Background: an optimization exercise with open tools, aiming at small area, a short achievable clock period and few clock cycles per item. Do not read the settings as production practice.
Only simulation tests tie the RTL to the original design; equivalence was not proved.
Some runs may be left out. An edit can pass the tests and still lose a function that they never use.

==> design/flow/design.v <==
module cas (divisor, dividend, quotient, cin, cout, remainder);
input wire divisor, dividend, quotient, cin;
output wire cout, remainder;
assign remainder = (quotient ^ divisor) ^ dividend ^ cin;
assign cout = ((quotient ^ divisor)&dividend) | ((quotient ^ divisor)&cin) | (cin&dividend);
endmodule
module Divider_row(divisor, dividend, quotient, q_out, remainder);
input [15:0]divisor;
input [15:0]dividend;
input quotient;
output [15:0]remainder;
output q_out;
wire [15:0]cout;
assign q_out = ~remainder[15];
cas cas_15 (
	.divisor	(divisor[15]),
	.dividend	(dividend[15]),
	.quotient	(quotient),
	.cin		(cout[14]),
	.cout		(cout[15]),
	.remainder  (remainder[15])
);
cas cas_14 (
	.divisor	(divisor[14]),
	.dividend	(dividend[14]),
	.quotient	(quotient),
	.cin		(cout[13]),
	.cout		(cout[14]),
	.remainder  (remainder[14])
);
cas cas_13 (
	.divisor	(divisor[13]),
	.dividend	(dividend[13]),
	.quotient	(quotient),
	.cin		(cout[12]),
	.cout		(cout[13]),
	.remainder  (remainder[13])
);
cas cas_12 (
	.divisor	(divisor[12]),
	.dividend	(dividend[12]),
	.quotient	(quotient),
	.cin		(cout[11]),
	.cout		(cout[12]),
	.remainder  (remainder[12])
);
cas cas_11 (
	.divisor	(divisor[11]),
	.dividend	(dividend[11]),
	.quotient	(quotient),
	.cin		(cout[10]),
	.cout		(cout[11]),
	.remainder  (remainder[11])
);
cas cas_10 (
	.divisor	(divisor[10]),
	.dividend	(dividend[10]),
	.quotient	(quotient),
	.cin		(cout[9]),
	.cout		(cout[10]),
	.remainder  (remainder[10])
);
cas cas_9 (
	.divisor	(divisor[9]),
	.dividend	(dividend[9]),
	.quotient	(quotient),
	.cin		(cout[8]),
	.cout		(cout[9]),
	.remainder  (remainder[9])
);
cas cas_8 (
	.divisor	(divisor[8]),
	.dividend	(dividend[8]),
	.quotient	(quotient),
	.cin		(cout[7]),
	.cout		(cout[8]),
	.remainder  (remainder[8])
);
cas cas_7 (
	.divisor	(divisor[7]),
	.dividend	(dividend[7]),
	.quotient	(quotient),
	.cin		(cout[6]),
	.cout		(cout[7]),
	.remainder  (remainder[7])
);
cas cas_6 (
	.divisor	(divisor[6]),
	.dividend	(dividend[6]),
	.quotient	(quotient),
	.cin		(cout[5]),
	.cout		(cout[6]),
	.remainder  (remainder[6])
);
cas cas_5 (
	.divisor	(divisor[5]),
	.dividend	(dividend[5]),
	.quotient	(quotient),
	.cin		(cout[4]),
	.cout		(cout[5]),
	.remainder  (remainder[5])
);
cas cas_4 (
	.divisor	(divisor[4]),
	.dividend	(dividend[4]),
	.quotient	(quotient),
	.cin		(cout[3]),
	.cout		(cout[4]),
	.remainder  (remainder[4])
);
cas cas_3 (
	.divisor	(divisor[3]),
	.dividend	(dividend[3]),
	.quotient	(quotient),
	.cin		(cout[2]),
	.cout		(cout[3]),
	.remainder  (remainder[3])
);
cas cas_2 (
	.divisor	(divisor[2]),
	.dividend	(dividend[2]),
	.quotient	(quotient),
	.cin		(cout[1]),
	.cout		(cout[2]),
	.remainder  (remainder[2])
);
cas cas_1 (
	.divisor	(divisor[1]),
	.dividend	(dividend[1]),
	.quotient	(quotient),
	.cin		(cout[0]),
	.cout		(cout[1]),
	.remainder  (remainder[1])
);
cas cas_0 (
	.divisor	(divisor[0]),
	.dividend	(dividend[0]),
	.quotient	(quotient),
	.cin		(quotient),
	.cout		(cout[0]),
	.remainder  (remainder[0])
);
endmodule
module Divider_Modulo (clk , reset, mode, valid_in, divisor, dividend, result, valid_out);
input wire clk, reset, mode,valid_in;
input wire [31:0]dividend;
input wire [15:0]divisor;
output reg valid_out;
output wire [31:0]result;
reg [4:0]clk_counter;
reg [0:0]v_out_p[3:0];
reg [0:0]mode_p[4:0];
reg [31:0]dividend_p[4:0];	 
reg [15:0]divisor_p[4:0];	 
wire [15:0]temp_remainder[11:0];	 
reg  [15:0]remainder_p[3:0];	 
wire [15:0]remainder_p_w[3:0];	 
wire [15:0]remainder_final;		 
wire [15:0]remainder_out;		 
reg  [16:0]quotient_p[3:0];	 
wire [16:0]quotient_w;			 
wire [16:0]quotient_out;		 
assign quotient_out = {quotient_p[3][16:1], quotient_w[0]};
assign remainder_out = (remainder_final[15] == 1) ? divisor_p[4] + remainder_final : remainder_final;
assign result = (mode_p[4] == 0) ?  quotient_out : remainder_out;
Divider_row Divider_row_16 (
	.divisor	(divisor_p[0]),
	.dividend	(dividend_p[0][31:16]),
	.quotient	(1'b1),
	.q_out		(quotient_w[16]),
	.remainder	(temp_remainder[11])
);
Divider_row Divider_row_15 (
	.divisor	(divisor_p[0]),
	.dividend	({temp_remainder[11][14:0], dividend_p[0][15]}),
	.quotient	(~temp_remainder[11][15]),
	.q_out		(quotient_w[15]),
	.remainder	(temp_remainder[10])
);
Divider_row Divider_row_14 (
	.divisor	(divisor_p[0]),
	.dividend	({temp_remainder[10][14:0], dividend_p[0][14]}),
	.quotient	(~temp_remainder[10][15]),
	.q_out		(quotient_w[14]),
	.remainder	(temp_remainder[9])
);
Divider_row Divider_row_13 (
	.divisor	(divisor_p[0]),
	.dividend	({temp_remainder[9][14:0], dividend_p[0][13]}),
	.quotient	(~temp_remainder[9][15]),
	.q_out		(quotient_w[13]),
	.remainder	(remainder_p_w[3])
);
Divider_row Divider_row_12 (
	.divisor	(divisor_p[1]),
	.dividend	({remainder_p[3][14:0], dividend_p[1][12]}),
	.quotient	(~remainder_p[3][15]),
	.q_out		(quotient_w[12]),
	.remainder	(temp_remainder[8])
);
Divider_row Divider_row_11 (
	.divisor	(divisor_p[1]),
	.dividend	({temp_remainder[8][14:0], dividend_p[1][11]}),
	.quotient	(~temp_remainder[8][15]),
	.q_out		(quotient_w[11]),
	.remainder	(temp_remainder[7])
);
Divider_row Divider_row_10 (
	.divisor	(divisor_p[1]),
	.dividend	({temp_remainder[7][14:0], dividend_p[1][10]}),
	.quotient	(~temp_remainder[7][15]),
	.q_out		(quotient_w[10]),
	.remainder	(temp_remainder[6])
);
Divider_row Divider_row_9 (
	.divisor	(divisor_p[1]),
	.dividend	({temp_remainder[6][14:0], dividend_p[1][9]}),
	.quotient	(~temp_remainder[6][15]),
	.q_out		(quotient_w[9]),
	.remainder	(remainder_p_w[2])
);
Divider_row Divider_row_8 (
	.divisor	(divisor_p[2]),
	.dividend	({remainder_p[2][14:0], dividend_p[2][8]}),
	.quotient	(~remainder_p[2][15]),
	.q_out		(quotient_w[8]),
	.remainder	(temp_remainder[5])
);
Divider_row Divider_row_7 (
	.divisor	(divisor_p[2]),
	.dividend	({temp_remainder[5][14:0], dividend_p[2][7]}),
	.quotient	(~temp_remainder[5][15]),
	.q_out		(quotient_w[7]),
	.remainder	(temp_remainder[4])
);
Divider_row Divider_row_6 (
	.divisor	(divisor_p[2]),
	.dividend	({temp_remainder[4][14:0], dividend_p[2][6]}),
	.quotient	(~temp_remainder[4][15]),
	.q_out		(quotient_w[6]),
	.remainder	(temp_remainder[3])
);
Divider_row Divider_row_5 (
	.divisor	(divisor_p[2]),
	.dividend	({temp_remainder[3][14:0], dividend_p[2][5]}),
	.quotient	(~temp_remainder[3][15]),
	.q_out		(quotient_w[5]),
	.remainder	(remainder_p_w[1])
);
Divider_row Divider_row_4 (
	.divisor	(divisor_p[3]),
	.dividend	({remainder_p[1][14:0], dividend_p[3][4]}),
	.quotient	(~remainder_p[1][15]),
	.q_out		(quotient_w[4]),
	.remainder	(temp_remainder[2])
);
Divider_row Divider_row_3 (
	.divisor	(divisor_p[3]),
	.dividend	({temp_remainder[2][14:0], dividend_p[3][3]}),
	.quotient	(~temp_remainder[2][15]),
	.q_out		(quotient_w[3]),
	.remainder	(temp_remainder[1])
);
Divider_row Divider_row_2 (
	.divisor	(divisor_p[3]),
	.dividend	({temp_remainder[1][14:0], dividend_p[3][2]}),
	.quotient	(~temp_remainder[1][15]),
	.q_out		(quotient_w[2]),
	.remainder	(temp_remainder[0])
);
Divider_row Divider_row_1 (
	.divisor	(divisor_p[3]),
	.dividend	({temp_remainder[0][14:0], dividend_p[3][1]}),
	.quotient	(~temp_remainder[0][15]),
	.q_out		(quotient_w[1]),
	.remainder	(remainder_p_w[0])
);
Divider_row Divider_row_0 (
	.divisor	(divisor_p[4]),
	.dividend	({remainder_p[0][14:0], dividend_p[4][0]}),
	.quotient	(~remainder_p[0][15]),
	.q_out		(quotient_w[0]),
	.remainder	(remainder_final)
);
always @ ( posedge clk or posedge reset ) begin
	if (reset == 1'b1) begin
		clk_counter <= 5'b0;
		v_out_p[0]				<= 1'b0;
		v_out_p[1]				<= 1'b0;
		v_out_p[2]				<= 1'b0;
		v_out_p[3]				<= 1'b0;
		valid_out				<= 1'b0;
		dividend_p[0]			<= 32'b0;
		dividend_p[1]			<= 32'b0;
		dividend_p[2]			<= 32'b0;
		dividend_p[3]			<= 32'b0;
		dividend_p[4]			<= 32'b0;
		divisor_p[0]			<= 16'b0;
		divisor_p[1]			<= 16'b0;
		divisor_p[2]			<= 16'b0;
		divisor_p[3]			<= 16'b0;
		divisor_p[4]			<= 16'b0;
		remainder_p[0]			<= 16'b0;
		remainder_p[1]			<= 16'b0;
		remainder_p[2]			<= 16'b0;
		remainder_p[3]			<= 16'b0;
		mode_p[0]				<= 1'b0;
		mode_p[1]				<= 1'b0;
		mode_p[2]				<= 1'b0;
		mode_p[3]				<= 1'b0;
		quotient_p[0]			<= 17'b0;
		quotient_p[1]			<= 17'b0;
		quotient_p[2]			<= 17'b0;
		quotient_p[3]			<= 17'b0;
	end
	else begin
		clk_counter <= clk_counter + 5'd1;
		v_out_p[0]				<= valid_in;
		v_out_p[1]				<= v_out_p[0];
		v_out_p[2]				<= v_out_p[1];
		v_out_p[3]				<= v_out_p[2];
		valid_out				<= v_out_p[3];
		mode_p[0]				<= mode;
		mode_p[1]				<= mode_p[0];
		mode_p[2]				<= mode_p[1];
		mode_p[3]				<= mode_p[2];
		mode_p[4]				<= mode_p[3];
		dividend_p[0]			<= dividend;
		dividend_p[1]			<= dividend_p[0];
		dividend_p[2]			<= dividend_p[1];
		dividend_p[3]			<= dividend_p[2];
		dividend_p[4]			<= dividend_p[3];
		divisor_p[0]			<= divisor;
		divisor_p[1]			<= divisor_p[0];
		divisor_p[2]			<= divisor_p[1];
		divisor_p[3]			<= divisor_p[2];
		divisor_p[4]			<= divisor_p[3];
		remainder_p[0]			<= remainder_p_w[0];
		remainder_p[1]			<= remainder_p_w[1];
		remainder_p[2]			<= remainder_p_w[2];
		remainder_p[3]			<= remainder_p_w[3];
		quotient_p[0][16:13]	<= quotient_w[16:13];
		quotient_p[1][16:9]		<= {quotient_p[0][16:13], quotient_w[12:9]};
		quotient_p[2][16:5]		<= {quotient_p[1][16:9], quotient_w[8:5]};
		quotient_p[3][16:1]		<= {quotient_p[2][16:5], quotient_w[4:1]};
	end
end
endmodule
==> design/flow/run.sh <==
#!/bin/bash
# synth_recipe.tcl (not shown) runs the flow's synth.tcl, then flattens the netlist and writes it again
# the make line also repeats each setting of config.mk as NAME=value (left out here)
make -C /OpenROAD-flow-scripts/flow DESIGN_CONFIG=/design/flow/config.mk WORK_HOME=/design/flow/orfs CLKGATE_MAP_FILE= SYNTH_SCRIPT=/design/flow/synth_recipe.tcl finish
==> design/flow/config.mk <==
export PLATFORM = sky130hd
export DESIGN_NAME = Divider_Modulo
export DESIGN_NICKNAME = Divider_Modulo
export VERILOG_FILES = /design/flow/design.v
export SDC_FILE = /design/flow/constraint.sdc
export NUM_CORES = 4
export LEC_CHECK = 0
export CAP_MARGIN = 20
export CORE_MARGIN = 2
export CORE_UTILIZATION = 40
export SLEW_MARGIN = 20
==> design/flow/constraint.sdc <==
create_clock -name core_clock -period 25.0 [get_ports {clk}]
set_input_delay 5.0000 -clock core_clock [delete_from_list [all_inputs] [get_ports {clk}]]
set_output_delay 5.0000 -clock core_clock [all_outputs]
set_load 0.01 [all_outputs]
Run 1, clock wiring as the flow saved it:
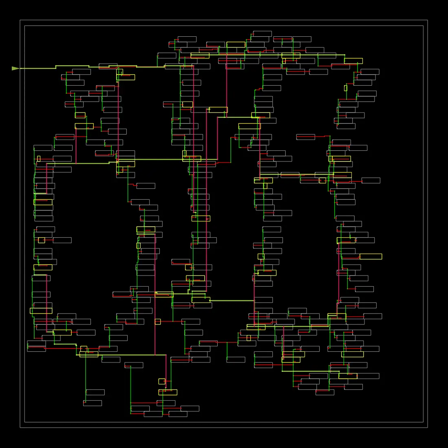
worst skew pair latency: 0.55 ns
skew final: 0.009449 ns
TritonCTS buffer count: 29

Run 1, a small window of the routed layout:
The bar under the picture is 20 um long. Region (77, 77) to (127, 127) um. Cells in gray, sequential cells in the stronger gray; small squares are vias.
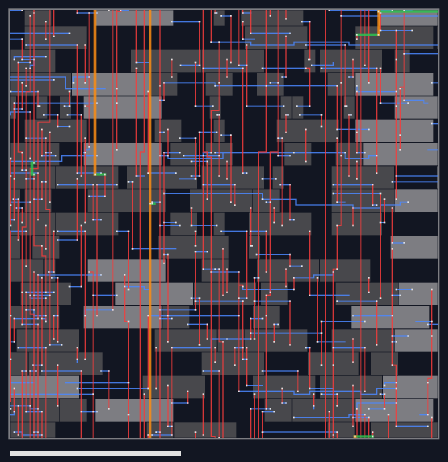
- red: metal 2
- blue: metal 1
- green: metal 3
- orange: metal 4
- most frequent: fa_1 (32), xnor2_1 (24), dfrtp_1 (21)
- netlist names of flops here include: remainder_p (11), divisor_p (10)
- sequential cells in the window: 21
- cells with their middle in the window: 115

Run 1, selected gate families:
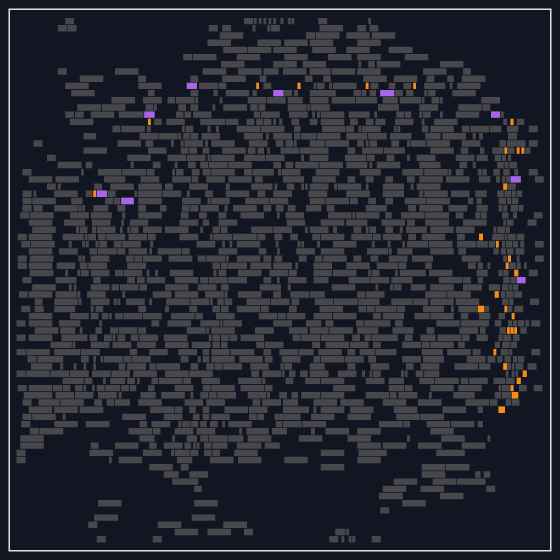
- purple: multiplexers (cells 9; most used mux2_2)
- orange: NAND gates (cells 30; most used nand2_1)
leading cell type in the layout, fill and taps excluded: sky130_fd_sc_hd__dfrtp_1
number of standard cells in the final layout excluding fillers: 1,837
proportion of cell area occupied by multi-input gates: 48.39%

run 1: routing by layer:
layer / GRT usage (%) / vias up
li1: - / 3744
met1: 16.23 / 4254
met2: 24.89 / 116
met3: 1.642 / 47
met4: 4.917 / 0
met5: 0 / -
run 1: flip-flops by register name, summed over array words and instances (netlist names):
register / cells
divisor_p: 80
remainder_p: 64
dividend_p: 60
quotient_p: 40
mode_p: 5
v_out_p: 4
valid_out: 1
run 1: metrics by stage:
stage | std cells | area [um^2] | hold WS, ns
floorplan | 1179 | 16170 | 0.3312
global placement | 1757 | 17540 | 0.3331
detailed placement | 1757 | 17540 | 0.3347
CTS | 1812 | 18600 | 0.3488
global route | 1837 | 19050 | 0.3551
finish | 1837 | 19050 | 0.3445
run 1: path summary, 6_finish.rpt:
path                            slack, ns           endpoint
max in group asynchronous           17.83   dividend_p[1][1]
worst max register to register       0.86  quotient_p[0][13]
min in group asynchronous            5.00          valid_out
worst min-delay path                 0.34   dividend_p[2][7]
worst max-delay path                 0.86  quotient_p[0][13]
worst min register to register       0.34   dividend_p[2][7]
run 1: logic make-up (layout without fill, tap and decap cells):
group / after synthesis / in the layout / synth area share, %
xor+xnor: 288 / 288 / 17.64
fa+ha+maj: 255 / 255 / 31.12
flops: 254 / 254 / 39.71
simple gates: 75 / 75 / 2.327
other cells: 1 / 15 / 0.02341
mux: 9 / 9 / 0.6092
buf+inv: 208 / 341 / 5.514
compound gates: 75 / 75 / 3.069
run 1: final cells by class:
class                           count  area (um^2)  area share, %
Clock inverter                     19        252.7          1.326
Sequential cell                   254         6365          33.40
Multi-Input combinational cell    717         9221          48.39
Clock buffer                       34        764.5          4.012
Tap cell                          525        656.9          3.447
Timing Repair Buffer              130         1194          6.264
Inverter                          158        600.6          3.152
run 1: Yosys cell counts (4+ instances only):
cell / n / area, um^2
sky130_fd_sc_hd__xnor2_1: 199 / 1743
sky130_fd_sc_hd__a31oi_1: 6 / 37.54
sky130_fd_sc_hd__buf_4: 21 / 157.7
sky130_fd_sc_hd__a21o_1: 4 / 30.03
sky130_fd_sc_hd__o21ai_0: 18 / 90.09
sky130_fd_sc_hd__nand3_1: 7 / 35.03
sky130_fd_sc_hd__inv_1: 158 / 593.1
sky130_fd_sc_hd__nor3_1: 6 / 30.03
sky130_fd_sc_hd__dfrtp_1: 253 / 6331
sky130_fd_sc_hd__buf_1: 8 / 30.03
sky130_fd_sc_hd__xnor2_2: 21 / 341.6
sky130_fd_sc_hd__nand2_1: 20 / 75.07
sky130_fd_sc_hd__fa_1: 239 / 4785
sky130_fd_sc_hd__o21a_1: 6 / 45.04
sky130_fd_sc_hd__clkbuf_1: 12 / 45.04
sky130_fd_sc_hd__ha_1: 16 / 200.2
sky130_fd_sc_hd__xor2_1: 59 / 516.8
sky130_fd_sc_hd__xnor2_4: 5 / 137.6
sky130_fd_sc_hd__buf_2: 7 / 35.03
sky130_fd_sc_hd__mux2_2: 6 / 67.56
sky130_fd_sc_hd__nor2b_1: 8 / 50.05
sky130_fd_sc_hd__a21oi_1: 15 / 75.07
sky130_fd_sc_hd__nor2_1: 18 / 67.56
sky130_fd_sc_hd__a211oi_1: 6 / 45.04
run 1: critical path, delay by kind of cell, from the launching register on:
| kind | cells | cell delay (ns) |
|---|---|---|
| muxes | 2 | 0.48 |
| buffers and inverters | 10 | 0.88 |
| xor gates and xnor gates | 10 | 1.68 |
| adders and majority gates | 57 | 20.59 |
| DFF | 1 | 0.36 |
run 1: repair_timing:
| item | 4_1_cts | 5_1_grt |
|---|---|---|
| resized for setup | 9 | 67 |
| buffers inserted | 2 | 25 |
| endpoints found under the setup margin | 5 | 12 |
| pin swaps | 7 | 24 |
==> impl_metrics.csv, run 1 <==
group,metric,value,unit
run_status,run_status,"no timing/DRC/antenna violations",
placement,io_buffers,69,
worst_setup_path,critPathLaunch,"dividend_p[0][16]",
die,ios,85,
worst_hold_path,startpoint_of_the_most_critical_hold_path,"dividend_p[1][7]",
drt,dr_wl_met3,765,um
final_layout,final.fill_count,3562,
worst_setup_path,worst_path_largest_cell_delay,0.47,ns
drt,wl_met1,10350,um
drt,drtIter0Drc,189,
worst_setup_path,cp_data_arrival_time,24.58,ns
worst_setup_path,critical_path_sink_type,"flop",
yosys,postSynthAreaPerCell,13.75,um^2
sta,finalHoldViolCount,0,
flow_run,timing.max_cap.violations,0,
grt,grt-ovfl-total,0,
worst_setup_path,r2r_cells,79,
die,design.die.area,0.04167,mm^2
worst_setup_path,worstPathMaxFanout,10,
clock_network,cts.reportedPaths.clkPinSlew,0.06,ns
die,fp.dieH,204.1,um
grt,wire_length_of_the_first_global_routing_pass,44700,um
worst_setup_path,critPathSlowestCell,"sky130_fd_sc_hd__fa_1",
placement,place_hpwl,21590,um
yosys,synthCells,1165,
yosys,synth_edf_count,1,
final_layout,final_net_count,1597,
drt,vias_per_cell,4.443,
die,start_util,40.41,%
final_layout,layout_common_cells,"sky130_fd_sc_hd__dfrtp_1 (250), sky130_fd_sc_hd__fa_1 (181), sky130_fd_sc_hd__xnor2_1 (180), sky130_fd_sc_hd__inv_1 (157), sky130_fd_sc_hd__clkdlybuf4s50_1 (69)",
final_layout,n_antenna_cell,0,
sta,clock.fmax,41.43,MHz
drt,detailroute.wirelength.met2,14440,um
sta,final_min_period_over_clock_period,96.55,%
worst_hold_path,min-delay-path-class,"flop to flop",
final_layout,area.growth.synth_to_final,18.94,%
yosys,synthFlopType,"sky130_fd_sc_hd__dfrtp_1",
final_layout,layout-drive-gt1-share,18.06,%
clock_network,clkSinkCount,254,
drt,firstDrtPassIters,4,
yosys,synthesis.area,0.01602,mm^2
clock_network,clockRootBuffer,"sky130_fd_sc_hd__clkbuf_16",
final_layout,layout.core_utilization,48.07,%
grt,grt_start_max_net_pins,127,
yosys,yosysWarnings,13,
clock_network,max-clock-path-buffers,3,
Testbench counts for the RTL of run 1, summed over its fixed seeds: cycles 20,000, items 4,000.
--- run 2 (diff from run 1) ---
==> design/flow/design.v (replaced) <==
module Divider_Modulo (clk, reset, mode, valid_in, divisor, dividend, result, valid_out);
input wire clk, reset, mode, valid_in;
input wire [31:0] dividend;
input wire [15:0] divisor;
output reg valid_out;
output wire [31:0] result;
localparam K1 = 6;
localparam K2 = 12;
function [15:0] step;    
	input [15:0] a;
	input [14:0] d;
	reg [15:0] diff;
	reg q;
	begin
		diff = {1'b0, a[14:0]} - {1'b0, d};
		q = a[15] | ~diff[15];
		step = {q, q ? diff[14:0] : a[14:0]};
	end
endfunction
wire [14:0] r  [0:17];
wire [16:0] sh [0:17];
wire [15:0] a16 = dividend[31:16];
wire [15:0] s16 = step(a16, divisor[14:0]);
assign r[1]  = s16[14:0];
assign sh[1] = {dividend[15:0], s16[15]};
reg [14:0] rA, rB;
reg [16:0] shA, shB;
reg [14:0] dA, dB;
reg mA, mB, vA;
genvar i;
generate
	for (i = 1; i < 17; i = i + 1) begin : row
		wire [14:0] rin  = (i == K1) ? rA  : (i == K2) ? rB  : r[i];
		wire [16:0] shin = (i == K1) ? shA : (i == K2) ? shB : sh[i];
		wire [14:0] d    = (i < K1) ? divisor[14:0] : (i < K2) ? dA : dB;
		wire [15:0] s    = step({rin, shin[16]}, d);
		assign r[i+1]  = s[14:0];
		assign sh[i+1] = {shin[15:0], s[15]};
	end
endgenerate
always @(posedge clk) begin
	rA <= r[K1]; shA <= sh[K1]; dA <= divisor[14:0]; mA <= mode;
	rB <= r[K2]; shB <= sh[K2]; dB <= dA; mB <= mA;
end
always @(posedge clk or posedge reset) begin
	if (reset) begin
		vA <= 1'b0;
		valid_out <= 1'b0;
	end else begin
		vA <= valid_in;
		valid_out <= vA;
	end
end
assign result = mB ? {17'b0, r[17]} : {15'b0, sh[17]};
endmodule
Run 2, M2 wires:
The bar under the picture is 50 um long.
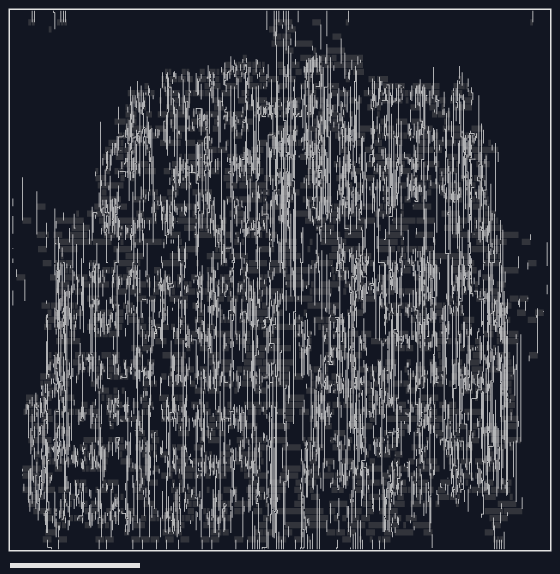
- longest straight run: 98.9 um
- share of all routed wire: 47%
- nets with wire on the layer: 2,169
- main direction: vertical
- wire length on this layer: 21.8 mm
total via count after detailed routing: 15,526
total wirelength of the detailed-routed design: 46,500 um
met2 capacity usage during global routing: 36.26%

Run 2, a small window of the routed layout:
The bar under the picture is 20 um long. Region (79, 79) to (129, 129) um. Cells in gray, sequential cells in the stronger gray; small squares are vias.
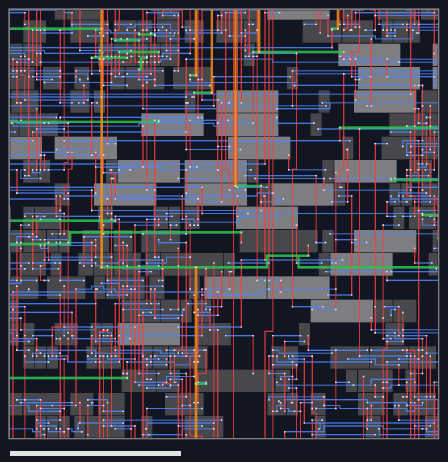
- orange: metal 4
- green: metal 3
- red: metal 2
- blue: metal 1
- most frequent: inv_1 (28), dfxtp_1 (22)
- sequential cells in the window: 22
- cells with their middle in the window: 164
- netlist names of flops here include: dB (8), rA (6), dA (5)

==> run 2 against run 1 <==
  * Critical endpoint is now rA[13]
  * Wire length is 76% higher
  * Clock skew is 0.016 ns higher
  * Largest cell class unchanged
  * First-iteration DRC count grew to 5.6 times the previous value
  * Die area is 3.2% higher
  * Still clean on timing, DRC and antenna
  * Critical path type is now input pin to flop
==> impl_metrics.csv, run 2 <==
group,metric,value,unit
drt,drtIter0Drc,1061,
sta,skew,0.02555,ns
sta,finalHoldViolCount,0,
run_status,run_status,"no timing/DRC/antenna violations",
final_layout,register_area,0.001972,mm^2
drt,vias_per_cell,5.629,
clock_network,worst_skew_pair_latency,0.38,ns
yosys,synthesis.area,0.01655,mm^2
final_layout,final_net_count,2545,
die,start_util,40.53,%
die,ios,85,
placement,io_buffers,68,
die,design.die.area,0.04301,mm^2
clock_network,cts.reportedPaths.clkPinSlew,0.09,ns
yosys,synth_largest_type_area_fraction,19.28,%
final_layout,leading_cell_type_in_the_layout_fill_and_taps_excluded,"sky130_fd_sc_hd__ha_1",
drt,firstDrtPassIters,5,
worst_setup_path,cp.buffers_inverters,6,
yosys,ys_top_cells_by_area,"sky130_fd_sc_hd__ha_1 (19%), sky130_fd_sc_hd__dfxtp_1 (12%), sky130_fd_sc_hd__xnor2_1 (5.9%)",
clock_network,post-cts-setup-buffers,0,
final_layout,final.fill_count,4123,
final_layout,layout.core_utilization,44.17,%
final_layout,n_antenna_cell,0,
clock_network,max-clock-path-buffers,2,
final_layout,layout_common_cells,"sky130_fd_sc_hd__ha_1 (255), sky130_fd_sc_hd__nor2_1 (215), sky130_fd_sc_hd__a21oi_1 (184), sky130_fd_sc_hd__nand2_1 (167), sky130_fd_sc_hd__o21ai_0 (149)",
grt,grt-ovfl-total,0,
yosys,synthFlopType,"sky130_fd_sc_hd__dfxtp_1",
sta,clock.fmax,42.89,MHz
final_layout,reg.largest.list,"shA x17, shB x17",
clock_network,cts_inserted_buffers,9,
die,fp.dieH,207.4,um
worst_setup_path,critical_path_sink_type,"flop",
yosys,synthTopCellsByCount,"sky130_fd_sc_hd__ha_1 (255), sky130_fd_sc_hd__nor2_1 (216), sky130_fd_sc_hd__a21oi_1 (184)",
flow_run,timing.max_cap.violations,0,
worst_hold_path,min-delay-path-class,"flop to flop",
worst_setup_path,worstPathMaxFanout,25,
yosys,postSynthAreaPerCell,7.619,um^2
worst_setup_path,cp_data_arrival_time,23.54,ns
yosys,synth_area_leader_cell,"sky130_fd_sc_hd__ha_1",
worst_setup_path,critPathSlowestCell,"sky130_fd_sc_hd__clkdlybuf4s50_1",
yosys,yosysWarnings,1,
final_layout,multi_input_comb_area,0.01376,mm^2
final_layout,area.growth.synth_to_final,8.990,%
sta,final_min_period_over_clock_period,93.25,%
clock_network,clkSinkCount,98,
Testbench counts for the RTL of run 2, summed over its fixed seeds: cycles 8,000, items 4,000.
## run 2: area by class of cell
type	count	area share, %
inverter	153	3.184
multi-input combinational	1881	76.30
clock inverter	6	0.3954
clock buffer	10	1.270
tap	532	3.691
sequential	98	10.93
timing repair buffer	78	4.232
## run 2: worst register-to-register path: cells and delay by family, from the launching register on
family / cells / cell delay (ns)
buf+inv: 7 / 2.00
flops: 1 / 0.72
mux: 2 / 0.73
simple gates: 15 / 2.97
fa+ha+maj: 6 / 1.80
compound gates: 41 / 12.07
## run 2: path summary, 6_finish.rpt
| check | startpoint | to | slack, ns | depth (start not counted) |
|---|---|---|---|---|
| worst max register to register | dA[1] | rB[7] | 4.63 | 71 |
| min in group asynchronous | reset | vA | 4.77 | 2 |
| worst max-delay path | divisor[1] | rA[13] | 1.69 | 67 |
| worst min-delay path | shA[3] | shB[9] | 0.30 | 0 |
| worst min register to register | shA[3] | shB[9] | 0.30 | 0 |
| max in group asynchronous | reset | valid_out | 20.12 | 2 |
## run 2: cell families (layout without fill, tap and decap cells)
logic type	after synthesis	after routing	share of synthesized area, %
compound gates	716	716	28.32
xor+xnor	167	167	8.839
fa+ha+maj	272	272	21.34
buf+inv	207	247	5.262
flops	98	98	11.92
mux	114	114	7.561
other cells	1	15	0.02266
simple gates	597	597	16.75
## run 2: timing repair
item,CTS,global route
endpoints found under the setup margin,0,16
resized for setup,0,2
hold buffers,0,0
## run 2: metal layers
metal	share of wire (%)	wire (um)	GRT usage [%]
met1	48	22180	27.97
met2	47	21800	36.26
met3	2.9	1341	1.815
met4	2.5	1178	6.502
met5	0	0	0
## run 2: through the flow
stage	hold WS (ns)	instances	cell area (um^2)
floorplan	0.3096	2186	16600
global placement	0.3120	2741	17720
detailed placement	0.3121	2742	17730
CTS	0.2996	2758	18030
global route	0.3097	2758	18040
finish	0.2987	2758	18040
==> run 3: too many edits to list; what changed since run 2 <==
design/flow/design.v: 55 -> 1586 lines; modules unchanged: 0
  Divider_Modulo: edited, 55 -> 31 lines
  div_stage0: new, 368 lines
  div_stage1: new, 819 lines
  div_stage2: new, 368 lines
==> module Divider_Modulo as of run 3 <==
module Divider_Modulo (clk, reset, mode, valid_in, divisor, dividend, result, valid_out);
input wire clk, reset, mode, valid_in;
input wire [31:0] dividend;
input wire [15:0] divisor;
output reg valid_out;
output wire [31:0] result;
reg [14:0] rA, rB;    
reg [16:0] shA, shB;  
reg [14:0] dA, dB;    
reg mA, mB, vA;       
wire [14:0] r0, r1;
wire [16:0] sh0, sh1;
wire [16:0] res;
div_stage0 u_stage0 (.dividend(dividend), .d(divisor[14:0]), .r_out(r0), .sh_out(sh0));
div_stage1 u_stage1 (.r_in(rA), .sh_in(shA), .d(dA), .r_out(r1), .sh_out(sh1));
div_stage2 u_stage2 (.r_in(rB), .sh_in(shB), .d(dB), .mode(mB), .result(res));
always @(posedge clk) begin
	rA <= r0; shA <= sh0; dA <= divisor[14:0]; mA <= mode;
	rB <= r1; shB <= sh1; dB <= dA; mB <= mA;
end
always @(posedge clk or posedge reset) begin
	if (reset) begin
		vA <= 1'b0;
		valid_out <= 1'b0;
	end else begin
		vA <= valid_in;
		valid_out <= vA;
	end
end
assign result = {15'b0, res};
endmodule
==> design/flow/flow/run.sh (new file) <==
#!/bin/bash
set -euo pipefail
MARGIN=${MARGIN:-16}
bash standard.sh synth > synth.log 2>&1
bash standard.sh SETUP_SLACK_MARGIN=$MARGIN finish > layout.log 2>&1
==> design/flow/standard.sh (new file) <==
#!/bin/bash
# synth_recipe.tcl (not shown) runs the flow's synth.tcl, then flattens the netlist and writes it again
# the make line also repeats each setting of config.mk as NAME=value (left out here)
make -C /OpenROAD-flow-scripts/flow DESIGN_CONFIG=/design/flow/config.mk WORK_HOME=/design/flow/orfs CLKGATE_MAP_FILE= SYNTH_SCRIPT=/design/flow/synth_recipe.tcl "${@:-finish}"
--- a/design/flow/config.mk
+++ b/design/flow/config.mk
@@ -6,6 +6,8 @@
 export NUM_CORES = 4
 export LEC_CHECK = 0
+export ABC_AREA = 1
 export CAP_MARGIN = 20
 export CORE_MARGIN = 2
 export CORE_UTILIZATION = 40
 export SLEW_MARGIN = 20
+export SYNTH_HIERARCHICAL = 1
removed: design/flow/run.sh
Run 3, selected gate families:
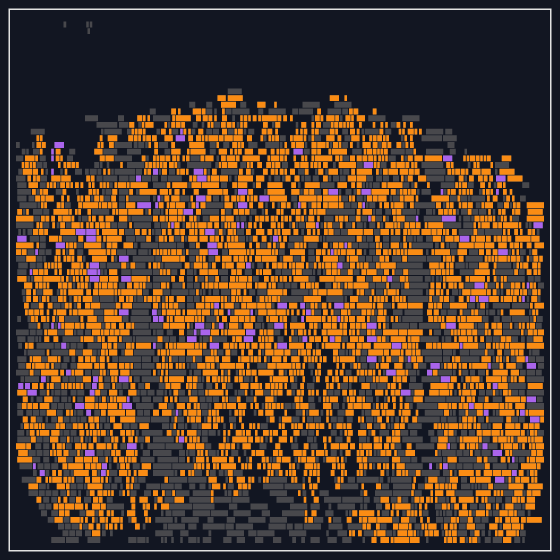
- purple: NOR gates (cells 145; most used nor2_4)
- orange: NAND gates (cells 2,592; most used nand2_1)
number of standard cells in the final layout excluding fillers: 4,810
leading cell type in the layout, fill and taps excluded: sky130_fd_sc_hd__nand2_1
proportion of cell area occupied by multi-input gates: 64.12%

Run 3, nets reached from selected ports:
The bar under the picture is 50 um long.
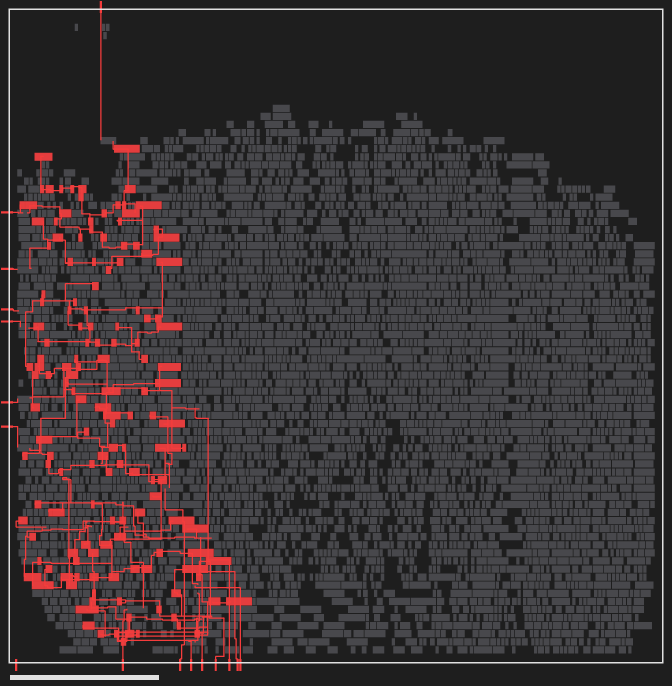
- red: divisor (bits 16; direction input; end cells 155; buffers 27; wire 2,280 um)
ports placed on the boundary: 85
Port Buf Inserts: 68

==> run 3 against run 2 <==
  * Die area increased by 12%
  * Sequential share of layout area is 4.1 points lower
  * Synthesized cell count rose by 68%
  * Critical endpoint is now result[3]
  * Largest cell class unchanged
==> impl_metrics.csv, run 3 <==
group,metric,value,unit
yosys,synth_edf_count,0,
grt,wire_length_of_the_first_global_routing_pass,114000,um
worst_setup_path,crit_family,"simple AND/OR/NAND/NOR gates",
die,die_w,219.4,um
worst_setup_path,cp.buffers_inverters,7,
clock_network,cts_hold_buf,0,
die,number_of_placement_rows,78,
yosys,ys_top_cells_by_area,"sky130_fd_sc_hd__nand2_1 (32%), sky130_fd_sc_hd__nand3_1 (18%), sky130_fd_sc_hd__dfxtp_1 (10%)",
final_layout,multi_input_comb_area,0.01971,mm^2
sta,finalSetupViolCount,0,
sta,setup_tns,0,ns
worst_setup_path,critical_path_sink_type,"output port",
final_layout,register_area,0.002112,mm^2
drt,vias_per_cell,5.731,
clock_network,max-clock-path-buffers,2,
worst_setup_path,critPathSlowestCell,"sky130_fd_sc_hd__dfxtp_4",
die,core_area,0.04558,mm^2
placement,place_hpwl,37340,um
final_layout,layout_common_cells,"sky130_fd_sc_hd__nand2_1 (1,013), sky130_fd_sc_hd__nand2_2 (495), sky130_fd_sc_hd__buf_4 (465), sky130_fd_sc_hd__nand3_1 (418), sky130_fd_sc_hd__inv_1 (361)",
flow_run,timing.max_cap.violations,0,
worst_setup_path,startpoint_kind_of_the_worst_setup_timing_path,"flop",
yosys,synthCells,3651,
worst_setup_path,critPathMostFrequentCell,"sky130_fd_sc_hd__nand2_2",
die,design.die.area,0.04814,mm^2
yosys,synthesis.area,0.01856,mm^2
sta,finalHoldViolCount,0,
clock_network,cts.reportedPaths.clkPinSlew,0.07,ns
worst_setup_path,cp_data_arrival_time,6.51,ns
clock_network,cts_inserted_buffers,9,
grt,vias_in_the_first_global_route,24485,
sta,final_min_period_over_clock_period,46.04,%
placement,placed_cell_area,0.01898,mm^2
grt,grt_start_max_net_pins,21,
yosys,synth_largest_type_area_fraction,31.87,%
clock_network,clockRootBuffer,"sky130_fd_sc_hd__clkbuf_16",
yosys,yosysWarnings,7,
die,fp.dieH,219.4,um
die,start_util,40.72,%
placement,place.detailed.instances,4165,
yosys,synthArstFlopShare,2.041,%
grt,grt-ovfl-total,0,
yosys,synthTopCellsByCount,"sky130_fd_sc_hd__nand2_1 (1,576), sky130_fd_sc_hd__nand3_1 (679), sky130_fd_sc_hd__inv_1 (436)",
sta,skew,0.01143,ns
clock_network,clkSinkCount,98,
run_status,run_status,"no timing/DRC/antenna violations",
drt,drtIter0Drc,2923,
final_layout,reg.largest.list,"shA x17, shB x17",
worst_setup_path,worst_path_largest_cell_delay,0.37,ns
clock_network,worst_skew_pair_latency,0.39,ns
grt,grt_antenna_before_repair,5,
final_layout,area.growth.synth_to_final,65.62,%
placement,preCtsSetupSlack,11.68,ns
worst_hold_path,min-delay-path-class,"flop to flop",
worst_setup_path,worstPathMaxFanout,8,
sta,grt_setup_unrepaired,"yes",
sta,timing.final.ws_setup,13.49,ns
yosys,postSynthAreaPerCell,5.083,um^2
yosys,synth_most_common_cell,"sky130_fd_sc_hd__nand2_1",
sta,clock.fmax,86.89,MHz
drt,routed_wl,86320,um
yosys,synthFlopType,"sky130_fd_sc_hd__dfxtp_1",
yosys,synth_area_leader_cell,"sky130_fd_sc_hd__nand2_1",
drt,firstDrtPassIters,10,
final_layout,layout-drive-gt1-share,47.90,%
final_layout,final.fill_count,3338,
drt,total_via_count_after_detailed_routing,27564,
final_layout,final_design_area_no_fill,0.03074,mm^2
final_layout,final_net_count,4252,
Testbench counts for the RTL of run 3, summed over its fixed seeds: cycles 8,000, items 4,000.
==> run 3: cell types whose count changed after synthesis, moves of 87 or more <==
cell	delta
sky130_fd_sc_hd__xnor2_1	-109
sky130_fd_sc_hd__nand2_1	+1409
sky130_fd_sc_hd__a21oi_1	-149
sky130_fd_sc_hd__ha_1	-255
sky130_fd_sc_hd__nand3_1	+665
sky130_fd_sc_hd__o21ai_0	-133
sky130_fd_sc_hd__nor2_1	-95
sky130_fd_sc_hd__nand2_2	+87
sky130_fd_sc_hd__inv_1	+290
sky130_fd_sc_hd__nand4_1	+106
==> run 3: kinds of logic after synthesis <==
family / count (synthesis) / share of synthesized area [%]
compound gates: 88 / 2.636
xor+xnor: 101 / 5.090
buf+inv: 672 / 16.65
flops: 98 / 10.62
other cells: 1 / 0.02021
simple gates: 2691 / 64.98
==> run 3: modules after synthesis, one instance, submodules excluded <==
| module | cell area, um^2 | flops+latches |
|---|---|---|
| div_stage1 | 8618 | 0 |
| div_stage2 | 3881 | 0 |
| div_stage0 | 3968 | 0 |
| Divider_Modulo | 2092 | 98 |
==> run 3: final cells by class <==
class                           instances  share of cell area [%]
Timing Repair inverter                  3                 0.06106
Antenna cell                            5                 0.04071
Inverter                              500                   6.611
Clock inverter                          6                  0.2198
Clock buffer                           10                  0.7449
Tap cell                              600                   2.442
Sequential cell                        98                   6.871
Multi-Input combinational cell       2948                   64.12
Timing Repair Buffer                  640                   18.89
==> run 3: worst paths after layout <==
path / endpoint / slack, ns / cells past startpoint / start
max: result[3] / 13.49 / 42 / dB[8]
min: shB[9] / 0.33 / 0 / shA[0]
max reg2reg: rB[8] / 13.60 / 89 / dA[9]
min reg2reg: shB[9] / 0.33 / 0 / shA[0]
max in group asynchronous: vA / 20.14 / 2 / reset
min in group asynchronous: valid_out / 4.75 / 2 / reset
==> run 3: per-stage QoR <==
| stage | hold slack, ns | utilization, % |
|---|---|---|
| after global placement | 0.3102 | 41.64 |
| after floorplan | 0.3096 | - |
| final | 0.3278 | 67.44 |
| after detailed placement | 0.3121 | 41.64 |
| after CTS | 0.3281 | 59.45 |
| after global routing | 0.3382 | 67.42 |
==> run 3: timing repair <==
| item | CTS | global route |
|---|---|---|
| endpoints found under the setup margin | 51 | 48 |
| setup buffers | 420 | 146 |
| pin swaps | 457 | 434 |
| resized for setup | 1215 | 684 |
| cloned | 57 | 1 |
==> run 3: layer usage <==
metal / wire length [um] / share of wire [%] / track usage, %
met5: 91 / 0.11 / 0
met4: 8752 / 10 / 20.32
met3: 7617 / 8.8 / 3.950
met2: 41290 / 48 / 55.16
met1: 28570 / 33 / 28.56
==> run 3: worst reg2reg max path, delay by kind of cell (launching register included) <==
family / cells / cell delay (ns)
simple gates: 74 / 8.90
buf+inv: 11 / 1.55
flops: 1 / 0.34
compound gates: 3 / 0.34
xor+xnor: 1 / 0.15
--- run 4 (diff from run 3) ---
==> design/flow/run.sh (new file) <==
#!/bin/bash
# synth_recipe.tcl (not shown) runs the flow's synth.tcl, then flattens the netlist and writes it again
# the make line also repeats each setting of config.mk as NAME=value (left out here)
make -C /OpenROAD-flow-scripts/flow DESIGN_CONFIG=/design/flow/config.mk WORK_HOME=/design/flow/orfs CLKGATE_MAP_FILE= SYNTH_SCRIPT=/design/flow/synth_recipe.tcl finish
removed: design/flow/flow/run.sh
removed: design/flow/standard.sh
Run 4, a small window of the routed layout:
The bar under the picture is 20 um long. Region (85, 85) to (135, 135) um. Cells in gray, sequential cells in the stronger gray; small squares are vias.
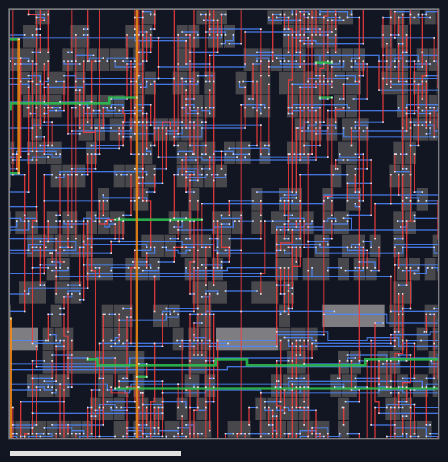
- red: metal 2
- green: metal 3
- blue: metal 1
- orange: metal 4
- most frequent: nand2_1 (135), nand3_1 (66), inv_1 (33)
- cells with their middle in the window: 287
- sequential cells in the window: 2
- netlist names of flops here include: shB (2)

Run 4, nets reached from selected ports:
The bar under the picture is 50 um long.
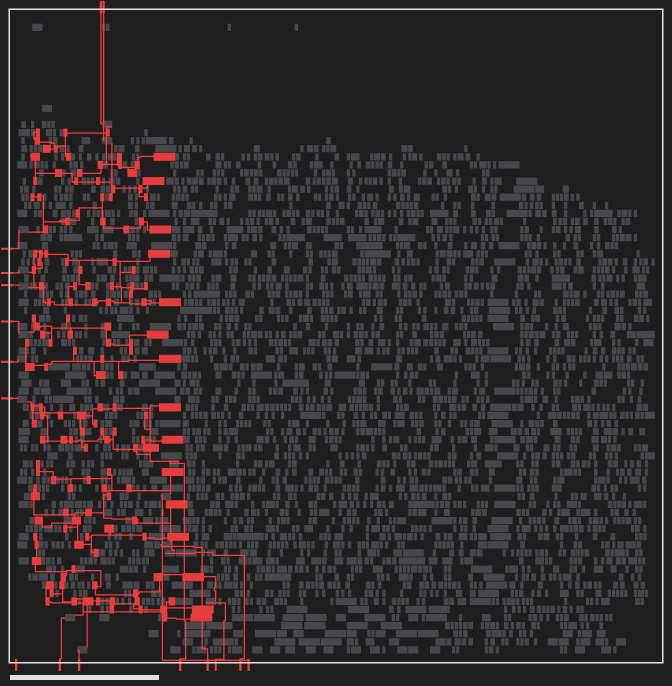
- red: divisor (bits 16; direction input; end cells 155; buffers 15; wire 1,730 um)

==> run 4 against run 3 <==
  * Wire length shrank 50%
  * Area after synthesis unchanged
  * Maximum frequency down 13%
  * Non-clock buffer count shrank 568
  * Critical path depth is 47 higher
  * Synthesized cell count unchanged
==> impl_metrics.csv, run 4 <==
group,metric,value,unit
sta,relative_slew_margins,29.71,%
die,number_of_placement_rows,78,
yosys,synthArstFlopShare,2.041,%
clock_network,tritoncts,"done",
sta,finalHoldViolCount,0,
yosys,ys_top_cells_by_area,"sky130_fd_sc_hd__nand2_1 (32%), sky130_fd_sc_hd__nand3_1 (18%), sky130_fd_sc_hd__dfxtp_1 (10%)",
drt,routedWlPerCell,10.39,um
worst_setup_path,startpoint_kind_of_the_worst_setup_timing_path,"flop",
grt,grt_antenna_before_repair,0,
yosys,yosys.area_share.simple,64.98,%
sta,skew,0.01178,ns
yosys,yosys.area_share.adder,0,%
clock_network,htree_num_levels,3,
placement,gp_routability_congestion,0.8538,
final_layout,layout.core_utilization,42.08,%
placement,io_buffers,68,
final_layout,n_antenna_cell,0,
final_layout,reg.largest.list,"shA x17, shB x17",
yosys,synthTopCellsByCount,"sky130_fd_sc_hd__nand2_1 (1,576), sky130_fd_sc_hd__nand3_1 (679), sky130_fd_sc_hd__inv_1 (436)",
worst_setup_path,worst_path_largest_cell_delay,0.80,ns
clock_network,clkSinkCount,98,
clock_network,cts_inserted_buffers,9,
flow_run,timing.max_cap.violations,0,
final_layout,area.growth.synth_to_final,3.344,%
yosys,synthFlopType,"sky130_fd_sc_hd__dfxtp_1",
sta,setup_tns,0,ns
sta,tightestPinTransition,1.053,ns
final_layout,layout-drive-gt1-share,7.065,%
final_layout,layout_common_cells,"sky130_fd_sc_hd__nand2_1 (1,576), sky130_fd_sc_hd__nand3_1 (679), sky130_fd_sc_hd__inv_1 (436), sky130_fd_sc_hd__nor2_1 (121), sky130_fd_sc_hd__nand4_1 (110)",
yosys,synth_largest_type_area_fraction,31.87,%
final_layout,leading_cell_type_in_the_layout_fill_and_taps_excluded,"sky130_fd_sc_hd__nand2_1",
worst_setup_path,critical_path_sink_type,"flop",
die,start_util,40.72,%
drt,total_via_count_after_detailed_routing,20387,
yosys,synth_area_leader_cell,"sky130_fd_sc_hd__nand2_1",
grt,wire_length_of_the_first_global_routing_pass,77960,um
worst_setup_path,critPathMostFrequentCell,"sky130_fd_sc_hd__nand2_1",
yosys,postSynthAreaPerCell,5.083,um^2
worst_setup_path,crit_family,"simple AND/OR/NAND/NOR gates",
yosys,sequential_share_of_the_synthesized_area,10.62,%
die,design.die.area,0.04814,mm^2
worst_setup_path,worstSetupPathType,"flop to flop",
drt,routed_wl,43450,um
yosys,register_bit_count_reported_by_yosys,98,
yosys,fraction_of_synthesized_cell_area_in_xor_and_xnor_cells,5.090,%
yosys,synth_cell_types,43,
yosys,synth_most_common_cell,"sky130_fd_sc_hd__nand2_1",
sta,clock.fmax,75.95,MHz
placement,placed_cell_area,0.01887,mm^2
drt,firstDrtPassIters,5,
worst_hold_path,min-delay-path-class,"flop to flop",
drt,vias_per_cell,4.876,
worst_setup_path,cp_data_arrival_time,13.46,ns
clock_network,cts.reportedPaths.clkPinSlew,0.08,ns
yosys,synth_top_family_by_area,"simple AND/OR/NAND/NOR gates",
clock_network,post-cts-setup-buffers,0,
yosys,yosysWarnings,7,
yosys,synth_compound_gate_area_share,2.636,%
clock_network,cts.repair.resized,0,
die,ios,85,
clock_network,cts_hold_buf,0,
final_layout,final_design_area_no_fill,0.01918,mm^2
worst_setup_path,critPathRequiredTime,25.30,ns
grt,grt_util_all_layers,18.68,%
yosys,synthesis.area,0.01856,mm^2
clock_network,worst_skew_pair_latency,0.37,ns
sta,grt_setup_unrepaired,"no",
grt,grt_start_max_net_pins,36,
worst_setup_path,critPathSlowestCell,"sky130_fd_sc_hd__dfxtp_1",
drt,drtIter0Drc,707,
clock_network,max-clock-path-buffers,2,
drt,remaining_drc_errors,0,
sta,final_min_period_over_clock_period,52.67,%
die,core_area,0.04558,mm^2
final_layout,final_net_count,3628,
yosys,synthMuxAreaShare,0,%
yosys,synthCells,3651,
placement,place_hpwl,37060,um
grt,vias_in_the_first_global_route,18665,
die,fp.dieH,219.4,um
worst_setup_path,cp.buffers_inverters,3,
clock_network,clockRootBuffer,"sky130_fd_sc_hd__clkbuf_16",
worst_setup_path,worstPathMaxFanout,35,
grt,grt-ovfl-total,0,
run_status,run_status,"no timing/DRC/antenna violations",
die,die_w,219.4,um
sta,finalSetupViolCount,0,
yosys,synth_edf_count,0,
-- run 4: cell counts after synthesis --
No cell type changed its count.
-- run 4: worst paths after layout --
check,start,end,cells after the start,slack [ns]
worst max-delay path,dA[8],rB[6],89,11.83
worst min-delay path,shA[6],shB[15],0,0.33
max in group asynchronous,reset,valid_out,2,20.11
worst min register to register,shA[6],shB[15],0,0.33
min in group asynchronous,reset,vA,2,4.78
worst max register to register,dA[8],rB[6],89,11.83
-- run 4: final cells by class --
cell class                 instances  area, um^2
clock buffer                      10       229.0
sequential                        98        1972
multi-input combinational       2895       13550
timing repair buffer              72       710.7
inverter                         500        1884
fill                            5250       26400
tap                              600       750.7
clock inverter                     6       83.83
-- run 4: worst reg2reg max path: cells and delay by family, from the launching register on --
family	cells	cell delay [ns]
flip-flops	1	0.80
AND/OR/NAND/NOR	83	11.28
buffers and inverters	3	0.62
XOR/XNOR	1	0.14
AO/OA/AOI/OAI	2	0.24
-- run 4: logic make-up after synthesis --
| family | Yosys count |
|---|---|
| and+or+nand+nor | 2691 |
| buffers and inverters | 672 |
| xor gates and xnor gates | 101 |
| DFF | 98 |
| AOI/OAI and AO/OA | 88 |
| other | 1 |
-- run 4: routing by layer --
layer	GRT usage, %	routed length [um]	vias to the layer above
met3	1.525	847	51
met5	0	0	-
met1	21.64	20120	8851
li1	-	-	11290
met4	4.775	707	0
met2	36.38	21780	195
-- run 4: Yosys stat by module, one instance, submodules excluded --
module | cells inside | flops+latches
Divider_Modulo | 115 | 98
div_stage2 | 840 | 0
div_stage1 | 1875 | 0
div_stage0 | 821 | 0
-- run 4: through the flow --
step	hold WS [ns]	setup WS, ns	instances
2_1_floorplan	0.3096	15.79	3665
3_3_place_gp	0.3101	11.95	4165
3_5_place_dp	0.3121	11.79	4165
4_1_cts	0.3294	11.71	4181
5_1_grt	0.3363	9.852	4181
6_report	0.3283	11.83	4181
--- run 5 (diff from run 4) ---
==> design/flow/flow/run.sh (new file) <==
#!/bin/bash
# Own layout flow: the standard synthesis unchanged, then the standard
# layout with these changes:
#  - ports are buffered with buf_4 cells instead of the slow delay buffers the
#    default port buffering picks;
#  - repair may resize a cell to any cell of the same function;
set -euo pipefail
bash standard.sh synth > synth.log 2>&1
bash standard.sh "BUFFER_PORTS_ARGS=-buffer_cell sky130_fd_sc_hd__buf_4" \
  SETUP_SLACK_MARGIN=14 TNS_END_PERCENT=0 SKIP_INCREMENTAL_REPAIR=1 finish > layout.log 2>&1
==> design/flow/standard.sh (new file) <==
#!/bin/bash
# synth_recipe.tcl (not shown) runs the flow's synth.tcl, then flattens the netlist and writes it again
# the make line also repeats each setting of config.mk as NAME=value (left out here)
make -C /OpenROAD-flow-scripts/flow DESIGN_CONFIG=/design/flow/config.mk WORK_HOME=/design/flow/orfs CLKGATE_MAP_FILE= SYNTH_SCRIPT=/design/flow/synth_recipe.tcl "${@:-finish}"
removed: design/flow/run.sh
Run 5, a small window of the routed layout:
The bar under the picture is 20 um long. Region (85, 85) to (135, 135) um. Cells in gray, sequential cells in the stronger gray; small squares are vias.
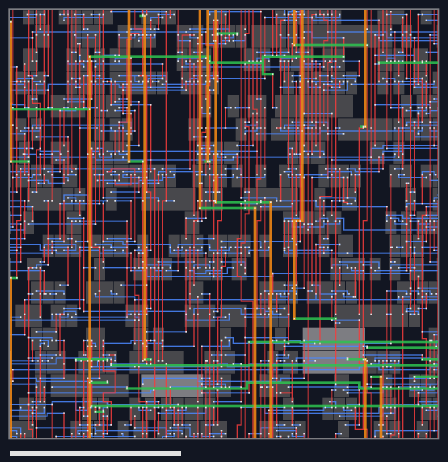
- red: metal 2
- green: metal 3
- blue: metal 1
- orange: metal 4
- netlist names of flops here include: shB (3)
- most frequent: nand2_1 (131), nand3_1 (61), inv_1 (33)
- cells with their middle in the window: 286
- sequential cells in the window: 3

Run 5, selected gate families:
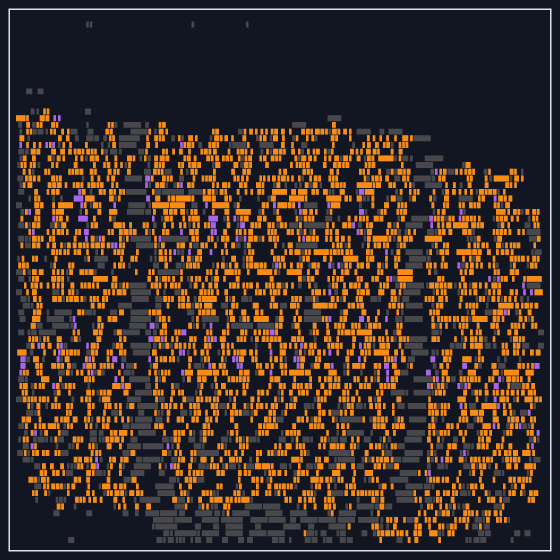
- purple: NOR gates (cells 145; most used nor2_1)
- orange: NAND gates (cells 2,562; most used nand2_1)
proportion of cell area occupied by multi-input gates: 71.44%
number of standard cells in the final layout excluding fillers: 4,218

==> run 5 against run 4 <==
  * Still clean
  * Die area is the same
  * Cell count up 0.88%
  * Register-to-register slack improved by 2.1 ns
  * Non-clock buffer count rose by 12
  * Maximum frequency increased by 19%
  * Critical path type unchanged
  * Highest routed layer unchanged
==> impl_metrics.csv, run 5 <==
group,metric,value,unit
grt,wire_length_of_the_first_global_routing_pass,84980,um
sta,clock.fmax,90.59,MHz
flow_run,timing.max_cap.violations,0,
yosys,synth_compound_gate_area_share,2.636,%
final_layout,final.fill_count,5154,
sta,tightestPinTransition,0.5103,ns
final_layout,multi_input_comb_area,0.01414,mm^2
final_layout,leading_cell_type_in_the_layout_fill_and_taps_excluded,"sky130_fd_sc_hd__nand2_1",
yosys,register_bit_count_reported_by_yosys,98,
worst_setup_path,worstSetupPathType,"flop to flop",
yosys,yosys.area_share.adder,0,%
worst_setup_path,startpoint_kind_of_the_worst_setup_timing_path,"flop",
grt,grt_antenna_before_repair,0,
sta,timing.final.ws_setup,13.96,ns
die,number_of_placement_rows,78,
clock_network,cts_inserted_buffers,9,
yosys,synth_top_family_by_area,"simple AND/OR/NAND/NOR gates",
clock_network,htree_num_levels,3,
sta,relative_slew_margins,65.94,%
grt,vias_in_the_first_global_route,19426,
yosys,synthCells,3651,
clock_network,cts.reportedPaths.clkPinSlew,0.07,ns
worst_hold_path,hold-path-cell-count,0,
sta,finalSetupViolCount,0,
yosys,synthesis.area,0.01856,mm^2
worst_setup_path,critPathRequiredTime,25.26,ns
drt,drtIter0Drc,944,
grt,grt_start_max_net_pins,36,
drt,routedWlPerCell,11.60,um
clock_network,tritoncts,"done",
clock_network,clockRootBuffer,"sky130_fd_sc_hd__clkbuf_16",
run_status,run_status,"no timing/DRC/antenna violations",
final_layout,register_area,0.002032,mm^2
placement,preCtsSetupSlack,11.80,ns
final_layout,reg.largest.list,"shA x17, shB x17",
clock_network,max-clock-path-buffers,2,
drt,total_via_count_after_detailed_routing,20998,
sta,final_min_period_over_clock_period,44.15,%
placement,gp_routability_congestion,0.8436,
yosys,synth_area_leader_cell,"sky130_fd_sc_hd__nand2_1",
clock_network,cts.repair.resized,101,
yosys,synth_cell_types,43,
yosys,yosysWarnings,7,
clock_network,clkSinkCount,98,
drt,vias_per_cell,4.978,
clock_network,post-cts-setup-buffers,12,
die,core_area,0.04558,mm^2
worst_setup_path,cp.buffers_inverters,10,
worst_setup_path,critPathMostFrequentCell,"sky130_fd_sc_hd__nand2_1",
placement,io_buffers,68,
final_layout,layout_common_cells,"sky130_fd_sc_hd__nand2_1 (1,568), sky130_fd_sc_hd__nand3_1 (678), sky130_fd_sc_hd__inv_1 (433), sky130_fd_sc_hd__nor2_1 (120), sky130_fd_sc_hd__nand4_1 (110)",
die,design.die.area,0.04814,mm^2
grt,grt_util_all_layers,20.93,%
clock_network,worst_skew_pair_latency,0.37,ns
worst_hold_path,min-delay-path-class,"flop to flop",
yosys,postSynthAreaPerCell,5.083,um^2
yosys,synth_edf_count,0,
yosys,sequential_share_of_the_synthesized_area,10.62,%
worst_setup_path,worst-path-stages,89,
run 5: layout make-up:
type | count | area share [%]
clock buffers | 10 | 1.208
clock inverters | 6 | 0.4236
inverters | 500 | 9.611
multi-input cells | 2918 | 71.44
flip-flops and latches | 98 | 10.27
well taps | 600 | 3.794
repair buffers | 84 | 3.206
repair inverters | 2 | 0.05058
run 5: worst paths after layout:
path | from | end | slack (ns)
min in group asynchronous | reset | vA | 4.47
max | dA[4] | rB[3] | 13.96
max in group asynchronous | reset | valid_out | 20.42
min reg2reg | mA | mB | 0.33
max reg2reg | dA[4] | rB[3] | 13.96
min | mA | mB | 0.33
run 5: per-layer routing:
metal	up-vias	GRT usage, %	part of all wire, %
met5	-	0	0
met4	0	7.860	3.2
met3	101	1.871	2.3
met2	268	41.61	52
met1	9221	22.54	43
li1	11408	-	-
run 5: worst register-to-register path, delay by kind of cell, from the launching register on:
family          cells  cell delay [ns]
simple gates       76             8.98
buf+inv            10             0.72
compound gates      2             0.60
flops               1             0.47
xor+xnor            1             0.14
run 5: per-stage QoR:
stage | utilization (%) | area (um^2) | cells
floorplan | - | 18610 | 3665
global placement | 41.02 | 18700 | 4165
detailed placement | 41.02 | 18700 | 4165
CTS | 43.42 | 19790 | 4218
global route | 43.42 | 19790 | 4218
finish | 43.42 | 19790 | 4218
run 5: kinds of logic after synthesis:
logic type      Yosys count
simple gates           2691
buf+inv                 672
xor+xnor                101
flops                    98
compound gates           88
other cells               1
run 5: Yosys stat by module (local to each module, per instance):
| module | flops+latches | times used | cell area (um^2) | cells |
|---|---|---|---|---|
| div_stage0 | 0 | 1 | 3968 | 821 |
| div_stage2 | 0 | 1 | 3881 | 840 |
| Divider_Modulo | 98 | 1 | 2092 | 115 |
| div_stage1 | 0 | 1 | 8618 | 1875 |
--- run 6 (diff from run 5) ---
--- a/design/flow/design.v
+++ b/design/flow/design.v
@@ -394,8 +394,98 @@
 assign r_0d[13] = a_0d[13] ^ ((h0d_1 & ~(d[13] ^ s0d_1_G6_12)));
 assign r_0d[14] = a_0d[14] ^ ((h0d_1 & ~(d[14] ^ s0d_1_G5_13)));
 wire [16:0] sh_0d = {sh_0c[15:0], q_0d};
-assign r_out = r_0d;
-assign sh_out = sh_0d[16:0];
+wire [15:0] a_0e = {r_0d, sh_0d[16:16]};
+wire [0:0] q_0e;
+wire [14:0] r_0e;
+wire s0e_1_g0 = a_0e[0] | ~d[0];
+wire s0e_1_g1 = a_0e[1] & ~d[1];
+wire s0e_1_p1 = a_0e[1] | ~d[1];
+wire s0e_1_g2 = a_0e[2] & ~d[2];
+wire s0e_1_p2 = a_0e[2] | ~d[2];
+wire s0e_1_g3 = a_0e[3] & ~d[3];
+wire s0e_1_p3 = a_0e[3] | ~d[3];
+wire s0e_1_g4 = a_0e[4] & ~d[4];
+wire s0e_1_p4 = a_0e[4] | ~d[4];
+wire s0e_1_g5 = a_0e[5] & ~d[5];
+wire s0e_1_p5 = a_0e[5] | ~d[5];
+wire s0e_1_g6 = a_0e[6] & ~d[6];
+wire s0e_1_p6 = a_0e[6] | ~d[6];
+wire s0e_1_g7 = a_0e[7] & ~d[7];
+wire s0e_1_p7 = a_0e[7] | ~d[7];
+wire s0e_1_g8 = a_0e[8] & ~d[8];
+wire s0e_1_p8 = a_0e[8] | ~d[8];
+wire s0e_1_g9 = a_0e[9] & ~d[9];
+wire s0e_1_p9 = a_0e[9] | ~d[9];
+wire s0e_1_g10 = a_0e[10] & ~d[10];
+wire s0e_1_p10 = a_0e[10] | ~d[10];
+wire s0e_1_g11 = a_0e[11] & ~d[11];
+wire s0e_1_p11 = a_0e[11] | ~d[11];
+wire s0e_1_g12 = a_0e[12] & ~d[12];
+wire s0e_1_p12 = a_0e[12] | ~d[12];
+wire s0e_1_g13 = a_0e[13] & ~d[13];
+wire s0e_1_p13 = a_0e[13] | ~d[13];
+wire s0e_1_g14 = a_0e[14] & ~d[14];
+wire s0e_1_p14 = a_0e[14] | ~d[14];
+wire s0e_1_g15 = a_0e[15] & ~1'b0;
+wire s0e_1_p15 = a_0e[15] | ~1'b0;
+wire s0e_1_G0_1 = s0e_1_g1 | (s0e_1_p1 & s0e_1_g0);
+wire s0e_1_G0_3 = s0e_1_g3 | (s0e_1_p3 & s0e_1_g2);
+wire s0e_1_P0_3 = s0e_1_p3 & s0e_1_p2;
+wire s0e_1_G0_5 = s0e_1_g5 | (s0e_1_p5 & s0e_1_g4);
+wire s0e_1_P0_5 = s0e_1_p5 & s0e_1_p4;
+wire s0e_1_G0_7 = s0e_1_g7 | (s0e_1_p7 & s0e_1_g6);
+wire s0e_1_P0_7 = s0e_1_p7 & s0e_1_p6;
+wire s0e_1_G0_9 = s0e_1_g9 | (s0e_1_p9 & s0e_1_g8);
+wire s0e_1_P0_9 = s0e_1_p9 & s0e_1_p8;
+wire s0e_1_G0_11 = s0e_1_g11 | (s0e_1_p11 & s0e_1_g10);
+wire s0e_1_P0_11 = s0e_1_p11 & s0e_1_p10;
+wire s0e_1_G0_13 = s0e_1_g13 | (s0e_1_p13 & s0e_1_g12);
+wire s0e_1_P0_13 = s0e_1_p13 & s0e_1_p12;
+wire s0e_1_G0_15 = s0e_1_g15 | (s0e_1_p15 & s0e_1_g14);
+wire s0e_1_P0_15 = s0e_1_p15 & s0e_1_p14;
+wire s0e_1_G1_3 = s0e_1_G0_3 | (s0e_1_P0_3 & s0e_1_G0_1);
+wire s0e_1_G1_7 = s0e_1_G0_7 | (s0e_1_P0_7 & s0e_1_G0_5);
+wire s0e_1_P1_7 = s0e_1_P0_7 & s0e_1_P0_5;
+wire s0e_1_G1_11 = s0e_1_G0_11 | (s0e_1_P0_11 & s0e_1_G0_9);
+wire s0e_1_P1_11 = s0e_1_P0_11 & s0e_1_P0_9;
+wire s0e_1_G1_15 = s0e_1_G0_15 | (s0e_1_P0_15 & s0e_1_G0_13);
+wire s0e_1_P1_15 = s0e_1_P0_15 & s0e_1_P0_13;
+wire s0e_1_G2_7 = s0e_1_G1_7 | (s0e_1_P1_7 & s0e_1_G1_3);
+wire s0e_1_G2_15 = s0e_1_G1_15 | (s0e_1_P1_15 & s0e_1_G1_11);
+wire s0e_1_P2_15 = s0e_1_P1_15 & s0e_1_P1_11;
+wire s0e_1_G3_15 = s0e_1_G2_15 | (s0e_1_P2_15 & s0e_1_G2_7);
+wire s0e_1_G4_11 = s0e_1_G1_11 | (s0e_1_P1_11 & s0e_1_G2_7);
+wire s0e_1_G5_5 = s0e_1_G0_5 | (s0e_1_P0_5 & s0e_1_G1_3);
+wire s0e_1_G5_9 = s0e_1_G0_9 | (s0e_1_P0_9 & s0e_1_G2_7);
+wire s0e_1_G5_13 = s0e_1_G0_13 | (s0e_1_P0_13 & s0e_1_G4_11);
+wire s0e_1_G6_2 = s0e_1_g2 | (s0e_1_p2 & s0e_1_G0_1);
+wire s0e_1_G6_4 = s0e_1_g4 | (s0e_1_p4 & s0e_1_G1_3);
+wire s0e_1_G6_6 = s0e_1_g6 | (s0e_1_p6 & s0e_1_G5_5);
+wire s0e_1_G6_8 = s0e_1_g8 | (s0e_1_p8 & s0e_1_G2_7);
+wire s0e_1_G6_10 = s0e_1_g10 | (s0e_1_p10 & s0e_1_G5_9);
+wire s0e_1_G6_12 = s0e_1_g12 | (s0e_1_p12 & s0e_1_G4_11);
+wire s0e_1_G6_14 = s0e_1_g14 | (s0e_1_p14 & s0e_1_G5_13);
+wire ge0e_1 = s0e_1_G3_15;
+wire h0e_1 = ge0e_1;
+assign q_0e[0] = h0e_1;
+assign r_0e[0] = a_0e[0] ^ ((h0e_1 & ~(d[0] ^ 1'b1)));
+assign r_0e[1] = a_0e[1] ^ ((h0e_1 & ~(d[1] ^ s0e_1_g0)));
+assign r_0e[2] = a_0e[2] ^ ((h0e_1 & ~(d[2] ^ s0e_1_G0_1)));
+assign r_0e[3] = a_0e[3] ^ ((h0e_1 & ~(d[3] ^ s0e_1_G6_2)));
+assign r_0e[4] = a_0e[4] ^ ((h0e_1 & ~(d[4] ^ s0e_1_G1_3)));
+assign r_0e[5] = a_0e[5] ^ ((h0e_1 & ~(d[5] ^ s0e_1_G6_4)));
+assign r_0e[6] = a_0e[6] ^ ((h0e_1 & ~(d[6] ^ s0e_1_G5_5)));
+assign r_0e[7] = a_0e[7] ^ ((h0e_1 & ~(d[7] ^ s0e_1_G6_6)));
+assign r_0e[8] = a_0e[8] ^ ((h0e_1 & ~(d[8] ^ s0e_1_G2_7)));
+assign r_0e[9] = a_0e[9] ^ ((h0e_1 & ~(d[9] ^ s0e_1_G6_8)));
+assign r_0e[10] = a_0e[10] ^ ((h0e_1 & ~(d[10] ^ s0e_1_G5_9)));
+assign r_0e[11] = a_0e[11] ^ ((h0e_1 & ~(d[11] ^ s0e_1_G6_10)));
+assign r_0e[12] = a_0e[12] ^ ((h0e_1 & ~(d[12] ^ s0e_1_G4_11)));
+assign r_0e[13] = a_0e[13] ^ ((h0e_1 & ~(d[13] ^ s0e_1_G6_12)));
+assign r_0e[14] = a_0e[14] ^ ((h0e_1 & ~(d[14] ^ s0e_1_G5_13)));
+wire [16:0] sh_0e = {sh_0d[15:0], q_0e};
+assign r_out = r_0e;
+assign sh_out = sh_0e[16:0];
 endmodule
 module div_stage1 (r_in, sh_in, d, r_out, sh_out);
 input wire [14:0] r_in;
@@ -1123,98 +1213,8 @@
 assign r_1h[13] = a_1h[13] ^ ((h1h_1 & ~(d[13] ^ s1h_1_G6_12)));
 assign r_1h[14] = a_1h[14] ^ ((h1h_1 & ~(d[14] ^ s1h_1_G5_13)));
 wire [16:0] sh_1h = {sh_1g[15:0], q_1h};
-wire [15:0] a_1i = {r_1h, sh_1h[16:16]};
-wire [0:0] q_1i;
-wire [14:0] r_1i;
-wire s1i_1_g0 = a_1i[0] | ~d[0];
-wire s1i_1_g1 = a_1i[1] & ~d[1];
-wire s1i_1_p1 = a_1i[1] | ~d[1];
-wire s1i_1_g2 = a_1i[2] & ~d[2];
-wire s1i_1_p2 = a_1i[2] | ~d[2];
-wire s1i_1_g3 = a_1i[3] & ~d[3];
-wire s1i_1_p3 = a_1i[3] | ~d[3];
-wire s1i_1_g4 = a_1i[4] & ~d[4];
-wire s1i_1_p4 = a_1i[4] | ~d[4];
-wire s1i_1_g5 = a_1i[5] & ~d[5];
-wire s1i_1_p5 = a_1i[5] | ~d[5];
-wire s1i_1_g6 = a_1i[6] & ~d[6];
-wire s1i_1_p6 = a_1i[6] | ~d[6];
-wire s1i_1_g7 = a_1i[7] & ~d[7];
-wire s1i_1_p7 = a_1i[7] | ~d[7];
-wire s1i_1_g8 = a_1i[8] & ~d[8];
-wire s1i_1_p8 = a_1i[8] | ~d[8];
-wire s1i_1_g9 = a_1i[9] & ~d[9];
-wire s1i_1_p9 = a_1i[9] | ~d[9];
-wire s1i_1_g10 = a_1i[10] & ~d[10];
-wire s1i_1_p10 = a_1i[10] | ~d[10];
-wire s1i_1_g11 = a_1i[11] & ~d[11];
-wire s1i_1_p11 = a_1i[11] | ~d[11];
-wire s1i_1_g12 = a_1i[12] & ~d[12];
-wire s1i_1_p12 = a_1i[12] | ~d[12];
-wire s1i_1_g13 = a_1i[13] & ~d[13];
-wire s1i_1_p13 = a_1i[13] | ~d[13];
-wire s1i_1_g14 = a_1i[14] & ~d[14];
-wire s1i_1_p14 = a_1i[14] | ~d[14];
-wire s1i_1_g15 = a_1i[15] & ~1'b0;
-wire s1i_1_p15 = a_1i[15] | ~1'b0;
-wire s1i_1_G0_1 = s1i_1_g1 | (s1i_1_p1 & s1i_1_g0);
-wire s1i_1_G0_3 = s1i_1_g3 | (s1i_1_p3 & s1i_1_g2);
-wire s1i_1_P0_3 = s1i_1_p3 & s1i_1_p2;
-wire s1i_1_G0_5 = s1i_1_g5 | (s1i_1_p5 & s1i_1_g4);
-wire s1i_1_P0_5 = s1i_1_p5 & s1i_1_p4;
-wire s1i_1_G0_7 = s1i_1_g7 | (s1i_1_p7 & s1i_1_g6);
-wire s1i_1_P0_7 = s1i_1_p7 & s1i_1_p6;
-wire s1i_1_G0_9 = s1i_1_g9 | (s1i_1_p9 & s1i_1_g8);
-wire s1i_1_P0_9 = s1i_1_p9 & s1i_1_p8;
-wire s1i_1_G0_11 = s1i_1_g11 | (s1i_1_p11 & s1i_1_g10);
-wire s1i_1_P0_11 = s1i_1_p11 & s1i_1_p10;
-wire s1i_1_G0_13 = s1i_1_g13 | (s1i_1_p13 & s1i_1_g12);
-wire s1i_1_P0_13 = s1i_1_p13 & s1i_1_p12;
-wire s1i_1_G0_15 = s1i_1_g15 | (s1i_1_p15 & s1i_1_g14);
-wire s1i_1_P0_15 = s1i_1_p15 & s1i_1_p14;
-wire s1i_1_G1_3 = s1i_1_G0_3 | (s1i_1_P0_3 & s1i_1_G0_1);
-wire s1i_1_G1_7 = s1i_1_G0_7 | (s1i_1_P0_7 & s1i_1_G0_5);
-wire s1i_1_P1_7 = s1i_1_P0_7 & s1i_1_P0_5;
-wire s1i_1_G1_11 = s1i_1_G0_11 | (s1i_1_P0_11 & s1i_1_G0_9);
-wire s1i_1_P1_11 = s1i_1_P0_11 & s1i_1_P0_9;
-wire s1i_1_G1_15 = s1i_1_G0_15 | (s1i_1_P0_15 & s1i_1_G0_13);
-wire s1i_1_P1_15 = s1i_1_P0_15 & s1i_1_P0_13;
-wire s1i_1_G2_7 = s1i_1_G1_7 | (s1i_1_P1_7 & s1i_1_G1_3);
-wire s1i_1_G2_15 = s1i_1_G1_15 | (s1i_1_P1_15 & s1i_1_G1_11);
-wire s1i_1_P2_15 = s1i_1_P1_15 & s1i_1_P1_11;
-wire s1i_1_G3_15 = s1i_1_G2_15 | (s1i_1_P2_15 & s1i_1_G2_7);
-wire s1i_1_G4_11 = s1i_1_G1_11 | (s1i_1_P1_11 & s1i_1_G2_7);
-wire s1i_1_G5_5 = s1i_1_G0_5 | (s1i_1_P0_5 & s1i_1_G1_3);
-wire s1i_1_G5_9 = s1i_1_G0_9 | (s1i_1_P0_9 & s1i_1_G2_7);
-wire s1i_1_G5_13 = s1i_1_G0_13 | (s1i_1_P0_13 & s1i_1_G4_11);
-wire s1i_1_G6_2 = s1i_1_g2 | (s1i_1_p2 & s1i_1_G0_1);
-wire s1i_1_G6_4 = s1i_1_g4 | (s1i_1_p4 & s1i_1_G1_3);
-wire s1i_1_G6_6 = s1i_1_g6 | (s1i_1_p6 & s1i_1_G5_5);
-wire s1i_1_G6_8 = s1i_1_g8 | (s1i_1_p8 & s1i_1_G2_7);
-wire s1i_1_G6_10 = s1i_1_g10 | (s1i_1_p10 & s1i_1_G5_9);
-wire s1i_1_G6_12 = s1i_1_g12 | (s1i_1_p12 & s1i_1_G4_11);
-wire s1i_1_G6_14 = s1i_1_g14 | (s1i_1_p14 & s1i_1_G5_13);
-wire ge1i_1 = s1i_1_G3_15;
-wire h1i_1 = ge1i_1;
-assign q_1i[0] = h1i_1;
-assign r_1i[0] = a_1i[0] ^ ((h1i_1 & ~(d[0] ^ 1'b1)));
-assign r_1i[1] = a_1i[1] ^ ((h1i_1 & ~(d[1] ^ s1i_1_g0)));
-assign r_1i[2] = a_1i[2] ^ ((h1i_1 & ~(d[2] ^ s1i_1_G0_1)));
-assign r_1i[3] = a_1i[3] ^ ((h1i_1 & ~(d[3] ^ s1i_1_G6_2)));
-assign r_1i[4] = a_1i[4] ^ ((h1i_1 & ~(d[4] ^ s1i_1_G1_3)));
-assign r_1i[5] = a_1i[5] ^ ((h1i_1 & ~(d[5] ^ s1i_1_G6_4)));
-assign r_1i[6] = a_1i[6] ^ ((h1i_1 & ~(d[6] ^ s1i_1_G5_5)));
-assign r_1i[7] = a_1i[7] ^ ((h1i_1 & ~(d[7] ^ s1i_1_G6_6)));
-assign r_1i[8] = a_1i[8] ^ ((h1i_1 & ~(d[8] ^ s1i_1_G2_7)));
-assign r_1i[9] = a_1i[9] ^ ((h1i_1 & ~(d[9] ^ s1i_1_G6_8)));
-assign r_1i[10] = a_1i[10] ^ ((h1i_1 & ~(d[10] ^ s1i_1_G5_9)));
-assign r_1i[11] = a_1i[11] ^ ((h1i_1 & ~(d[11] ^ s1i_1_G6_10)));
-assign r_1i[12] = a_1i[12] ^ ((h1i_1 & ~(d[12] ^ s1i_1_G4_11)));
-assign r_1i[13] = a_1i[13] ^ ((h1i_1 & ~(d[13] ^ s1i_1_G6_12)));
-assign r_1i[14] = a_1i[14] ^ ((h1i_1 & ~(d[14] ^ s1i_1_G5_13)));
-wire [16:0] sh_1i = {sh_1h[15:0], q_1i};
-assign r_out = r_1i;
-assign sh_out = sh_1i[16:0];
+assign r_out = r_1h;
+assign sh_out = sh_1h[16:0];
 endmodule
 module div_stage2 (r_in, sh_in, d, mode, result);
 input wire [14:0] r_in;
==> design/flow/flow/run.sh (replaced) <==
#!/bin/bash
set -euo pipefail
bash standard.sh synth > synth.log 2>&1
bash standard.sh SETUP_SLACK_MARGIN=14 TNS_END_PERCENT=0 finish > layout.log 2>&1
Run 6, M2 wires:
The bar under the picture is 50 um long.
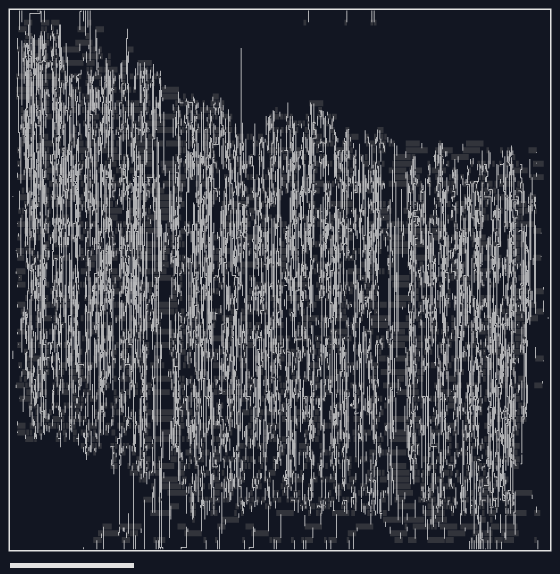
- longest straight run: 140 um
- nets with wire on the layer: 2,908
- main direction: vertical
met2 capacity usage during global routing: 41.13%
total via count after detailed routing: 21,717

Run 6, clock wiring as the flow saved it:
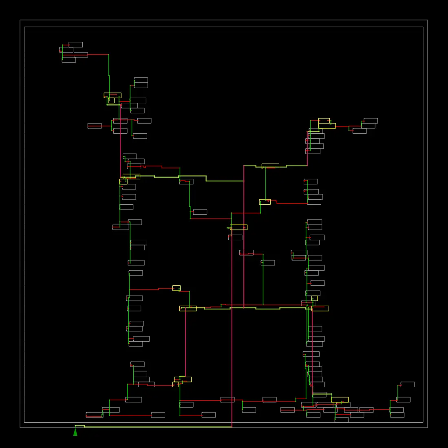
number of clock buffer instances in the layout: 9
TritonCTS buffer count: 9
skew final: 0.02322 ns
worst skew pair latency: 0.40 ns

==> run 6 against run 5 <==
  * Highest routed layer unchanged
  * First-iteration DRC count rose by 15%
  * Critical endpoint is now rA[0]
  * Count of clock-buffer cells in the layout fell by 1
  * Non-clock buffer count rose by 74
  * Cell count rose by 2.1%
  * Global-route usage fell by 0.45 points
  * Largest cell class unchanged
  * Critical path depth fell by 36
  * Final area rose by 7.1%
  * Still clean
  * Hold slack improved by 0.0023 ns
==> impl_metrics.csv, run 6 <==
group,metric,value,unit
sta,final_min_period_over_clock_period,43.48,%
placement,place.detailed.instances,4164,
placement,placed_cell_area,0.01873,mm^2
worst_setup_path,worstPathMaxFanout,17,
yosys,yosys.area_share.adder,0,%
final_layout,layout.core_utilization,46.71,%
worst_setup_path,start_of_the_worst_register_to_register_path,"dA[12]",
placement,place_hpwl,35890,um
drt,firstDrtPassIters,6,
final_layout,multi_input_comb_area,0.01466,mm^2
worst_setup_path,critPathRequiredTime,25.34,ns
final_layout,final_design_area_no_fill,0.02120,mm^2
yosys,synthMuxAreaShare,0,%
yosys,register_bit_count_reported_by_yosys,98,
drt,ant_nets,0,
grt,grt_antenna_before_repair,0,
die,fp.dieH,218.6,um
die,die_w,218.6,um
drt,routedWlPerCell,12.43,um
yosys,synth_largest_type_area_fraction,31.68,%
sta,tightestPinTransition,0.5617,ns
grt,grt_start_max_net_pins,35,
yosys,fraction_of_synthesized_cell_area_in_xor_and_xnor_cells,5.175,%
final_layout,final_net_count,3754,
yosys,synthArstFlopShare,2.041,%
yosys,synth_top_family_by_area,"simple AND/OR/NAND/NOR gates",
clock_network,htree_num_levels,3,
worst_hold_path,min-delay-path-class,"flop to flop",
clock_network,cts_hold_buf,0,
yosys,synth_edf_count,0,
run_status,run_status,"no timing/DRC/antenna violations",
yosys,ys_top_cells_by_area,"sky130_fd_sc_hd__nand2_1 (32%), sky130_fd_sc_hd__nand3_1 (20%), sky130_fd_sc_hd__dfxtp_1 (10%)",
worst_setup_path,critical_path_sink_type,"flop",
die,ios,85,
grt,wire_length_of_the_first_global_routing_pass,83620,um
yosys,synth_most_common_cell,"sky130_fd_sc_hd__nand2_1",
worst_setup_path,crit_family,"simple AND/OR/NAND/NOR gates",
worst_setup_path,worstSetupPathType,"input pin to flop",
worst_setup_path,critPathSlowestCell,"sky130_fd_sc_hd__clkdlybuf4s50_1",
final_layout,n_antenna_cell,0,
worst_hold_path,startpoint_of_the_most_critical_hold_path,"shA[6]",
placement,io_buffers,68,
yosys,synthCells,3650,
final_layout,number_of_standard_cells_in_the_final_layout_excluding_fillers,4307,
yosys,synthFlopType,"sky130_fd_sc_hd__dfxtp_1",
yosys,yosys.area_share.simple,64.21,%
grt,grt-ovfl-total,0,
worst_setup_path,cp_data_arrival_time,11.21,ns
flow_run,timing.max_cap.violations,0,
yosys,yosysWarnings,7,
clock_network,max-clock-path-buffers,2,
sta,relative_slew_margins,62.51,%
grt,vias_in_the_first_global_route,19722,
sta,timing.final.ws_setup,14.13,ns
drt,vias_per_cell,5.042,
grt,grt_util_all_layers,20.48,%
final_layout,register_area,0.002053,mm^2
clock_network,clkSinkCount,98,
final_layout,reg.largest.list,"shA x17, shB x17",
die,design.die.area,0.04779,mm^2
yosys,sequential_share_of_the_synthesized_area,10.70,%
die,core_area,0.04538,mm^2
die,start_util,40.60,%
final_layout,leading_cell_type_in_the_layout_fill_and_taps_excluded,"sky130_fd_sc_hd__nand2_1",
final_layout,final.fill_count,5007,
die,number_of_placement_rows,78,
yosys,synth_area_leader_cell,"sky130_fd_sc_hd__nand2_1",
worst_setup_path,cp.buffers_inverters,11,
placement,gp_routability_congestion,0.8444,
clock_network,tritoncts,"done",
drt,drtIter0Drc,1081,
yosys,synthTopCellsByCount,"sky130_fd_sc_hd__nand2_1 (1,555), sky130_fd_sc_hd__nand3_1 (725), sky130_fd_sc_hd__inv_1 (438)",
worst_setup_path,critPathLaunch,"dividend[27]",
yosys,synth_cell_types,39,
sta,min_hold_slack,0.3295,ns
yosys,synthesis.area,0.01842,mm^2
worst_setup_path,startpoint_kind_of_the_worst_setup_timing_path,"input pin",
drt,remaining_drc_errors,0,
yosys,synth_compound_gate_area_share,2.866,%
clock_network,clockRootBuffer,"sky130_fd_sc_hd__clkbuf_16",
worst_setup_path,critPathMostFrequentCell,"sky130_fd_sc_hd__nand2_1",
drt,routed_wl,53520,um
yosys,postSynthAreaPerCell,5.048,um^2
clock_network,cts.reportedPaths.clkPinSlew,0.09,ns
Testbench counts for the RTL of run 6, summed over its fixed seeds: cycles 8,000, items 4,000.
[run 6: Yosys stat by module (local to each module, per instance)]
module,copies in the design,cell area (um^2)
Divider_Modulo,1,2092
div_stage0,1,4845
div_stage1,1,7606
div_stage2,1,3881
[run 6: kinds of logic after synthesis]
logic type	count (synthesis)
other cells	1
buf+inv	683
compound gates	95
flops	98
xor+xnor	108
simple gates	2665
[run 6: per-layer routing]
| layer | GRT usage [%] | share of wire (%) |
|---|---|---|
| met1 | 21.85 | 39 |
| met2 | 41.13 | 54 |
| met5 | 0 | 0 |
| met4 | 6.961 | 4.3 |
| met3 | 2.032 | 2.6 |
[run 6: worst register-to-register path, delay by kind of cell (launching register included)]
kind                      cells  cell delay [ns]
buffers and inverters         9             1.01
DFF                           1             0.33
AOI/OAI and AO/OA             4             0.87
xor gates and xnor gates      1             0.14
and+or+nand+nor              62             7.76
[run 6: final timing paths]
| path | endpoint | slack, ns | cells after the start |
|---|---|---|---|
| worst min-delay path | shB[14] | 0.33 | 0 |
| worst max register to register | rB[6] | 14.78 | 76 |
| min in group asynchronous | vA | 4.74 | 2 |
| worst max-delay path | rA[0] | 14.13 | 53 |
| worst min register to register | shB[14] | 0.33 | 0 |
| max in group asynchronous | valid_out | 20.16 | 2 |
[run 6: final cells by class]
cell class | count | share of cell area (%)
multi-input cells | 2924 | 69.14
flip-flops and latches | 98 | 9.686
inverters | 511 | 9.279
repair buffers | 158 | 6.912
well taps | 600 | 3.541
clock buffers | 9 | 1.062
clock inverters | 7 | 0.3837
[run 6: timing repair]
item	in CTS	in global routing
resized for setup	107	216
buffers inserted	11	75
pin swaps	9	54
cloned	17	24
setup endpoints to repair	47	47
--- run 7 (diff from run 6) ---
==> design/flow/flow/run.sh (replaced) <==
#!/bin/bash
set -euo pipefail
bash standard.sh synth > synth.log 2>&1
bash standard.sh SETUP_SLACK_MARGIN=15 TNS_END_PERCENT=0 SKIP_INCREMENTAL_REPAIR=1 finish > layout.log 2>&1
Run 7, selected gate families:
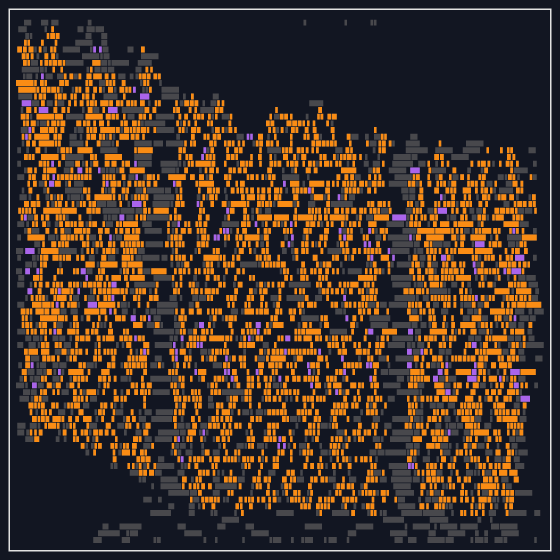
- orange: NAND gates (cells 2,561; most used nand2_1)
- purple: NOR gates (cells 142; most used nor2_1)
proportion of cell area occupied by multi-input gates: 68.27%
number of standard cells in the final layout excluding fillers: 4,376

Run 7, a small window of the routed layout:
The bar under the picture is 20 um long. Region (84, 84) to (134, 134) um. Cells in gray, sequential cells in the stronger gray; small squares are vias.
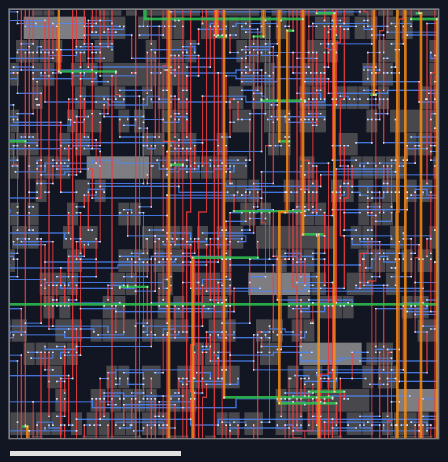
- red: metal 2
- orange: metal 4
- blue: metal 1
- green: metal 3
- netlist names of flops here include: shB (5)
- sequential cells in the window: 5
- most frequent: nand2_1 (124), nand3_1 (54), inv_1 (29)
- cells with their middle in the window: 264

==> run 7 against run 6 <==
  * Worst setup slack better by 0.40 ns
  * First-iteration DRC count decreased by 0.93%
  * Cell count grew 1.6%
  * Hold slack better by 0.00069 ns
  * Count of clock-buffer cells in the layout did not move
  * Critical endpoint is now rA[14]
  * Clock skew shrank 0.0013 ns
==> impl_metrics.csv, run 7 <==
group,metric,value,unit
run_status,run_status,"no timing/DRC/antenna violations",
grt,wire_length_of_the_first_global_routing_pass,95700,um
grt,grt_util_all_layers,24.09,%
worst_setup_path,timing.rr.end,"rB[7]",
clock_network,max-clock-path-buffers,2,
clock_network,cts.repair.resized,577,
clock_network,post-cts-setup-buffers,153,
sta,timing.final.ws_setup,14.53,ns
yosys,register_bit_count_reported_by_yosys,98,
worst_hold_path,hold-path-cell-count,0,
placement,placed_cell_area,0.01873,mm^2
flow_run,timing.max_cap.violations,0,
clock_network,worst_skew_pair_latency,0.40,ns
clock_network,clkSinkCount,98,
grt,vias_in_the_first_global_route,21527,
yosys,postSynthAreaPerCell,5.048,um^2
final_layout,layout.core_utilization,48.99,%
die,fp.dieH,218.6,um
clock_network,htree_num_levels,3,
drt,drtIter0Drc,1071,
die,die_w,218.6,um
placement,preCtsSetupSlack,12.11,ns
final_layout,layout_common_cells,"sky130_fd_sc_hd__nand2_1 (1,453), sky130_fd_sc_hd__nand3_1 (693), sky130_fd_sc_hd__inv_1 (411), sky130_fd_sc_hd__buf_4 (136), sky130_fd_sc_hd__nand2_2 (135)",
worst_setup_path,r2r_cells,76,
placement,gp_routability_congestion,0.8444,
sta,clock.fmax,95.49,MHz
sta,relative_slew_margins,61.68,%
worst_setup_path,worst_path_largest_cell_delay,0.28,ns
worst_setup_path,startpoint_kind_of_the_worst_setup_timing_path,"input pin",
worst_setup_path,cp_data_arrival_time,10.77,ns
die,core_area,0.04538,mm^2
yosys,synthesis.area,0.01842,mm^2
sta,final_min_period_over_clock_period,41.89,%
drt,total_via_count_after_detailed_routing,22236,
final_layout,final.fill_count,4878,
die,ios,85,
grt,grt-ovfl-total,0,
clock_network,tritoncts,"done",
final_layout,final_design_area_no_fill,0.02223,mm^2
die,start_util,40.60,%
clock_network,cts.reportedPaths.clkPinSlew,0.08,ns
final_layout,layout-drive-gt1-share,17.77,%
die,design.die.area,0.04779,mm^2
die,number_of_placement_rows,78,
drt,ant_nets,0,
-- run 7: changes by cell type in the layout (fill, tap and decap cells not counted), sizes merged, moves of 2 or more --
cell	before	now
clkbuf	18	9
clkdlybuf4s15	3	5
dlymetal6s2s	8	0
dlygate4sd2	1	13
buf	91	184
clkdlybuf4s50	45	23
-- run 7: cell type report --
class	instances	area (um^2)	share of cell area [%]
Inverter	511	1981	8.908
Tap cell	600	750.7	3.376
Sequential cell	98	2078	9.347
Timing Repair Buffer	225	1938	8.717
Clock inverter	7	81.33	0.3658
Multi-Input combinational cell	2926	15180	68.27
Clock buffer	9	225.2	1.013
-- run 7: Yosys stat by module (local to each module, per instance) --
module / cells / flops+latches / cell area, um^2 / times used
Divider_Modulo: 115 / 98 / 2092 / 1
div_stage2: 840 / 0 / 3881 / 1
div_stage1: 1665 / 0 / 7606 / 1
div_stage0: 1030 / 0 / 4845 / 1
-- run 7: worst max path at each step --
stage                       from         to  slack, ns  depth (start not counted)
global route              dA[13]     rB[11]      13.47                         84
global placement     divisor[12]      rA[6]      12.18                         50
detailed placement   divisor[12]      rA[8]      12.11                         50
floorplan             divisor[0]      rA[3]      15.18                         51
CTS                      shB[16]  result[3]      14.74                         46
finish              dividend[27]     rA[14]      14.53                         52
-- run 7: per-stage QoR --
| stage | hold slack (ns) | cells |
|---|---|---|
| CTS | 0.3320 | 4376 |
| detailed placement | 0.3138 | 4164 |
| global route | 0.3351 | 4376 |
| finish | 0.3302 | 4376 |
| global placement | 0.3106 | 4164 |
| floorplan | 0.3096 | 3664 |
-- run 7: layer usage --
layer  wire [um]  track usage (%)  part of all wire, %
met1       21140            23.93                   38
met2       28610            46.74                   52
met3        1467            2.491                  2.7
met4        3747            16.28                  6.8
met5           0                0                    0
-- run 7: cell families after synthesis --
| family | share of synthesized area [%] |
|---|---|
| XOR/XNOR | 5.175 |
| AND/OR/NAND/NOR | 64.21 |
| flip-flops | 10.70 |
| AO/OA/AOI/OAI | 2.866 |
| other | 0.02035 |
| buffers and inverters | 17.03 |
-- run 7: worst max-delay path: cells and delay by family --
kind,cells,cell delay (ns)
buffers and inverters,11,1.33
AO/OA/AOI/OAI,3,0.49
AND/OR/NAND/NOR,38,3.90
--- run 8 (diff from run 7) ---
==> design/flow/flow/run.sh (replaced) <==
#!/bin/bash
set -euo pipefail
bash standard.sh synth > synth.log 2>&1
bash standard.sh SETUP_SLACK_MARGIN=13.5 TNS_END_PERCENT=0 SKIP_INCREMENTAL_REPAIR=1 finish > layout.log 2>&1
Run 8, clock wiring as the flow saved it:
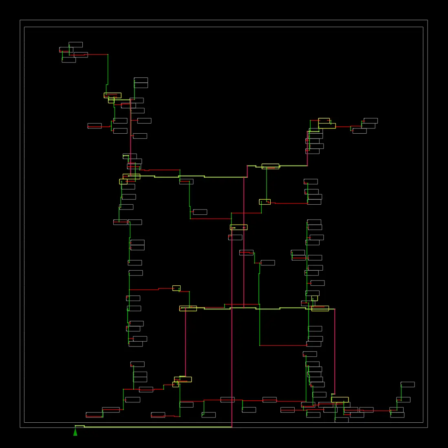
skew final: 0.02154 ns
sinks on the clock net: 98
number of flip-flops and latches: 98

Run 8, M2 wires:
The bar under the picture is 50 um long.
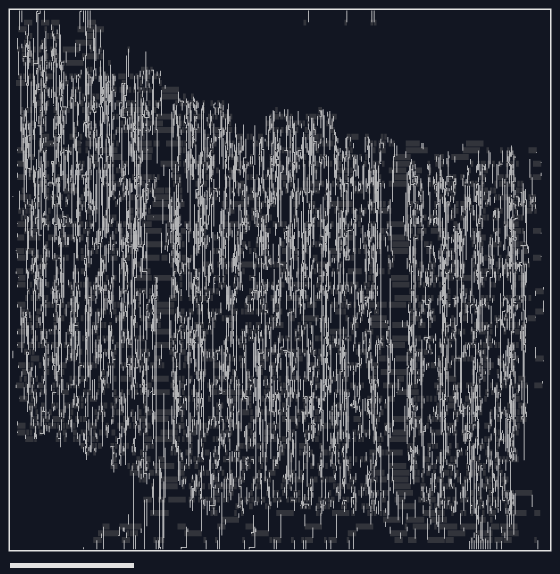
- nets with wire on the layer: 2,741
- share of all routed wire: 51%
- main direction: vertical
total via count after detailed routing: 20,531
total wirelength of the detailed-routed design: 43,490 um

==> run 8 against run 7 <==
  * Still clean on timing, DRC and antenna
  * Wire length shrank 21%
  * First-iteration DRC count shrank 22%
  * Via count shrank 7.7%
  * Non-clock buffer count shrank 153
  * Synthesized cell count is the same
  * Critical path type unchanged
==> impl_metrics.csv, run 8 <==
group,metric,value,unit
yosys,yosysWarnings,7,
worst_setup_path,worst_path_largest_cell_delay,0.79,ns
worst_setup_path,critPathMostFrequentCell,"sky130_fd_sc_hd__nand2_1",
yosys,synth_most_common_cell,"sky130_fd_sc_hd__nand2_1",
final_layout,final_design_area_no_fill,0.01914,mm^2
final_layout,final_net_count,3630,
clock_network,htree_num_levels,3,
final_layout,layout-drive-gt1-share,6.001,%
drt,firstDrtPassIters,5,
sta,clock.fmax,87.48,MHz
grt,grt-ovfl-total,0,
drt,vias_per_cell,4.908,
placement,placed_cell_area,0.01873,mm^2
placement,place_hpwl,35890,um
worst_setup_path,timing.rr.end,"rB[10]",
worst_setup_path,critPathRequiredTime,25.27,ns
worst_hold_path,startpoint_of_the_most_critical_hold_path,"shA[6]",
placement,io_buffers,68,
run_status,run_status,"no timing/DRC/antenna violations",
grt,grt_util_all_layers,19.20,%
drt,drtIter0Drc,834,
yosys,sequential_share_of_the_synthesized_area,10.70,%
clock_network,cts_hold_buf,0,
yosys,synthArstFlopShare,2.041,%
worst_hold_path,hold-path-cell-count,0,
sta,finalHoldViolCount,0,
drt,routedWlPerCell,10.40,um
final_layout,layout_common_cells,"sky130_fd_sc_hd__nand2_1 (1,555), sky130_fd_sc_hd__nand3_1 (725), sky130_fd_sc_hd__inv_1 (437), sky130_fd_sc_hd__nor2_1 (126), sky130_fd_sc_hd__nand4_1 (106)",
drt,remaining_drc_errors,0,
final_layout,reg.largest.list,"shA x17, shB x17",
drt,ant_nets,0,
yosys,synth_area_leader_cell,"sky130_fd_sc_hd__nand2_1",
worst_setup_path,r2r_cells,83,
worst_setup_path,worstSetupPathType,"input pin to flop",
sta,min_hold_slack,0.3298,ns
sta,relative_slew_margins,44.21,%
worst_setup_path,startpoint_kind_of_the_worst_setup_timing_path,"input pin",
worst_setup_path,critical_path_sink_type,"flop",
yosys,synth_edf_count,0,
grt,grt_start_max_net_pins,36,
yosys,synthesis.area,0.01842,mm^2
clock_network,cts.repair.resized,33,
final_layout,leading_cell_type_in_the_layout_fill_and_taps_excluded,"sky130_fd_sc_hd__nand2_1",
clock_network,max-clock-path-buffers,2,
grt,wire_length_of_the_first_global_routing_pass,79380,um
yosys,ys_top_cells_by_area,"sky130_fd_sc_hd__nand2_1 (32%), sky130_fd_sc_hd__nand3_1 (20%), sky130_fd_sc_hd__dfxtp_1 (10%)",
clock_network,cts_inserted_buffers,9,
final_layout,area.growth.synth_to_final,3.885,%
flow_run,timing.max_cap.violations,0,
die,number_of_placement_rows,78,
yosys,synthTopCellsByCount,"sky130_fd_sc_hd__nand2_1 (1,555), sky130_fd_sc_hd__nand3_1 (725), sky130_fd_sc_hd__inv_1 (438)",
die,die_w,218.6,um
worst_setup_path,critPathLaunch,"divisor[10]",
sta,final_min_period_over_clock_period,45.72,%
sta,setup_tns,0,ns
placement,gp_routability_congestion,0.8444,
yosys,synthFlopType,"sky130_fd_sc_hd__dfxtp_1",
final_layout,n_antenna_cell,0,
clock_network,clockRootBuffer,"sky130_fd_sc_hd__clkbuf_16",
grt,vias_in_the_first_global_route,19240,
worst_setup_path,setup.reg_to_reg.worst_slack,13.68,ns
sta,finalSetupViolCount,0,
worst_hold_path,hold-path-endpoint,"shB[14]",
run 8: cell counts after synthesis:
No cell type changed its count.
run 8: layer usage:
layer / share of wire [%] / GRT usage (%) / up-vias
met3: 1.6 / 1.781 / 58
met2: 51 / 37.92 / 178
met5: 0 / 0 / -
met1: 46 / 21.38 / 8969
li1: - / - / 11326
met4: 1.8 / 5.624 / 0
run 8: layout make-up:
type / count / area, um^2
fillers: 5193 / 26240
multi-input cells: 2886 / 13480
flip-flops and latches: 98 / 1981
inverters: 511 / 1926
well taps: 600 / 750.7
repair buffers: 72 / 699.4
clock buffers: 9 / 225.2
clock inverters: 7 / 81.33
run 8: worst max path at each step:
| stage | to | slack (ns) | cells after the start |
|---|---|---|---|
| CTS | rA[8] | 13.47 | 50 |
| floorplan | rA[3] | 15.18 | 51 |
| detailed placement | rA[8] | 12.11 | 50 |
| finish | rA[8] | 13.57 | 51 |
| global placement | rA[6] | 12.18 | 50 |
| global route | rB[10] | 11.90 | 83 |
run 8: logic make-up (layout without fill, tap and decap cells):
group                  after synthesis  after routing  share of synthesized area (%)
buffers and inverters              683            599                          17.03
AND/OR/NAND/NOR                   2665           2668                          64.21
flip-flops                          98             98                          10.70
other                                1             15                        0.02035
XOR/XNOR                           108            108                          5.175
AO/OA/AOI/OAI                       95             95                          2.866
run 8: per-stage QoR:
| step | instances | setup slack [ns] | utilization, % |
|---|---|---|---|
| final | 4183 | 13.57 | 42.18 |
| after CTS | 4183 | 13.47 | 42.18 |
| after detailed placement | 4164 | 12.11 | 41.27 |
| after floorplan | 3664 | 15.18 | - |
| after global placement | 4164 | 12.18 | 41.27 |
| after global routing | 4183 | 11.90 | 42.18 |
run 8: Yosys stat by module, one instance, submodules excluded:
module | times used | flip-flops and latches
div_stage1 | 1 | 0
div_stage0 | 1 | 0
div_stage2 | 1 | 0
Divider_Modulo | 1 | 98
run 8: critical path, delay by kind of cell:
kind,cells,cell delay (ns)
xor+xnor,1,0.15
simple gates,45,5.32
compound gates,1,0.22
buf+inv,4,0.94
--- run 9 (diff from run 8) ---
==> design/flow/flow/run.sh (replaced) <==
#!/bin/bash
set -euo pipefail
bash standard.sh synth > synth.log 2>&1
bash standard.sh SETUP_SLACK_MARGIN=14.5 TNS_END_PERCENT=0 SKIP_INCREMENTAL_REPAIR=1 finish > layout.log 2>&1
Run 9, M2 wires:
The bar under the picture is 50 um long.
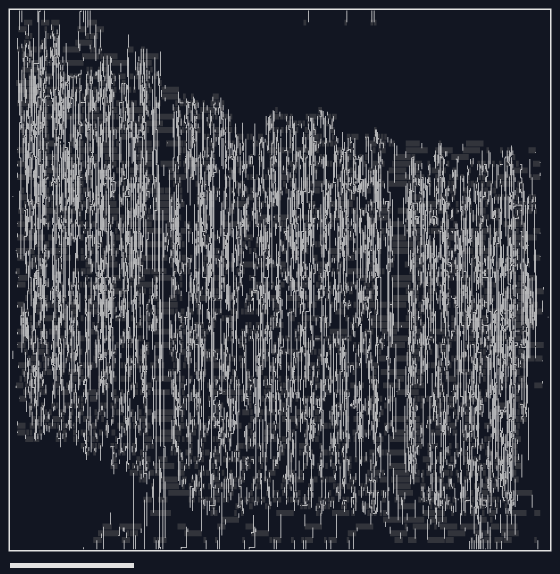
- share of all routed wire: 53%
- main direction: vertical
total wirelength of the detailed-routed design: 51,990 um
met2 capacity usage during global routing: 45.19%

Run 9, selected gate families:
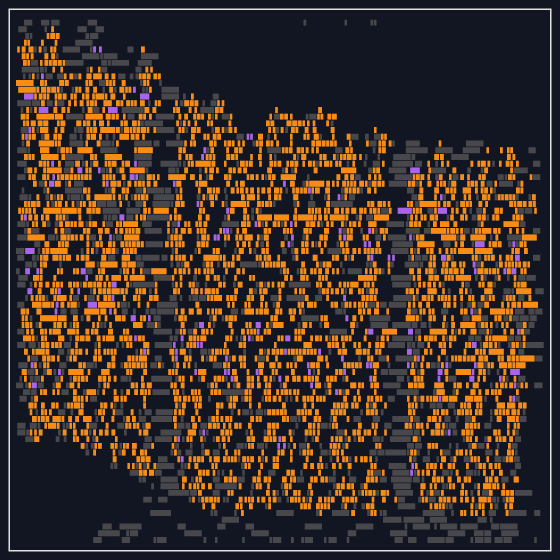
- orange: NAND gates (cells 2,555; most used nand2_1)
- purple: NOR gates (cells 142; most used nor2_1)
proportion of cell area occupied by multi-input gates: 69.30%
number of standard cells in the final layout excluding fillers: 4,302

==> run 9 against run 8 <==
  * Critical endpoint is now rA[14]
  * Clock skew about the same
  * Global-route usage increased by 3.6 points
  * Area after synthesis unchanged
  * Non-clock buffer count increased by 85
  * Worst setup slack improved by 0.84 ns
  * Critical path depth unchanged
  * Sequential share of layout area decreased by 0.71 points
  * First-iteration DRC count increased by 18%
  * Via count increased by 5.6%
  * Wire length increased by 20%
==> impl_metrics.csv, run 9 <==
group,metric,value,unit
final_layout,reg.largest.list,"shA x17, shB x17",
worst_setup_path,cp_data_arrival_time,10.89,ns
clock_network,clockRootBuffer,"sky130_fd_sc_hd__clkbuf_16",
sta,tightestPinTransition,0.5587,ns
sta,finalSetupViolCount,0,
sta,min_hold_slack,0.3295,ns
sta,final_min_period_over_clock_period,42.36,%
final_layout,area.growth.synth_to_final,15.67,%
drt,ant_nets,0,
clock_network,cts_hold_buf,0,
final_layout,final.fill_count,4986,
flow_run,timing.max_cap.violations,0,
yosys,synthArstFlopShare,2.041,%
worst_hold_path,startpoint_of_the_most_critical_hold_path,"shA[6]",
clock_network,cts_inserted_buffers,9,
yosys,synth_area_leader_cell,"sky130_fd_sc_hd__nand2_1",
clock_network,htree_num_levels,3,
yosys,postSynthAreaPerCell,5.048,um^2
worst_setup_path,worstPathMaxFanout,8,
drt,remaining_drc_errors,0,
drt,vias_per_cell,5.038,
yosys,ys_top_cells_by_area,"sky130_fd_sc_hd__nand2_1 (32%), sky130_fd_sc_hd__nand3_1 (20%), sky130_fd_sc_hd__dfxtp_1 (10%)",
die,die_w,218.6,um
final_layout,multi_input_comb_area,0.01477,mm^2
die,fp.dieH,218.6,um
worst_hold_path,min-delay-path-class,"flop to flop",
clock_network,worst_skew_pair_latency,0.40,ns
die,ios,85,
yosys,synth_largest_type_area_fraction,31.68,%
placement,io_buffers,68,
final_layout,leading_cell_type_in_the_layout_fill_and_taps_excluded,"sky130_fd_sc_hd__nand2_1",
final_layout,final_net_count,3749,
worst_setup_path,critPathMostFrequentCell,"sky130_fd_sc_hd__nand2_1",
die,design.die.area,0.04779,mm^2
final_layout,n_antenna_cell,0,
clock_network,post-cts-setup-buffers,85,
yosys,synthesis.area,0.01842,mm^2
worst_setup_path,cp.buffers_inverters,11,
final_layout,layout_common_cells,"sky130_fd_sc_hd__nand2_1 (1,504), sky130_fd_sc_hd__nand3_1 (706), sky130_fd_sc_hd__inv_1 (427), sky130_fd_sc_hd__nor2_1 (109), sky130_fd_sc_hd__nand4_1 (106)",
clock_network,max-clock-path-buffers,2,
grt,wire_length_of_the_first_global_routing_pass,91050,um
sta,finalHoldViolCount,0,
yosys,synthTopCellsByCount,"sky130_fd_sc_hd__nand2_1 (1,555), sky130_fd_sc_hd__nand3_1 (725), sky130_fd_sc_hd__inv_1 (438)",
clock_network,clkSinkCount,98,
final_layout,layout-drive-gt1-share,13.21,%
die,core_area,0.04538,mm^2
yosys,yosysWarnings,7,
placement,gp_routability_congestion,0.8444,
grt,grt_util_all_layers,22.77,%
drt,total_via_count_after_detailed_routing,21675,
yosys,synth_most_common_cell,"sky130_fd_sc_hd__nand2_1",
worst_setup_path,startpoint_kind_of_the_worst_setup_timing_path,"input pin",
yosys,synthCells,3650,
worst_setup_path,critPathSlowestCell,"sky130_fd_sc_hd__clkdlybuf4s50_1",
final_layout,register_area,0.002053,mm^2
die,start_util,40.60,%
drt,drtIter0Drc,985,
clock_network,cts.reportedPaths.clkPinSlew,0.08,ns
yosys,synthFlopType,"sky130_fd_sc_hd__dfxtp_1",
yosys,synth_edf_count,0,
drt,firstDrtPassIters,7,
sta,setup_tns,0,ns
die,number_of_placement_rows,78,
sta,relative_slew_margins,62.71,%
worst_setup_path,timing.rr.end,"rB[7]",
yosys,sequential_share_of_the_synthesized_area,10.70,%
sta,clock.fmax,94.43,MHz
worst_setup_path,worstSetupPathType,"input pin to flop",
grt,vias_in_the_first_global_route,20827,
worst_setup_path,r2r_cells,78,
placement,place_hpwl,35890,um
worst_setup_path,start_of_the_worst_register_to_register_path,"dA[12]",
grt,grt-ovfl-total,0,
worst_setup_path,critPathRequiredTime,25.30,ns
yosys,synth_cell_types,39,
worst_setup_path,critical_path_sink_type,"flop",
drt,routedWlPerCell,12.08,um
run_status,run_status,"no timing/DRC/antenna violations",
worst_setup_path,critPathLaunch,"dividend[27]",
yosys,register_bit_count_reported_by_yosys,98,
grt,grt_antenna_before_repair,0,
worst_setup_path,setup.reg_to_reg.worst_slack,14.68,ns
sta,skew,0.02141,ns
worst_hold_path,hold-path-cell-count,0,
grt,grt_start_max_net_pins,33,
clock_network,tritoncts,"done",
worst_hold_path,hold-path-endpoint,"shB[14]",
clock_network,cts.repair.resized,356,
## run 9: cell counts after synthesis
No cell type changed its count.
## run 9: how the worst max path moves through the flow
stage	cells after the start	end	slack [ns]
after floorplan	51	rA[3]	15.18
after global placement	50	rA[6]	12.18
after detailed placement	50	rA[8]	12.11
after CTS	44	result[0]	14.50
after global routing	86	rB[14]	13.23
final	51	rA[14]	14.41
## run 9: logic make-up after synthesis
group / count (synthesis) / share of synthesized area, %
simple gates: 2665 / 64.21
buf+inv: 683 / 17.03
flops: 98 / 10.70
compound gates: 95 / 2.866
other cells: 1 / 0.02035
xor+xnor: 108 / 5.175
## run 9: through the flow
step / cell area [um^2] / util (%) / instances / setup slack (ns)
3_5_place_dp: 18730 / 41.27 / 4164 / 12.11
2_1_floorplan: 18480 / - / 3664 / 15.18
6_report: 21310 / 46.96 / 4302 / 14.41
3_3_place_gp: 18730 / 41.27 / 4164 / 12.18
4_1_cts: 21310 / 46.96 / 4302 / 14.50
5_1_grt: 21310 / 46.96 / 4302 / 13.23
## run 9: modules after synthesis (local to each module, per instance)
module / area (um^2) / flip-flops and latches
div_stage2: 3881 / 0
Divider_Modulo: 2092 / 98
div_stage1: 7606 / 0
div_stage0: 4845 / 0
## run 9: metal layers
metal	track usage (%)	vias up	routed length [um]
met5	0	-	0
met4	12.49	0	2591
met3	2.310	141	1482
met2	45.19	374	27450
met1	22.91	9510	20460
li1	-	11650	-
## run 9: layout make-up
type	instances	area share, %
Inverter	511	9.153
Clock buffer	9	1.057
Tap cell	600	3.523
Sequential cell	98	9.634
Clock inverter	7	0.3816
Timing Repair Buffer	157	6.951
Multi-Input combinational cell	2920	69.30
--- run 10 (diff from run 9) ---
==> design/flow/run.sh (new file) <==
#!/bin/bash
# synth_recipe.tcl (not shown) runs the flow's synth.tcl, then flattens the netlist and writes it again
# the make line also repeats each setting of config.mk as NAME=value (left out here)
make -C /OpenROAD-flow-scripts/flow DESIGN_CONFIG=/design/flow/config.mk WORK_HOME=/design/flow/orfs CLKGATE_MAP_FILE= SYNTH_SCRIPT=/design/flow/synth_recipe.tcl finish
removed: design/flow/flow/run.sh
removed: design/flow/standard.sh
Run 10, a small window of the routed layout:
The bar under the picture is 20 um long. Region (84, 84) to (134, 134) um. Cells in gray, sequential cells in the stronger gray; small squares are vias.
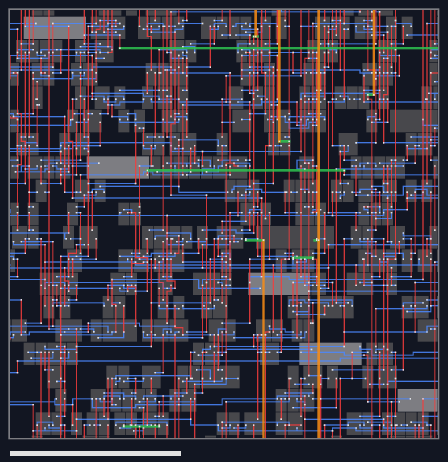
- green: metal 3
- orange: metal 4
- blue: metal 1
- red: metal 2
- netlist names of flops here include: shB (5)
- most frequent: nand2_1 (125), nand3_1 (54), inv_1 (29)
- cells with their middle in the window: 262
- sequential cells in the window: 5

Run 10, clock wiring as the flow saved it:
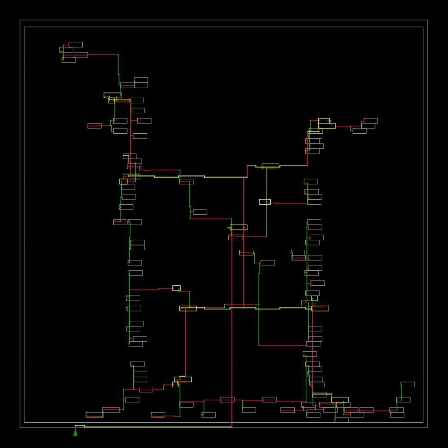
skew final: 0.02174 ns

==> run 10 against run 9 <==
  * Synthesized cell count unchanged
  * Area after synthesis did not move
  * Count of clock-buffer cells in the layout stayed put
  * Core utilization decreased by 5.0 points
  * Wire length shrank 18%
  * Die area is the same
  * Register-to-register slack got worse by 1.6 ns
  * Clock skew hardly changed
  * Cell count shrank 2.8%
==> impl_metrics.csv, run 10 <==
group,metric,value,unit
grt,globalRouteMet2Util,36.99,%
worst_hold_path,hold-path-cell-count,0,
worst_setup_path,worstSetupPathType,"input pin to flop",
yosys,synth_cell_types,39,
final_layout,final_net_count,3627,
worst_setup_path,timing.rr.end,"rB[10]",
clock_network,cts.repair.resized,0,
placement,place.detailed.instances,4164,
grt,grt_util_met3,1.809,%
die,die_w,218.6,um
grt,grt_start_max_net_pins,36,
sta,grt_setup_unrepaired,"no",
drt,routedWlPerCell,10.19,um
sta,setup_tns,0,ns
yosys,synthArstFlopShare,2.041,%
clock_network,tritoncts,"done",
grt,grt_util_all_layers,18.86,%
worst_setup_path,setup.reg_to_reg.worst_slack,13.09,ns
worst_setup_path,startpoint_kind_of_the_worst_setup_timing_path,"input pin",
clock_network,cts_hold_buf,0,
die,core_area,0.04538,mm^2
final_layout,leading_cell_type_in_the_layout_fill_and_taps_excluded,"sky130_fd_sc_hd__nand2_1",
worst_setup_path,cp_data_arrival_time,12.62,ns
die,number_of_placement_rows,78,
grt,wire_length_of_the_first_global_routing_pass,78240,um
yosys,synth_edf_count,0,
yosys,synthesis.area,0.01842,mm^2
die,fp.dieH,218.6,um
grt,met1_usage_grt,21.21,%
worst_setup_path,critPathSlowestCell,"sky130_fd_sc_hd__clkdlybuf4s50_1",
yosys,synth_area_leader_cell,"sky130_fd_sc_hd__nand2_1",
grt,grt-ovfl-total,0,
grt,globalRoute.busiestLayer,"met2",
worst_setup_path,start_of_the_worst_register_to_register_path,"dA[0]",
yosys,register_bit_count_reported_by_yosys,98,
yosys,synth_most_common_cell,"sky130_fd_sc_hd__nand2_1",
placement,gp_routability_congestion,0.8444,
drt,remaining_drc_errors,0,
final_layout,layout-drive-gt1-share,5.615,%
worst_setup_path,critical_path_sink_type,"flop",
clock_network,post-cts-setup-buffers,0,
yosys,sequential_share_of_the_synthesized_area,10.70,%
yosys,postSynthAreaPerCell,5.048,um^2
drt,routed_wl,42620,um
worst_hold_path,min-delay-path-class,"flop to flop",
drt,firstDrtPassIters,8,
yosys,ys_top_cells_by_area,"sky130_fd_sc_hd__nand2_1 (32%), sky130_fd_sc_hd__nand3_1 (20%), sky130_fd_sc_hd__dfxtp_1 (10%)",
clock_network,clockRootBuffer,"sky130_fd_sc_hd__clkbuf_16",
worst_setup_path,worstPathMaxFanout,34,
die,start_util,40.60,%
worst_setup_path,worst_path_largest_cell_delay,0.81,ns
drt,vias_per_cell,4.888,
worst_hold_path,hold-path-endpoint,"shB[14]",
clock_network,cts_inserted_buffers,9,
run_status,run_status,"no timing/DRC/antenna violations",
worst_setup_path,r2r_cells,83,
clock_network,max-clock-path-buffers,2,
worst_setup_path,critPathRequiredTime,25.31,ns
grt,grt_antenna_before_repair,0,
placement,place_hpwl,35890,um
drt,drtIter0Drc,778,
clock_network,clkSinkCount,98,
==> run 10: cell counts after synthesis <==
Identical to the previous run, type by type.
==> run 10: kinds of logic (layout without fill, tap and decap cells) <==
group | count (synthesis) | after routing | share of synthesized area [%]
buf+inv | 683 | 599 | 17.03
simple gates | 2665 | 2665 | 64.21
compound gates | 95 | 95 | 2.866
xor+xnor | 108 | 108 | 5.175
flops | 98 | 98 | 10.70
other cells | 1 | 16 | 0.02035
==> run 10: worst max-delay path, delay by kind of cell <==
family | cells | cell delay [ns]
AO/OA/AOI/OAI | 2 | 0.33
XOR/XNOR | 1 | 0.16
AND/OR/NAND/NOR | 43 | 5.81
buffers and inverters | 4 | 1.26
==> run 10: layer usage <==
layer | up-vias | wire [um]
met4 | 0 | 744
met2 | 173 | 21500
li1 | 11311 | -
met5 | - | 0
met1 | 8897 | 19510
met3 | 55 | 866
==> run 10: worst max path at each step <==
stage | start | end | slack [ns] | depth (start not counted)
after floorplan | divisor[0] | rA[3] | 15.18 | 51
after global placement | divisor[12] | rA[6] | 12.18 | 50
after detailed placement | divisor[12] | rA[8] | 12.11 | 50
after CTS | divisor[12] | rA[8] | 12.52 | 50
after global routing | dA[0] | rB[10] | 11.22 | 87
final | divisor[12] | rA[8] | 12.69 | 50
==> run 10: through the flow <==
step	area, um^2	setup slack [ns]	hold slack [ns]
after floorplan	18480	15.18	0.3096
after global placement	18730	12.18	0.3106
after detailed placement	18730	12.11	0.3138
after CTS	19030	12.52	0.3326
after global routing	19030	11.22	0.3376
final	19040	12.69	0.3296
==> run 10: area by class of cell <==
type	count	area (um^2)
Fill cell	5189	26350
Multi-Input combinational cell	2883	13370
Sequential cell	98	1972
Inverter	511	1926
Tap cell	600	750.7
Timing Repair Buffer	72	710.7
Clock buffer	9	225.2
Clock inverter	7	81.33
Antenna cell	1	2.502
==> run 10: per-module statistics from Yosys, one instance, submodules excluded <==
module	cell area [um^2]	times used
div_stage2	3881	1
Divider_Modulo	2092	1
div_stage0	4845	1
div_stage1	7606	1
--- run 11 (diff from run 10) ---
--- a/design/flow/config.mk
+++ b/design/flow/config.mk
@@ -8,6 +8,7 @@
 export ABC_AREA = 1
 export CAP_MARGIN = 20
 export CORE_MARGIN = 2
-export CORE_UTILIZATION = 40
+export CORE_UTILIZATION = 65
+export PLACE_DENSITY = 0.8
 export SLEW_MARGIN = 20
 export SYNTH_HIERARCHICAL = 1
Run 11, a small window of the routed layout:
The bar under the picture is 20 um long. Region (61, 61) to (111, 111) um. Cells in gray, sequential cells in the stronger gray; small squares are vias.
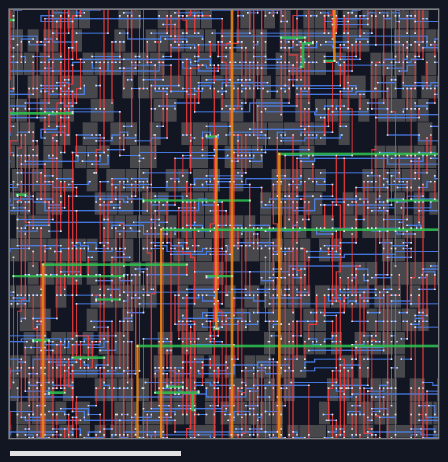
- orange: metal 4
- red: metal 2
- blue: metal 1
- green: metal 3
- sequential cells in the window: 0
- most frequent: nand2_1 (188), nand3_1 (92), inv_1 (44)
- cells with their middle in the window: 391

Run 11, nets reached from selected ports:
The bar under the picture is 50 um long.
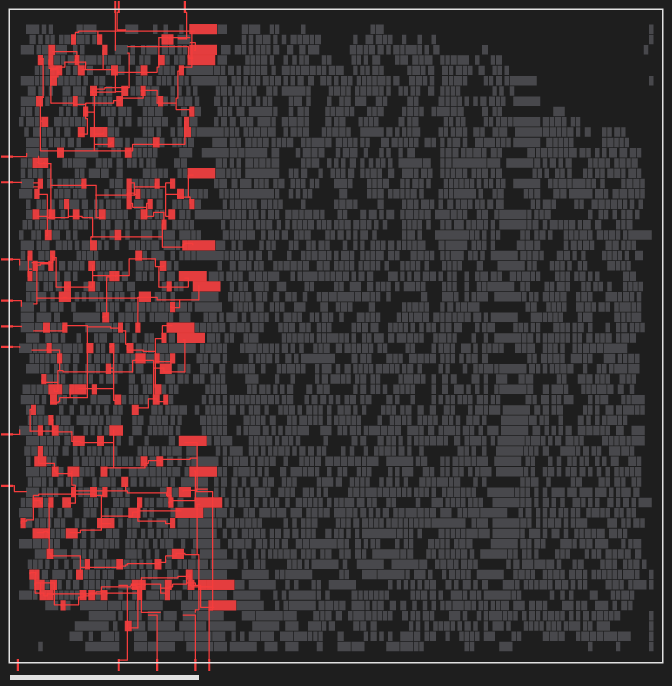
- red: divisor (bits 16; direction input; end cells 181; buffers 15; wire 1,640 um)

==> run 11 against run 10 <==
  * Global-route usage grew 12 points
  * Core utilization grew 25 points
  * Die area decreased by 38%
  * Synthesized cell count unchanged
  * Sequential share of layout area increased by 0.14 points
  * Cell count down 5.3%
  * Non-clock buffer count is 3 higher
  * Hold slack is essentially flat
  * Clock skew down 0.013 ns
  * Critical endpoint is now result[8]
==> impl_metrics.csv, run 11 <==
group,metric,value,unit
run_status,run_status,"no timing/DRC/antenna violations",
sta,final_min_period_over_clock_period,49.78,%
worst_setup_path,critPathMostFrequentCell,"sky130_fd_sc_hd__nand2_1",
sta,setup_tns,0,ns
worst_setup_path,setup.reg_to_reg.worst_slack,12.93,ns
drt,routed_wl,45380,um
worst_setup_path,critPathRequiredTime,20.00,ns
worst_setup_path,r2r_cells,83,
yosys,synthCells,3650,
yosys,synthTopCellsByCount,"sky130_fd_sc_hd__nand2_1 (1,555), sky130_fd_sc_hd__nand3_1 (725), sky130_fd_sc_hd__inv_1 (438)",
final_layout,area.growth.synth_to_final,1.922,%
worst_hold_path,hold-path-endpoint,"mB",
yosys,synth_edf_count,0,
drt,routedWlPerCell,11.46,um
flow_run,timing.max_cap.violations,0,
die,fp.dieH,172.4,um
worst_setup_path,worstSetupPathType,"flop to output port",
placement,io_buffers,68,
yosys,synthesis.area,0.01842,mm^2
final_layout,layout-drive-gt1-share,5.694,%
worst_setup_path,critPathSlowestCell,"sky130_fd_sc_hd__clkdlybuf4s50_1",
yosys,synth_largest_type_area_fraction,31.68,%
final_layout,final_net_count,3630,
yosys,synthArstFlopShare,2.041,%
yosys,synth_most_common_cell,"sky130_fd_sc_hd__nand2_1",
worst_hold_path,hold-path-cell-count,0,
final_layout,number_of_standard_cells_in_the_final_layout_excluding_fillers,3961,
worst_setup_path,worstPathMaxFanout,34,
placement,gp_routability_congestion,0.9038,
yosys,postSynthAreaPerCell,5.048,um^2
clock_network,cts.reportedPaths.clkPinSlew,0.08,ns
clock_network,cts.repair.resized,0,
yosys,sequential_share_of_the_synthesized_area,10.70,%
clock_network,cts_inserted_buffers,9,
clock_network,max-clock-path-buffers,2,
sta,relative_slew_margins,39.29,%
sta,tightestPinTransition,0.9094,ns
yosys,synth_area_leader_cell,"sky130_fd_sc_hd__nand2_1",
sta,clock.fmax,80.35,MHz
drt,total_via_count_after_detailed_routing,21717,
clock_network,tritoncts,"done",
sta,grt_setup_unrepaired,"no",
worst_setup_path,timing.rr.end,"rB[10]",
worst_setup_path,critical_path_sink_type,"output port",
grt,grt-ovfl-total,0,
drt,vias_per_cell,5.483,
die,design.die.area,0.02971,mm^2
drt,ant_nets,0,
clock_network,clkSinkCount,98,
yosys,yosysWarnings,7,
clock_network,worst_skew_pair_latency,0.37,ns
drt,remaining_drc_errors,0,
die,ios,85,
worst_setup_path,startpoint_kind_of_the_worst_setup_timing_path,"flop",
drt,firstDrtPassIters,7,
grt,wire_length_of_the_first_global_routing_pass,80160,um
grt,grt_util_all_layers,31.25,%
die,die_w,172.4,um
sta,final_max_slew_violation_count,0,
clock_network,clockRootBuffer,"sky130_fd_sc_hd__clkbuf_16",
placement,place_hpwl,36940,um
sta,skew,0.008648,ns
yosys,synth_cell_types,39,
grt,grt_start_max_net_pins,36,
final_layout,n_antenna_cell,0,
clock_network,cts_hold_buf,0,
placement,place.detailed.instances,3945,
clock_network,post-cts-setup-buffers,0,
worst_hold_path,min-delay-path-class,"flop to flop",
die,start_util,66.14,%
final_layout,layout_common_cells,"sky130_fd_sc_hd__nand2_1 (1,555), sky130_fd_sc_hd__nand3_1 (725), sky130_fd_sc_hd__inv_1 (438), sky130_fd_sc_hd__nor2_1 (126), sky130_fd_sc_hd__nand4_1 (106)",
sta,finalSetupViolCount,0,
yosys,ys_top_cells_by_area,"sky130_fd_sc_hd__nand2_1 (32%), sky130_fd_sc_hd__nand3_1 (20%), sky130_fd_sc_hd__dfxtp_1 (10%)",
worst_hold_path,startpoint_of_the_most_critical_hold_path,"mA",
worst_setup_path,start_of_the_worst_register_to_register_path,"dA[0]",
grt,vias_in_the_first_global_route,20181,
drt,drtIter0Drc,1203,
clock_network,htree_num_levels,3,
final_layout,leading_cell_type_in_the_layout_fill_and_taps_excluded,"sky130_fd_sc_hd__nand2_1",
die,number_of_placement_rows,61,
final_layout,reg.largest.list,"shA x17, shB x17",
sta,finalHoldViolCount,0,
sta,timing.final.crit_period,12.45,ns
die,core_area,0.02786,mm^2
worst_setup_path,worst_path_largest_cell_delay,0.67,ns
yosys,register_bit_count_reported_by_yosys,98,
yosys,synthFlopType,"sky130_fd_sc_hd__dfxtp_1",
grt,grt_antenna_before_repair,0,
worst_setup_path,cp_data_arrival_time,7.45,ns
==> run 11: cell counts after synthesis <==
Identical to the previous run, type by type.
==> run 11: through the flow <==
| step | hold slack [ns] | worst slack (ns) | utilization (%) | area (um^2) |
|---|---|---|---|---|
| 2_1_floorplan | 0.3096 | 15.18 | - | 18480 |
| 3_3_place_gp | 0.3108 | 12.45 | 66.31 | 18470 |
| 3_5_place_dp | 0.3136 | 12.20 | 66.31 | 18470 |
| 4_1_cts | 0.3318 | 12.57 | 67.41 | 18780 |
| 5_1_grt | 0.3409 | 11.33 | 67.41 | 18780 |
| 6_report | 0.3299 | 12.55 | 67.41 | 18780 |
==> run 11: cell type report <==
class,count,area (um^2)
multi-input cells,2883,13370
fillers,2731,9080
flip-flops and latches,98,1972
inverters,511,1926
repair buffers,75,733.2
well taps,378,473.0
clock buffers,9,225.2
clock inverters,7,81.33
==> run 11: logic make-up after synthesis <==
group	synth area share [%]
AO/OA/AOI/OAI	2.866
other	0.02035
AND/OR/NAND/NOR	64.21
flip-flops	10.70
buffers and inverters	17.03
XOR/XNOR	5.175
==> run 11: modules after synthesis, one instance, submodules excluded <==
module / flops+latches / copies in the design / cell area [um^2] / cells
div_stage2: 0 / 1 / 3881 / 840
div_stage0: 0 / 1 / 4845 / 1030
div_stage1: 0 / 1 / 7606 / 1665
Divider_Modulo: 98 / 1 / 2092 / 115
==> run 11: worst max-delay path: cells and delay by family (launching register included) <==
| kind | cells | cell delay, ns |
|---|---|---|
| AO/OA/AOI/OAI | 2 | 0.62 |
| flip-flops | 1 | 0.61 |
| buffers and inverters | 3 | 0.92 |
| AND/OR/NAND/NOR | 34 | 4.84 |
==> run 11: how the worst max path moves through the flow <==
stage	cells past startpoint	slack [ns]	start	end
after floorplan	51	15.18	divisor[0]	rA[3]
after global placement	52	12.45	divisor[12]	rA[7]
after detailed placement	50	12.20	divisor[12]	rA[7]
after CTS	50	12.57	divisor[12]	rA[11]
after global routing	85	11.33	dA[0]	rB[10]
final	39	12.55	dB[7]	result[8]
==> run 11: per-layer routing <==
metal	vias up	track usage, %	part of all wire [%]
met4	0	15.56	3.1
met5	-	0	0
li1	11343	-	-
met2	547	60.97	52
met3	118	3.593	4.3
met1	9709	32.77	41

==> static timing again, ports no longer ideal <==
How much do the figures lean on ideal ports? The routed layouts below were timed once more, with nothing changed but the port constraints.
Step 1: set_driving_cell puts a clkbuf_16 on clk and a buf_2 on each other input, an assumption about the parent block.
Step 2 also shifts input and output timing later by t, the mid clock arrival at the registers, as if the neighbouring blocks saw the same clock.
a / b / c = no drivers / after step 1 / after step 2; a / b = the first two.
run | shift t [ns] | setup slack, ns | worst setup path after step 2 | worst register clock-pin slew, ns | worst data-port slew with drivers (ns)
run 1 | 0.591 | 0.863 / 0.863 / 0.863 | register to register | 0.06 / 0.06 | 0.05
run 2 | 0.418 | 1.687 / 1.712 / 1.294 | input to register | 0.09 / 0.09 | 0.04
run 3 | 0.445 | 13.491 / 13.434 / 13.601 | register to register | 0.07 / 0.07 | 0.10
run 4 | 0.422 | 11.833 / 11.833 / 11.833 | register to register | 0.08 / 0.08 | 0.07
run 5 | 0.423 | 13.962 / 13.962 / 13.962 | register to register | 0.08 / 0.08 | 0.07
run 6 | 0.442 | 14.131 / 14.085 / 13.700 | input to register | 0.09 / 0.09 | 0.05
run 7 | 0.444 | 14.528 / 14.543 / 14.101 | input to register | 0.09 / 0.09 | 0.05
run 8 | 0.438 | 13.569 / 13.550 / 13.162 | input to register | 0.09 / 0.09 | 0.05
run 9 | 0.439 | 14.410 / 14.387 / 13.982 | input to register | 0.09 / 0.09 | 0.05
run 10 | 0.435 | 12.688 / 12.714 / 12.278 | input to register | 0.09 / 0.09 | 0.05
run 11 | 0.410 | 12.554 / 12.507 / 12.177 | input to register | 0.08 / 0.08 | 0.05
After both steps every run listed still meets setup and hold. For run 6, which loses most, drivers alone change the setup slack by -0.046 ns; drivers and shift together by -0.431 ns.
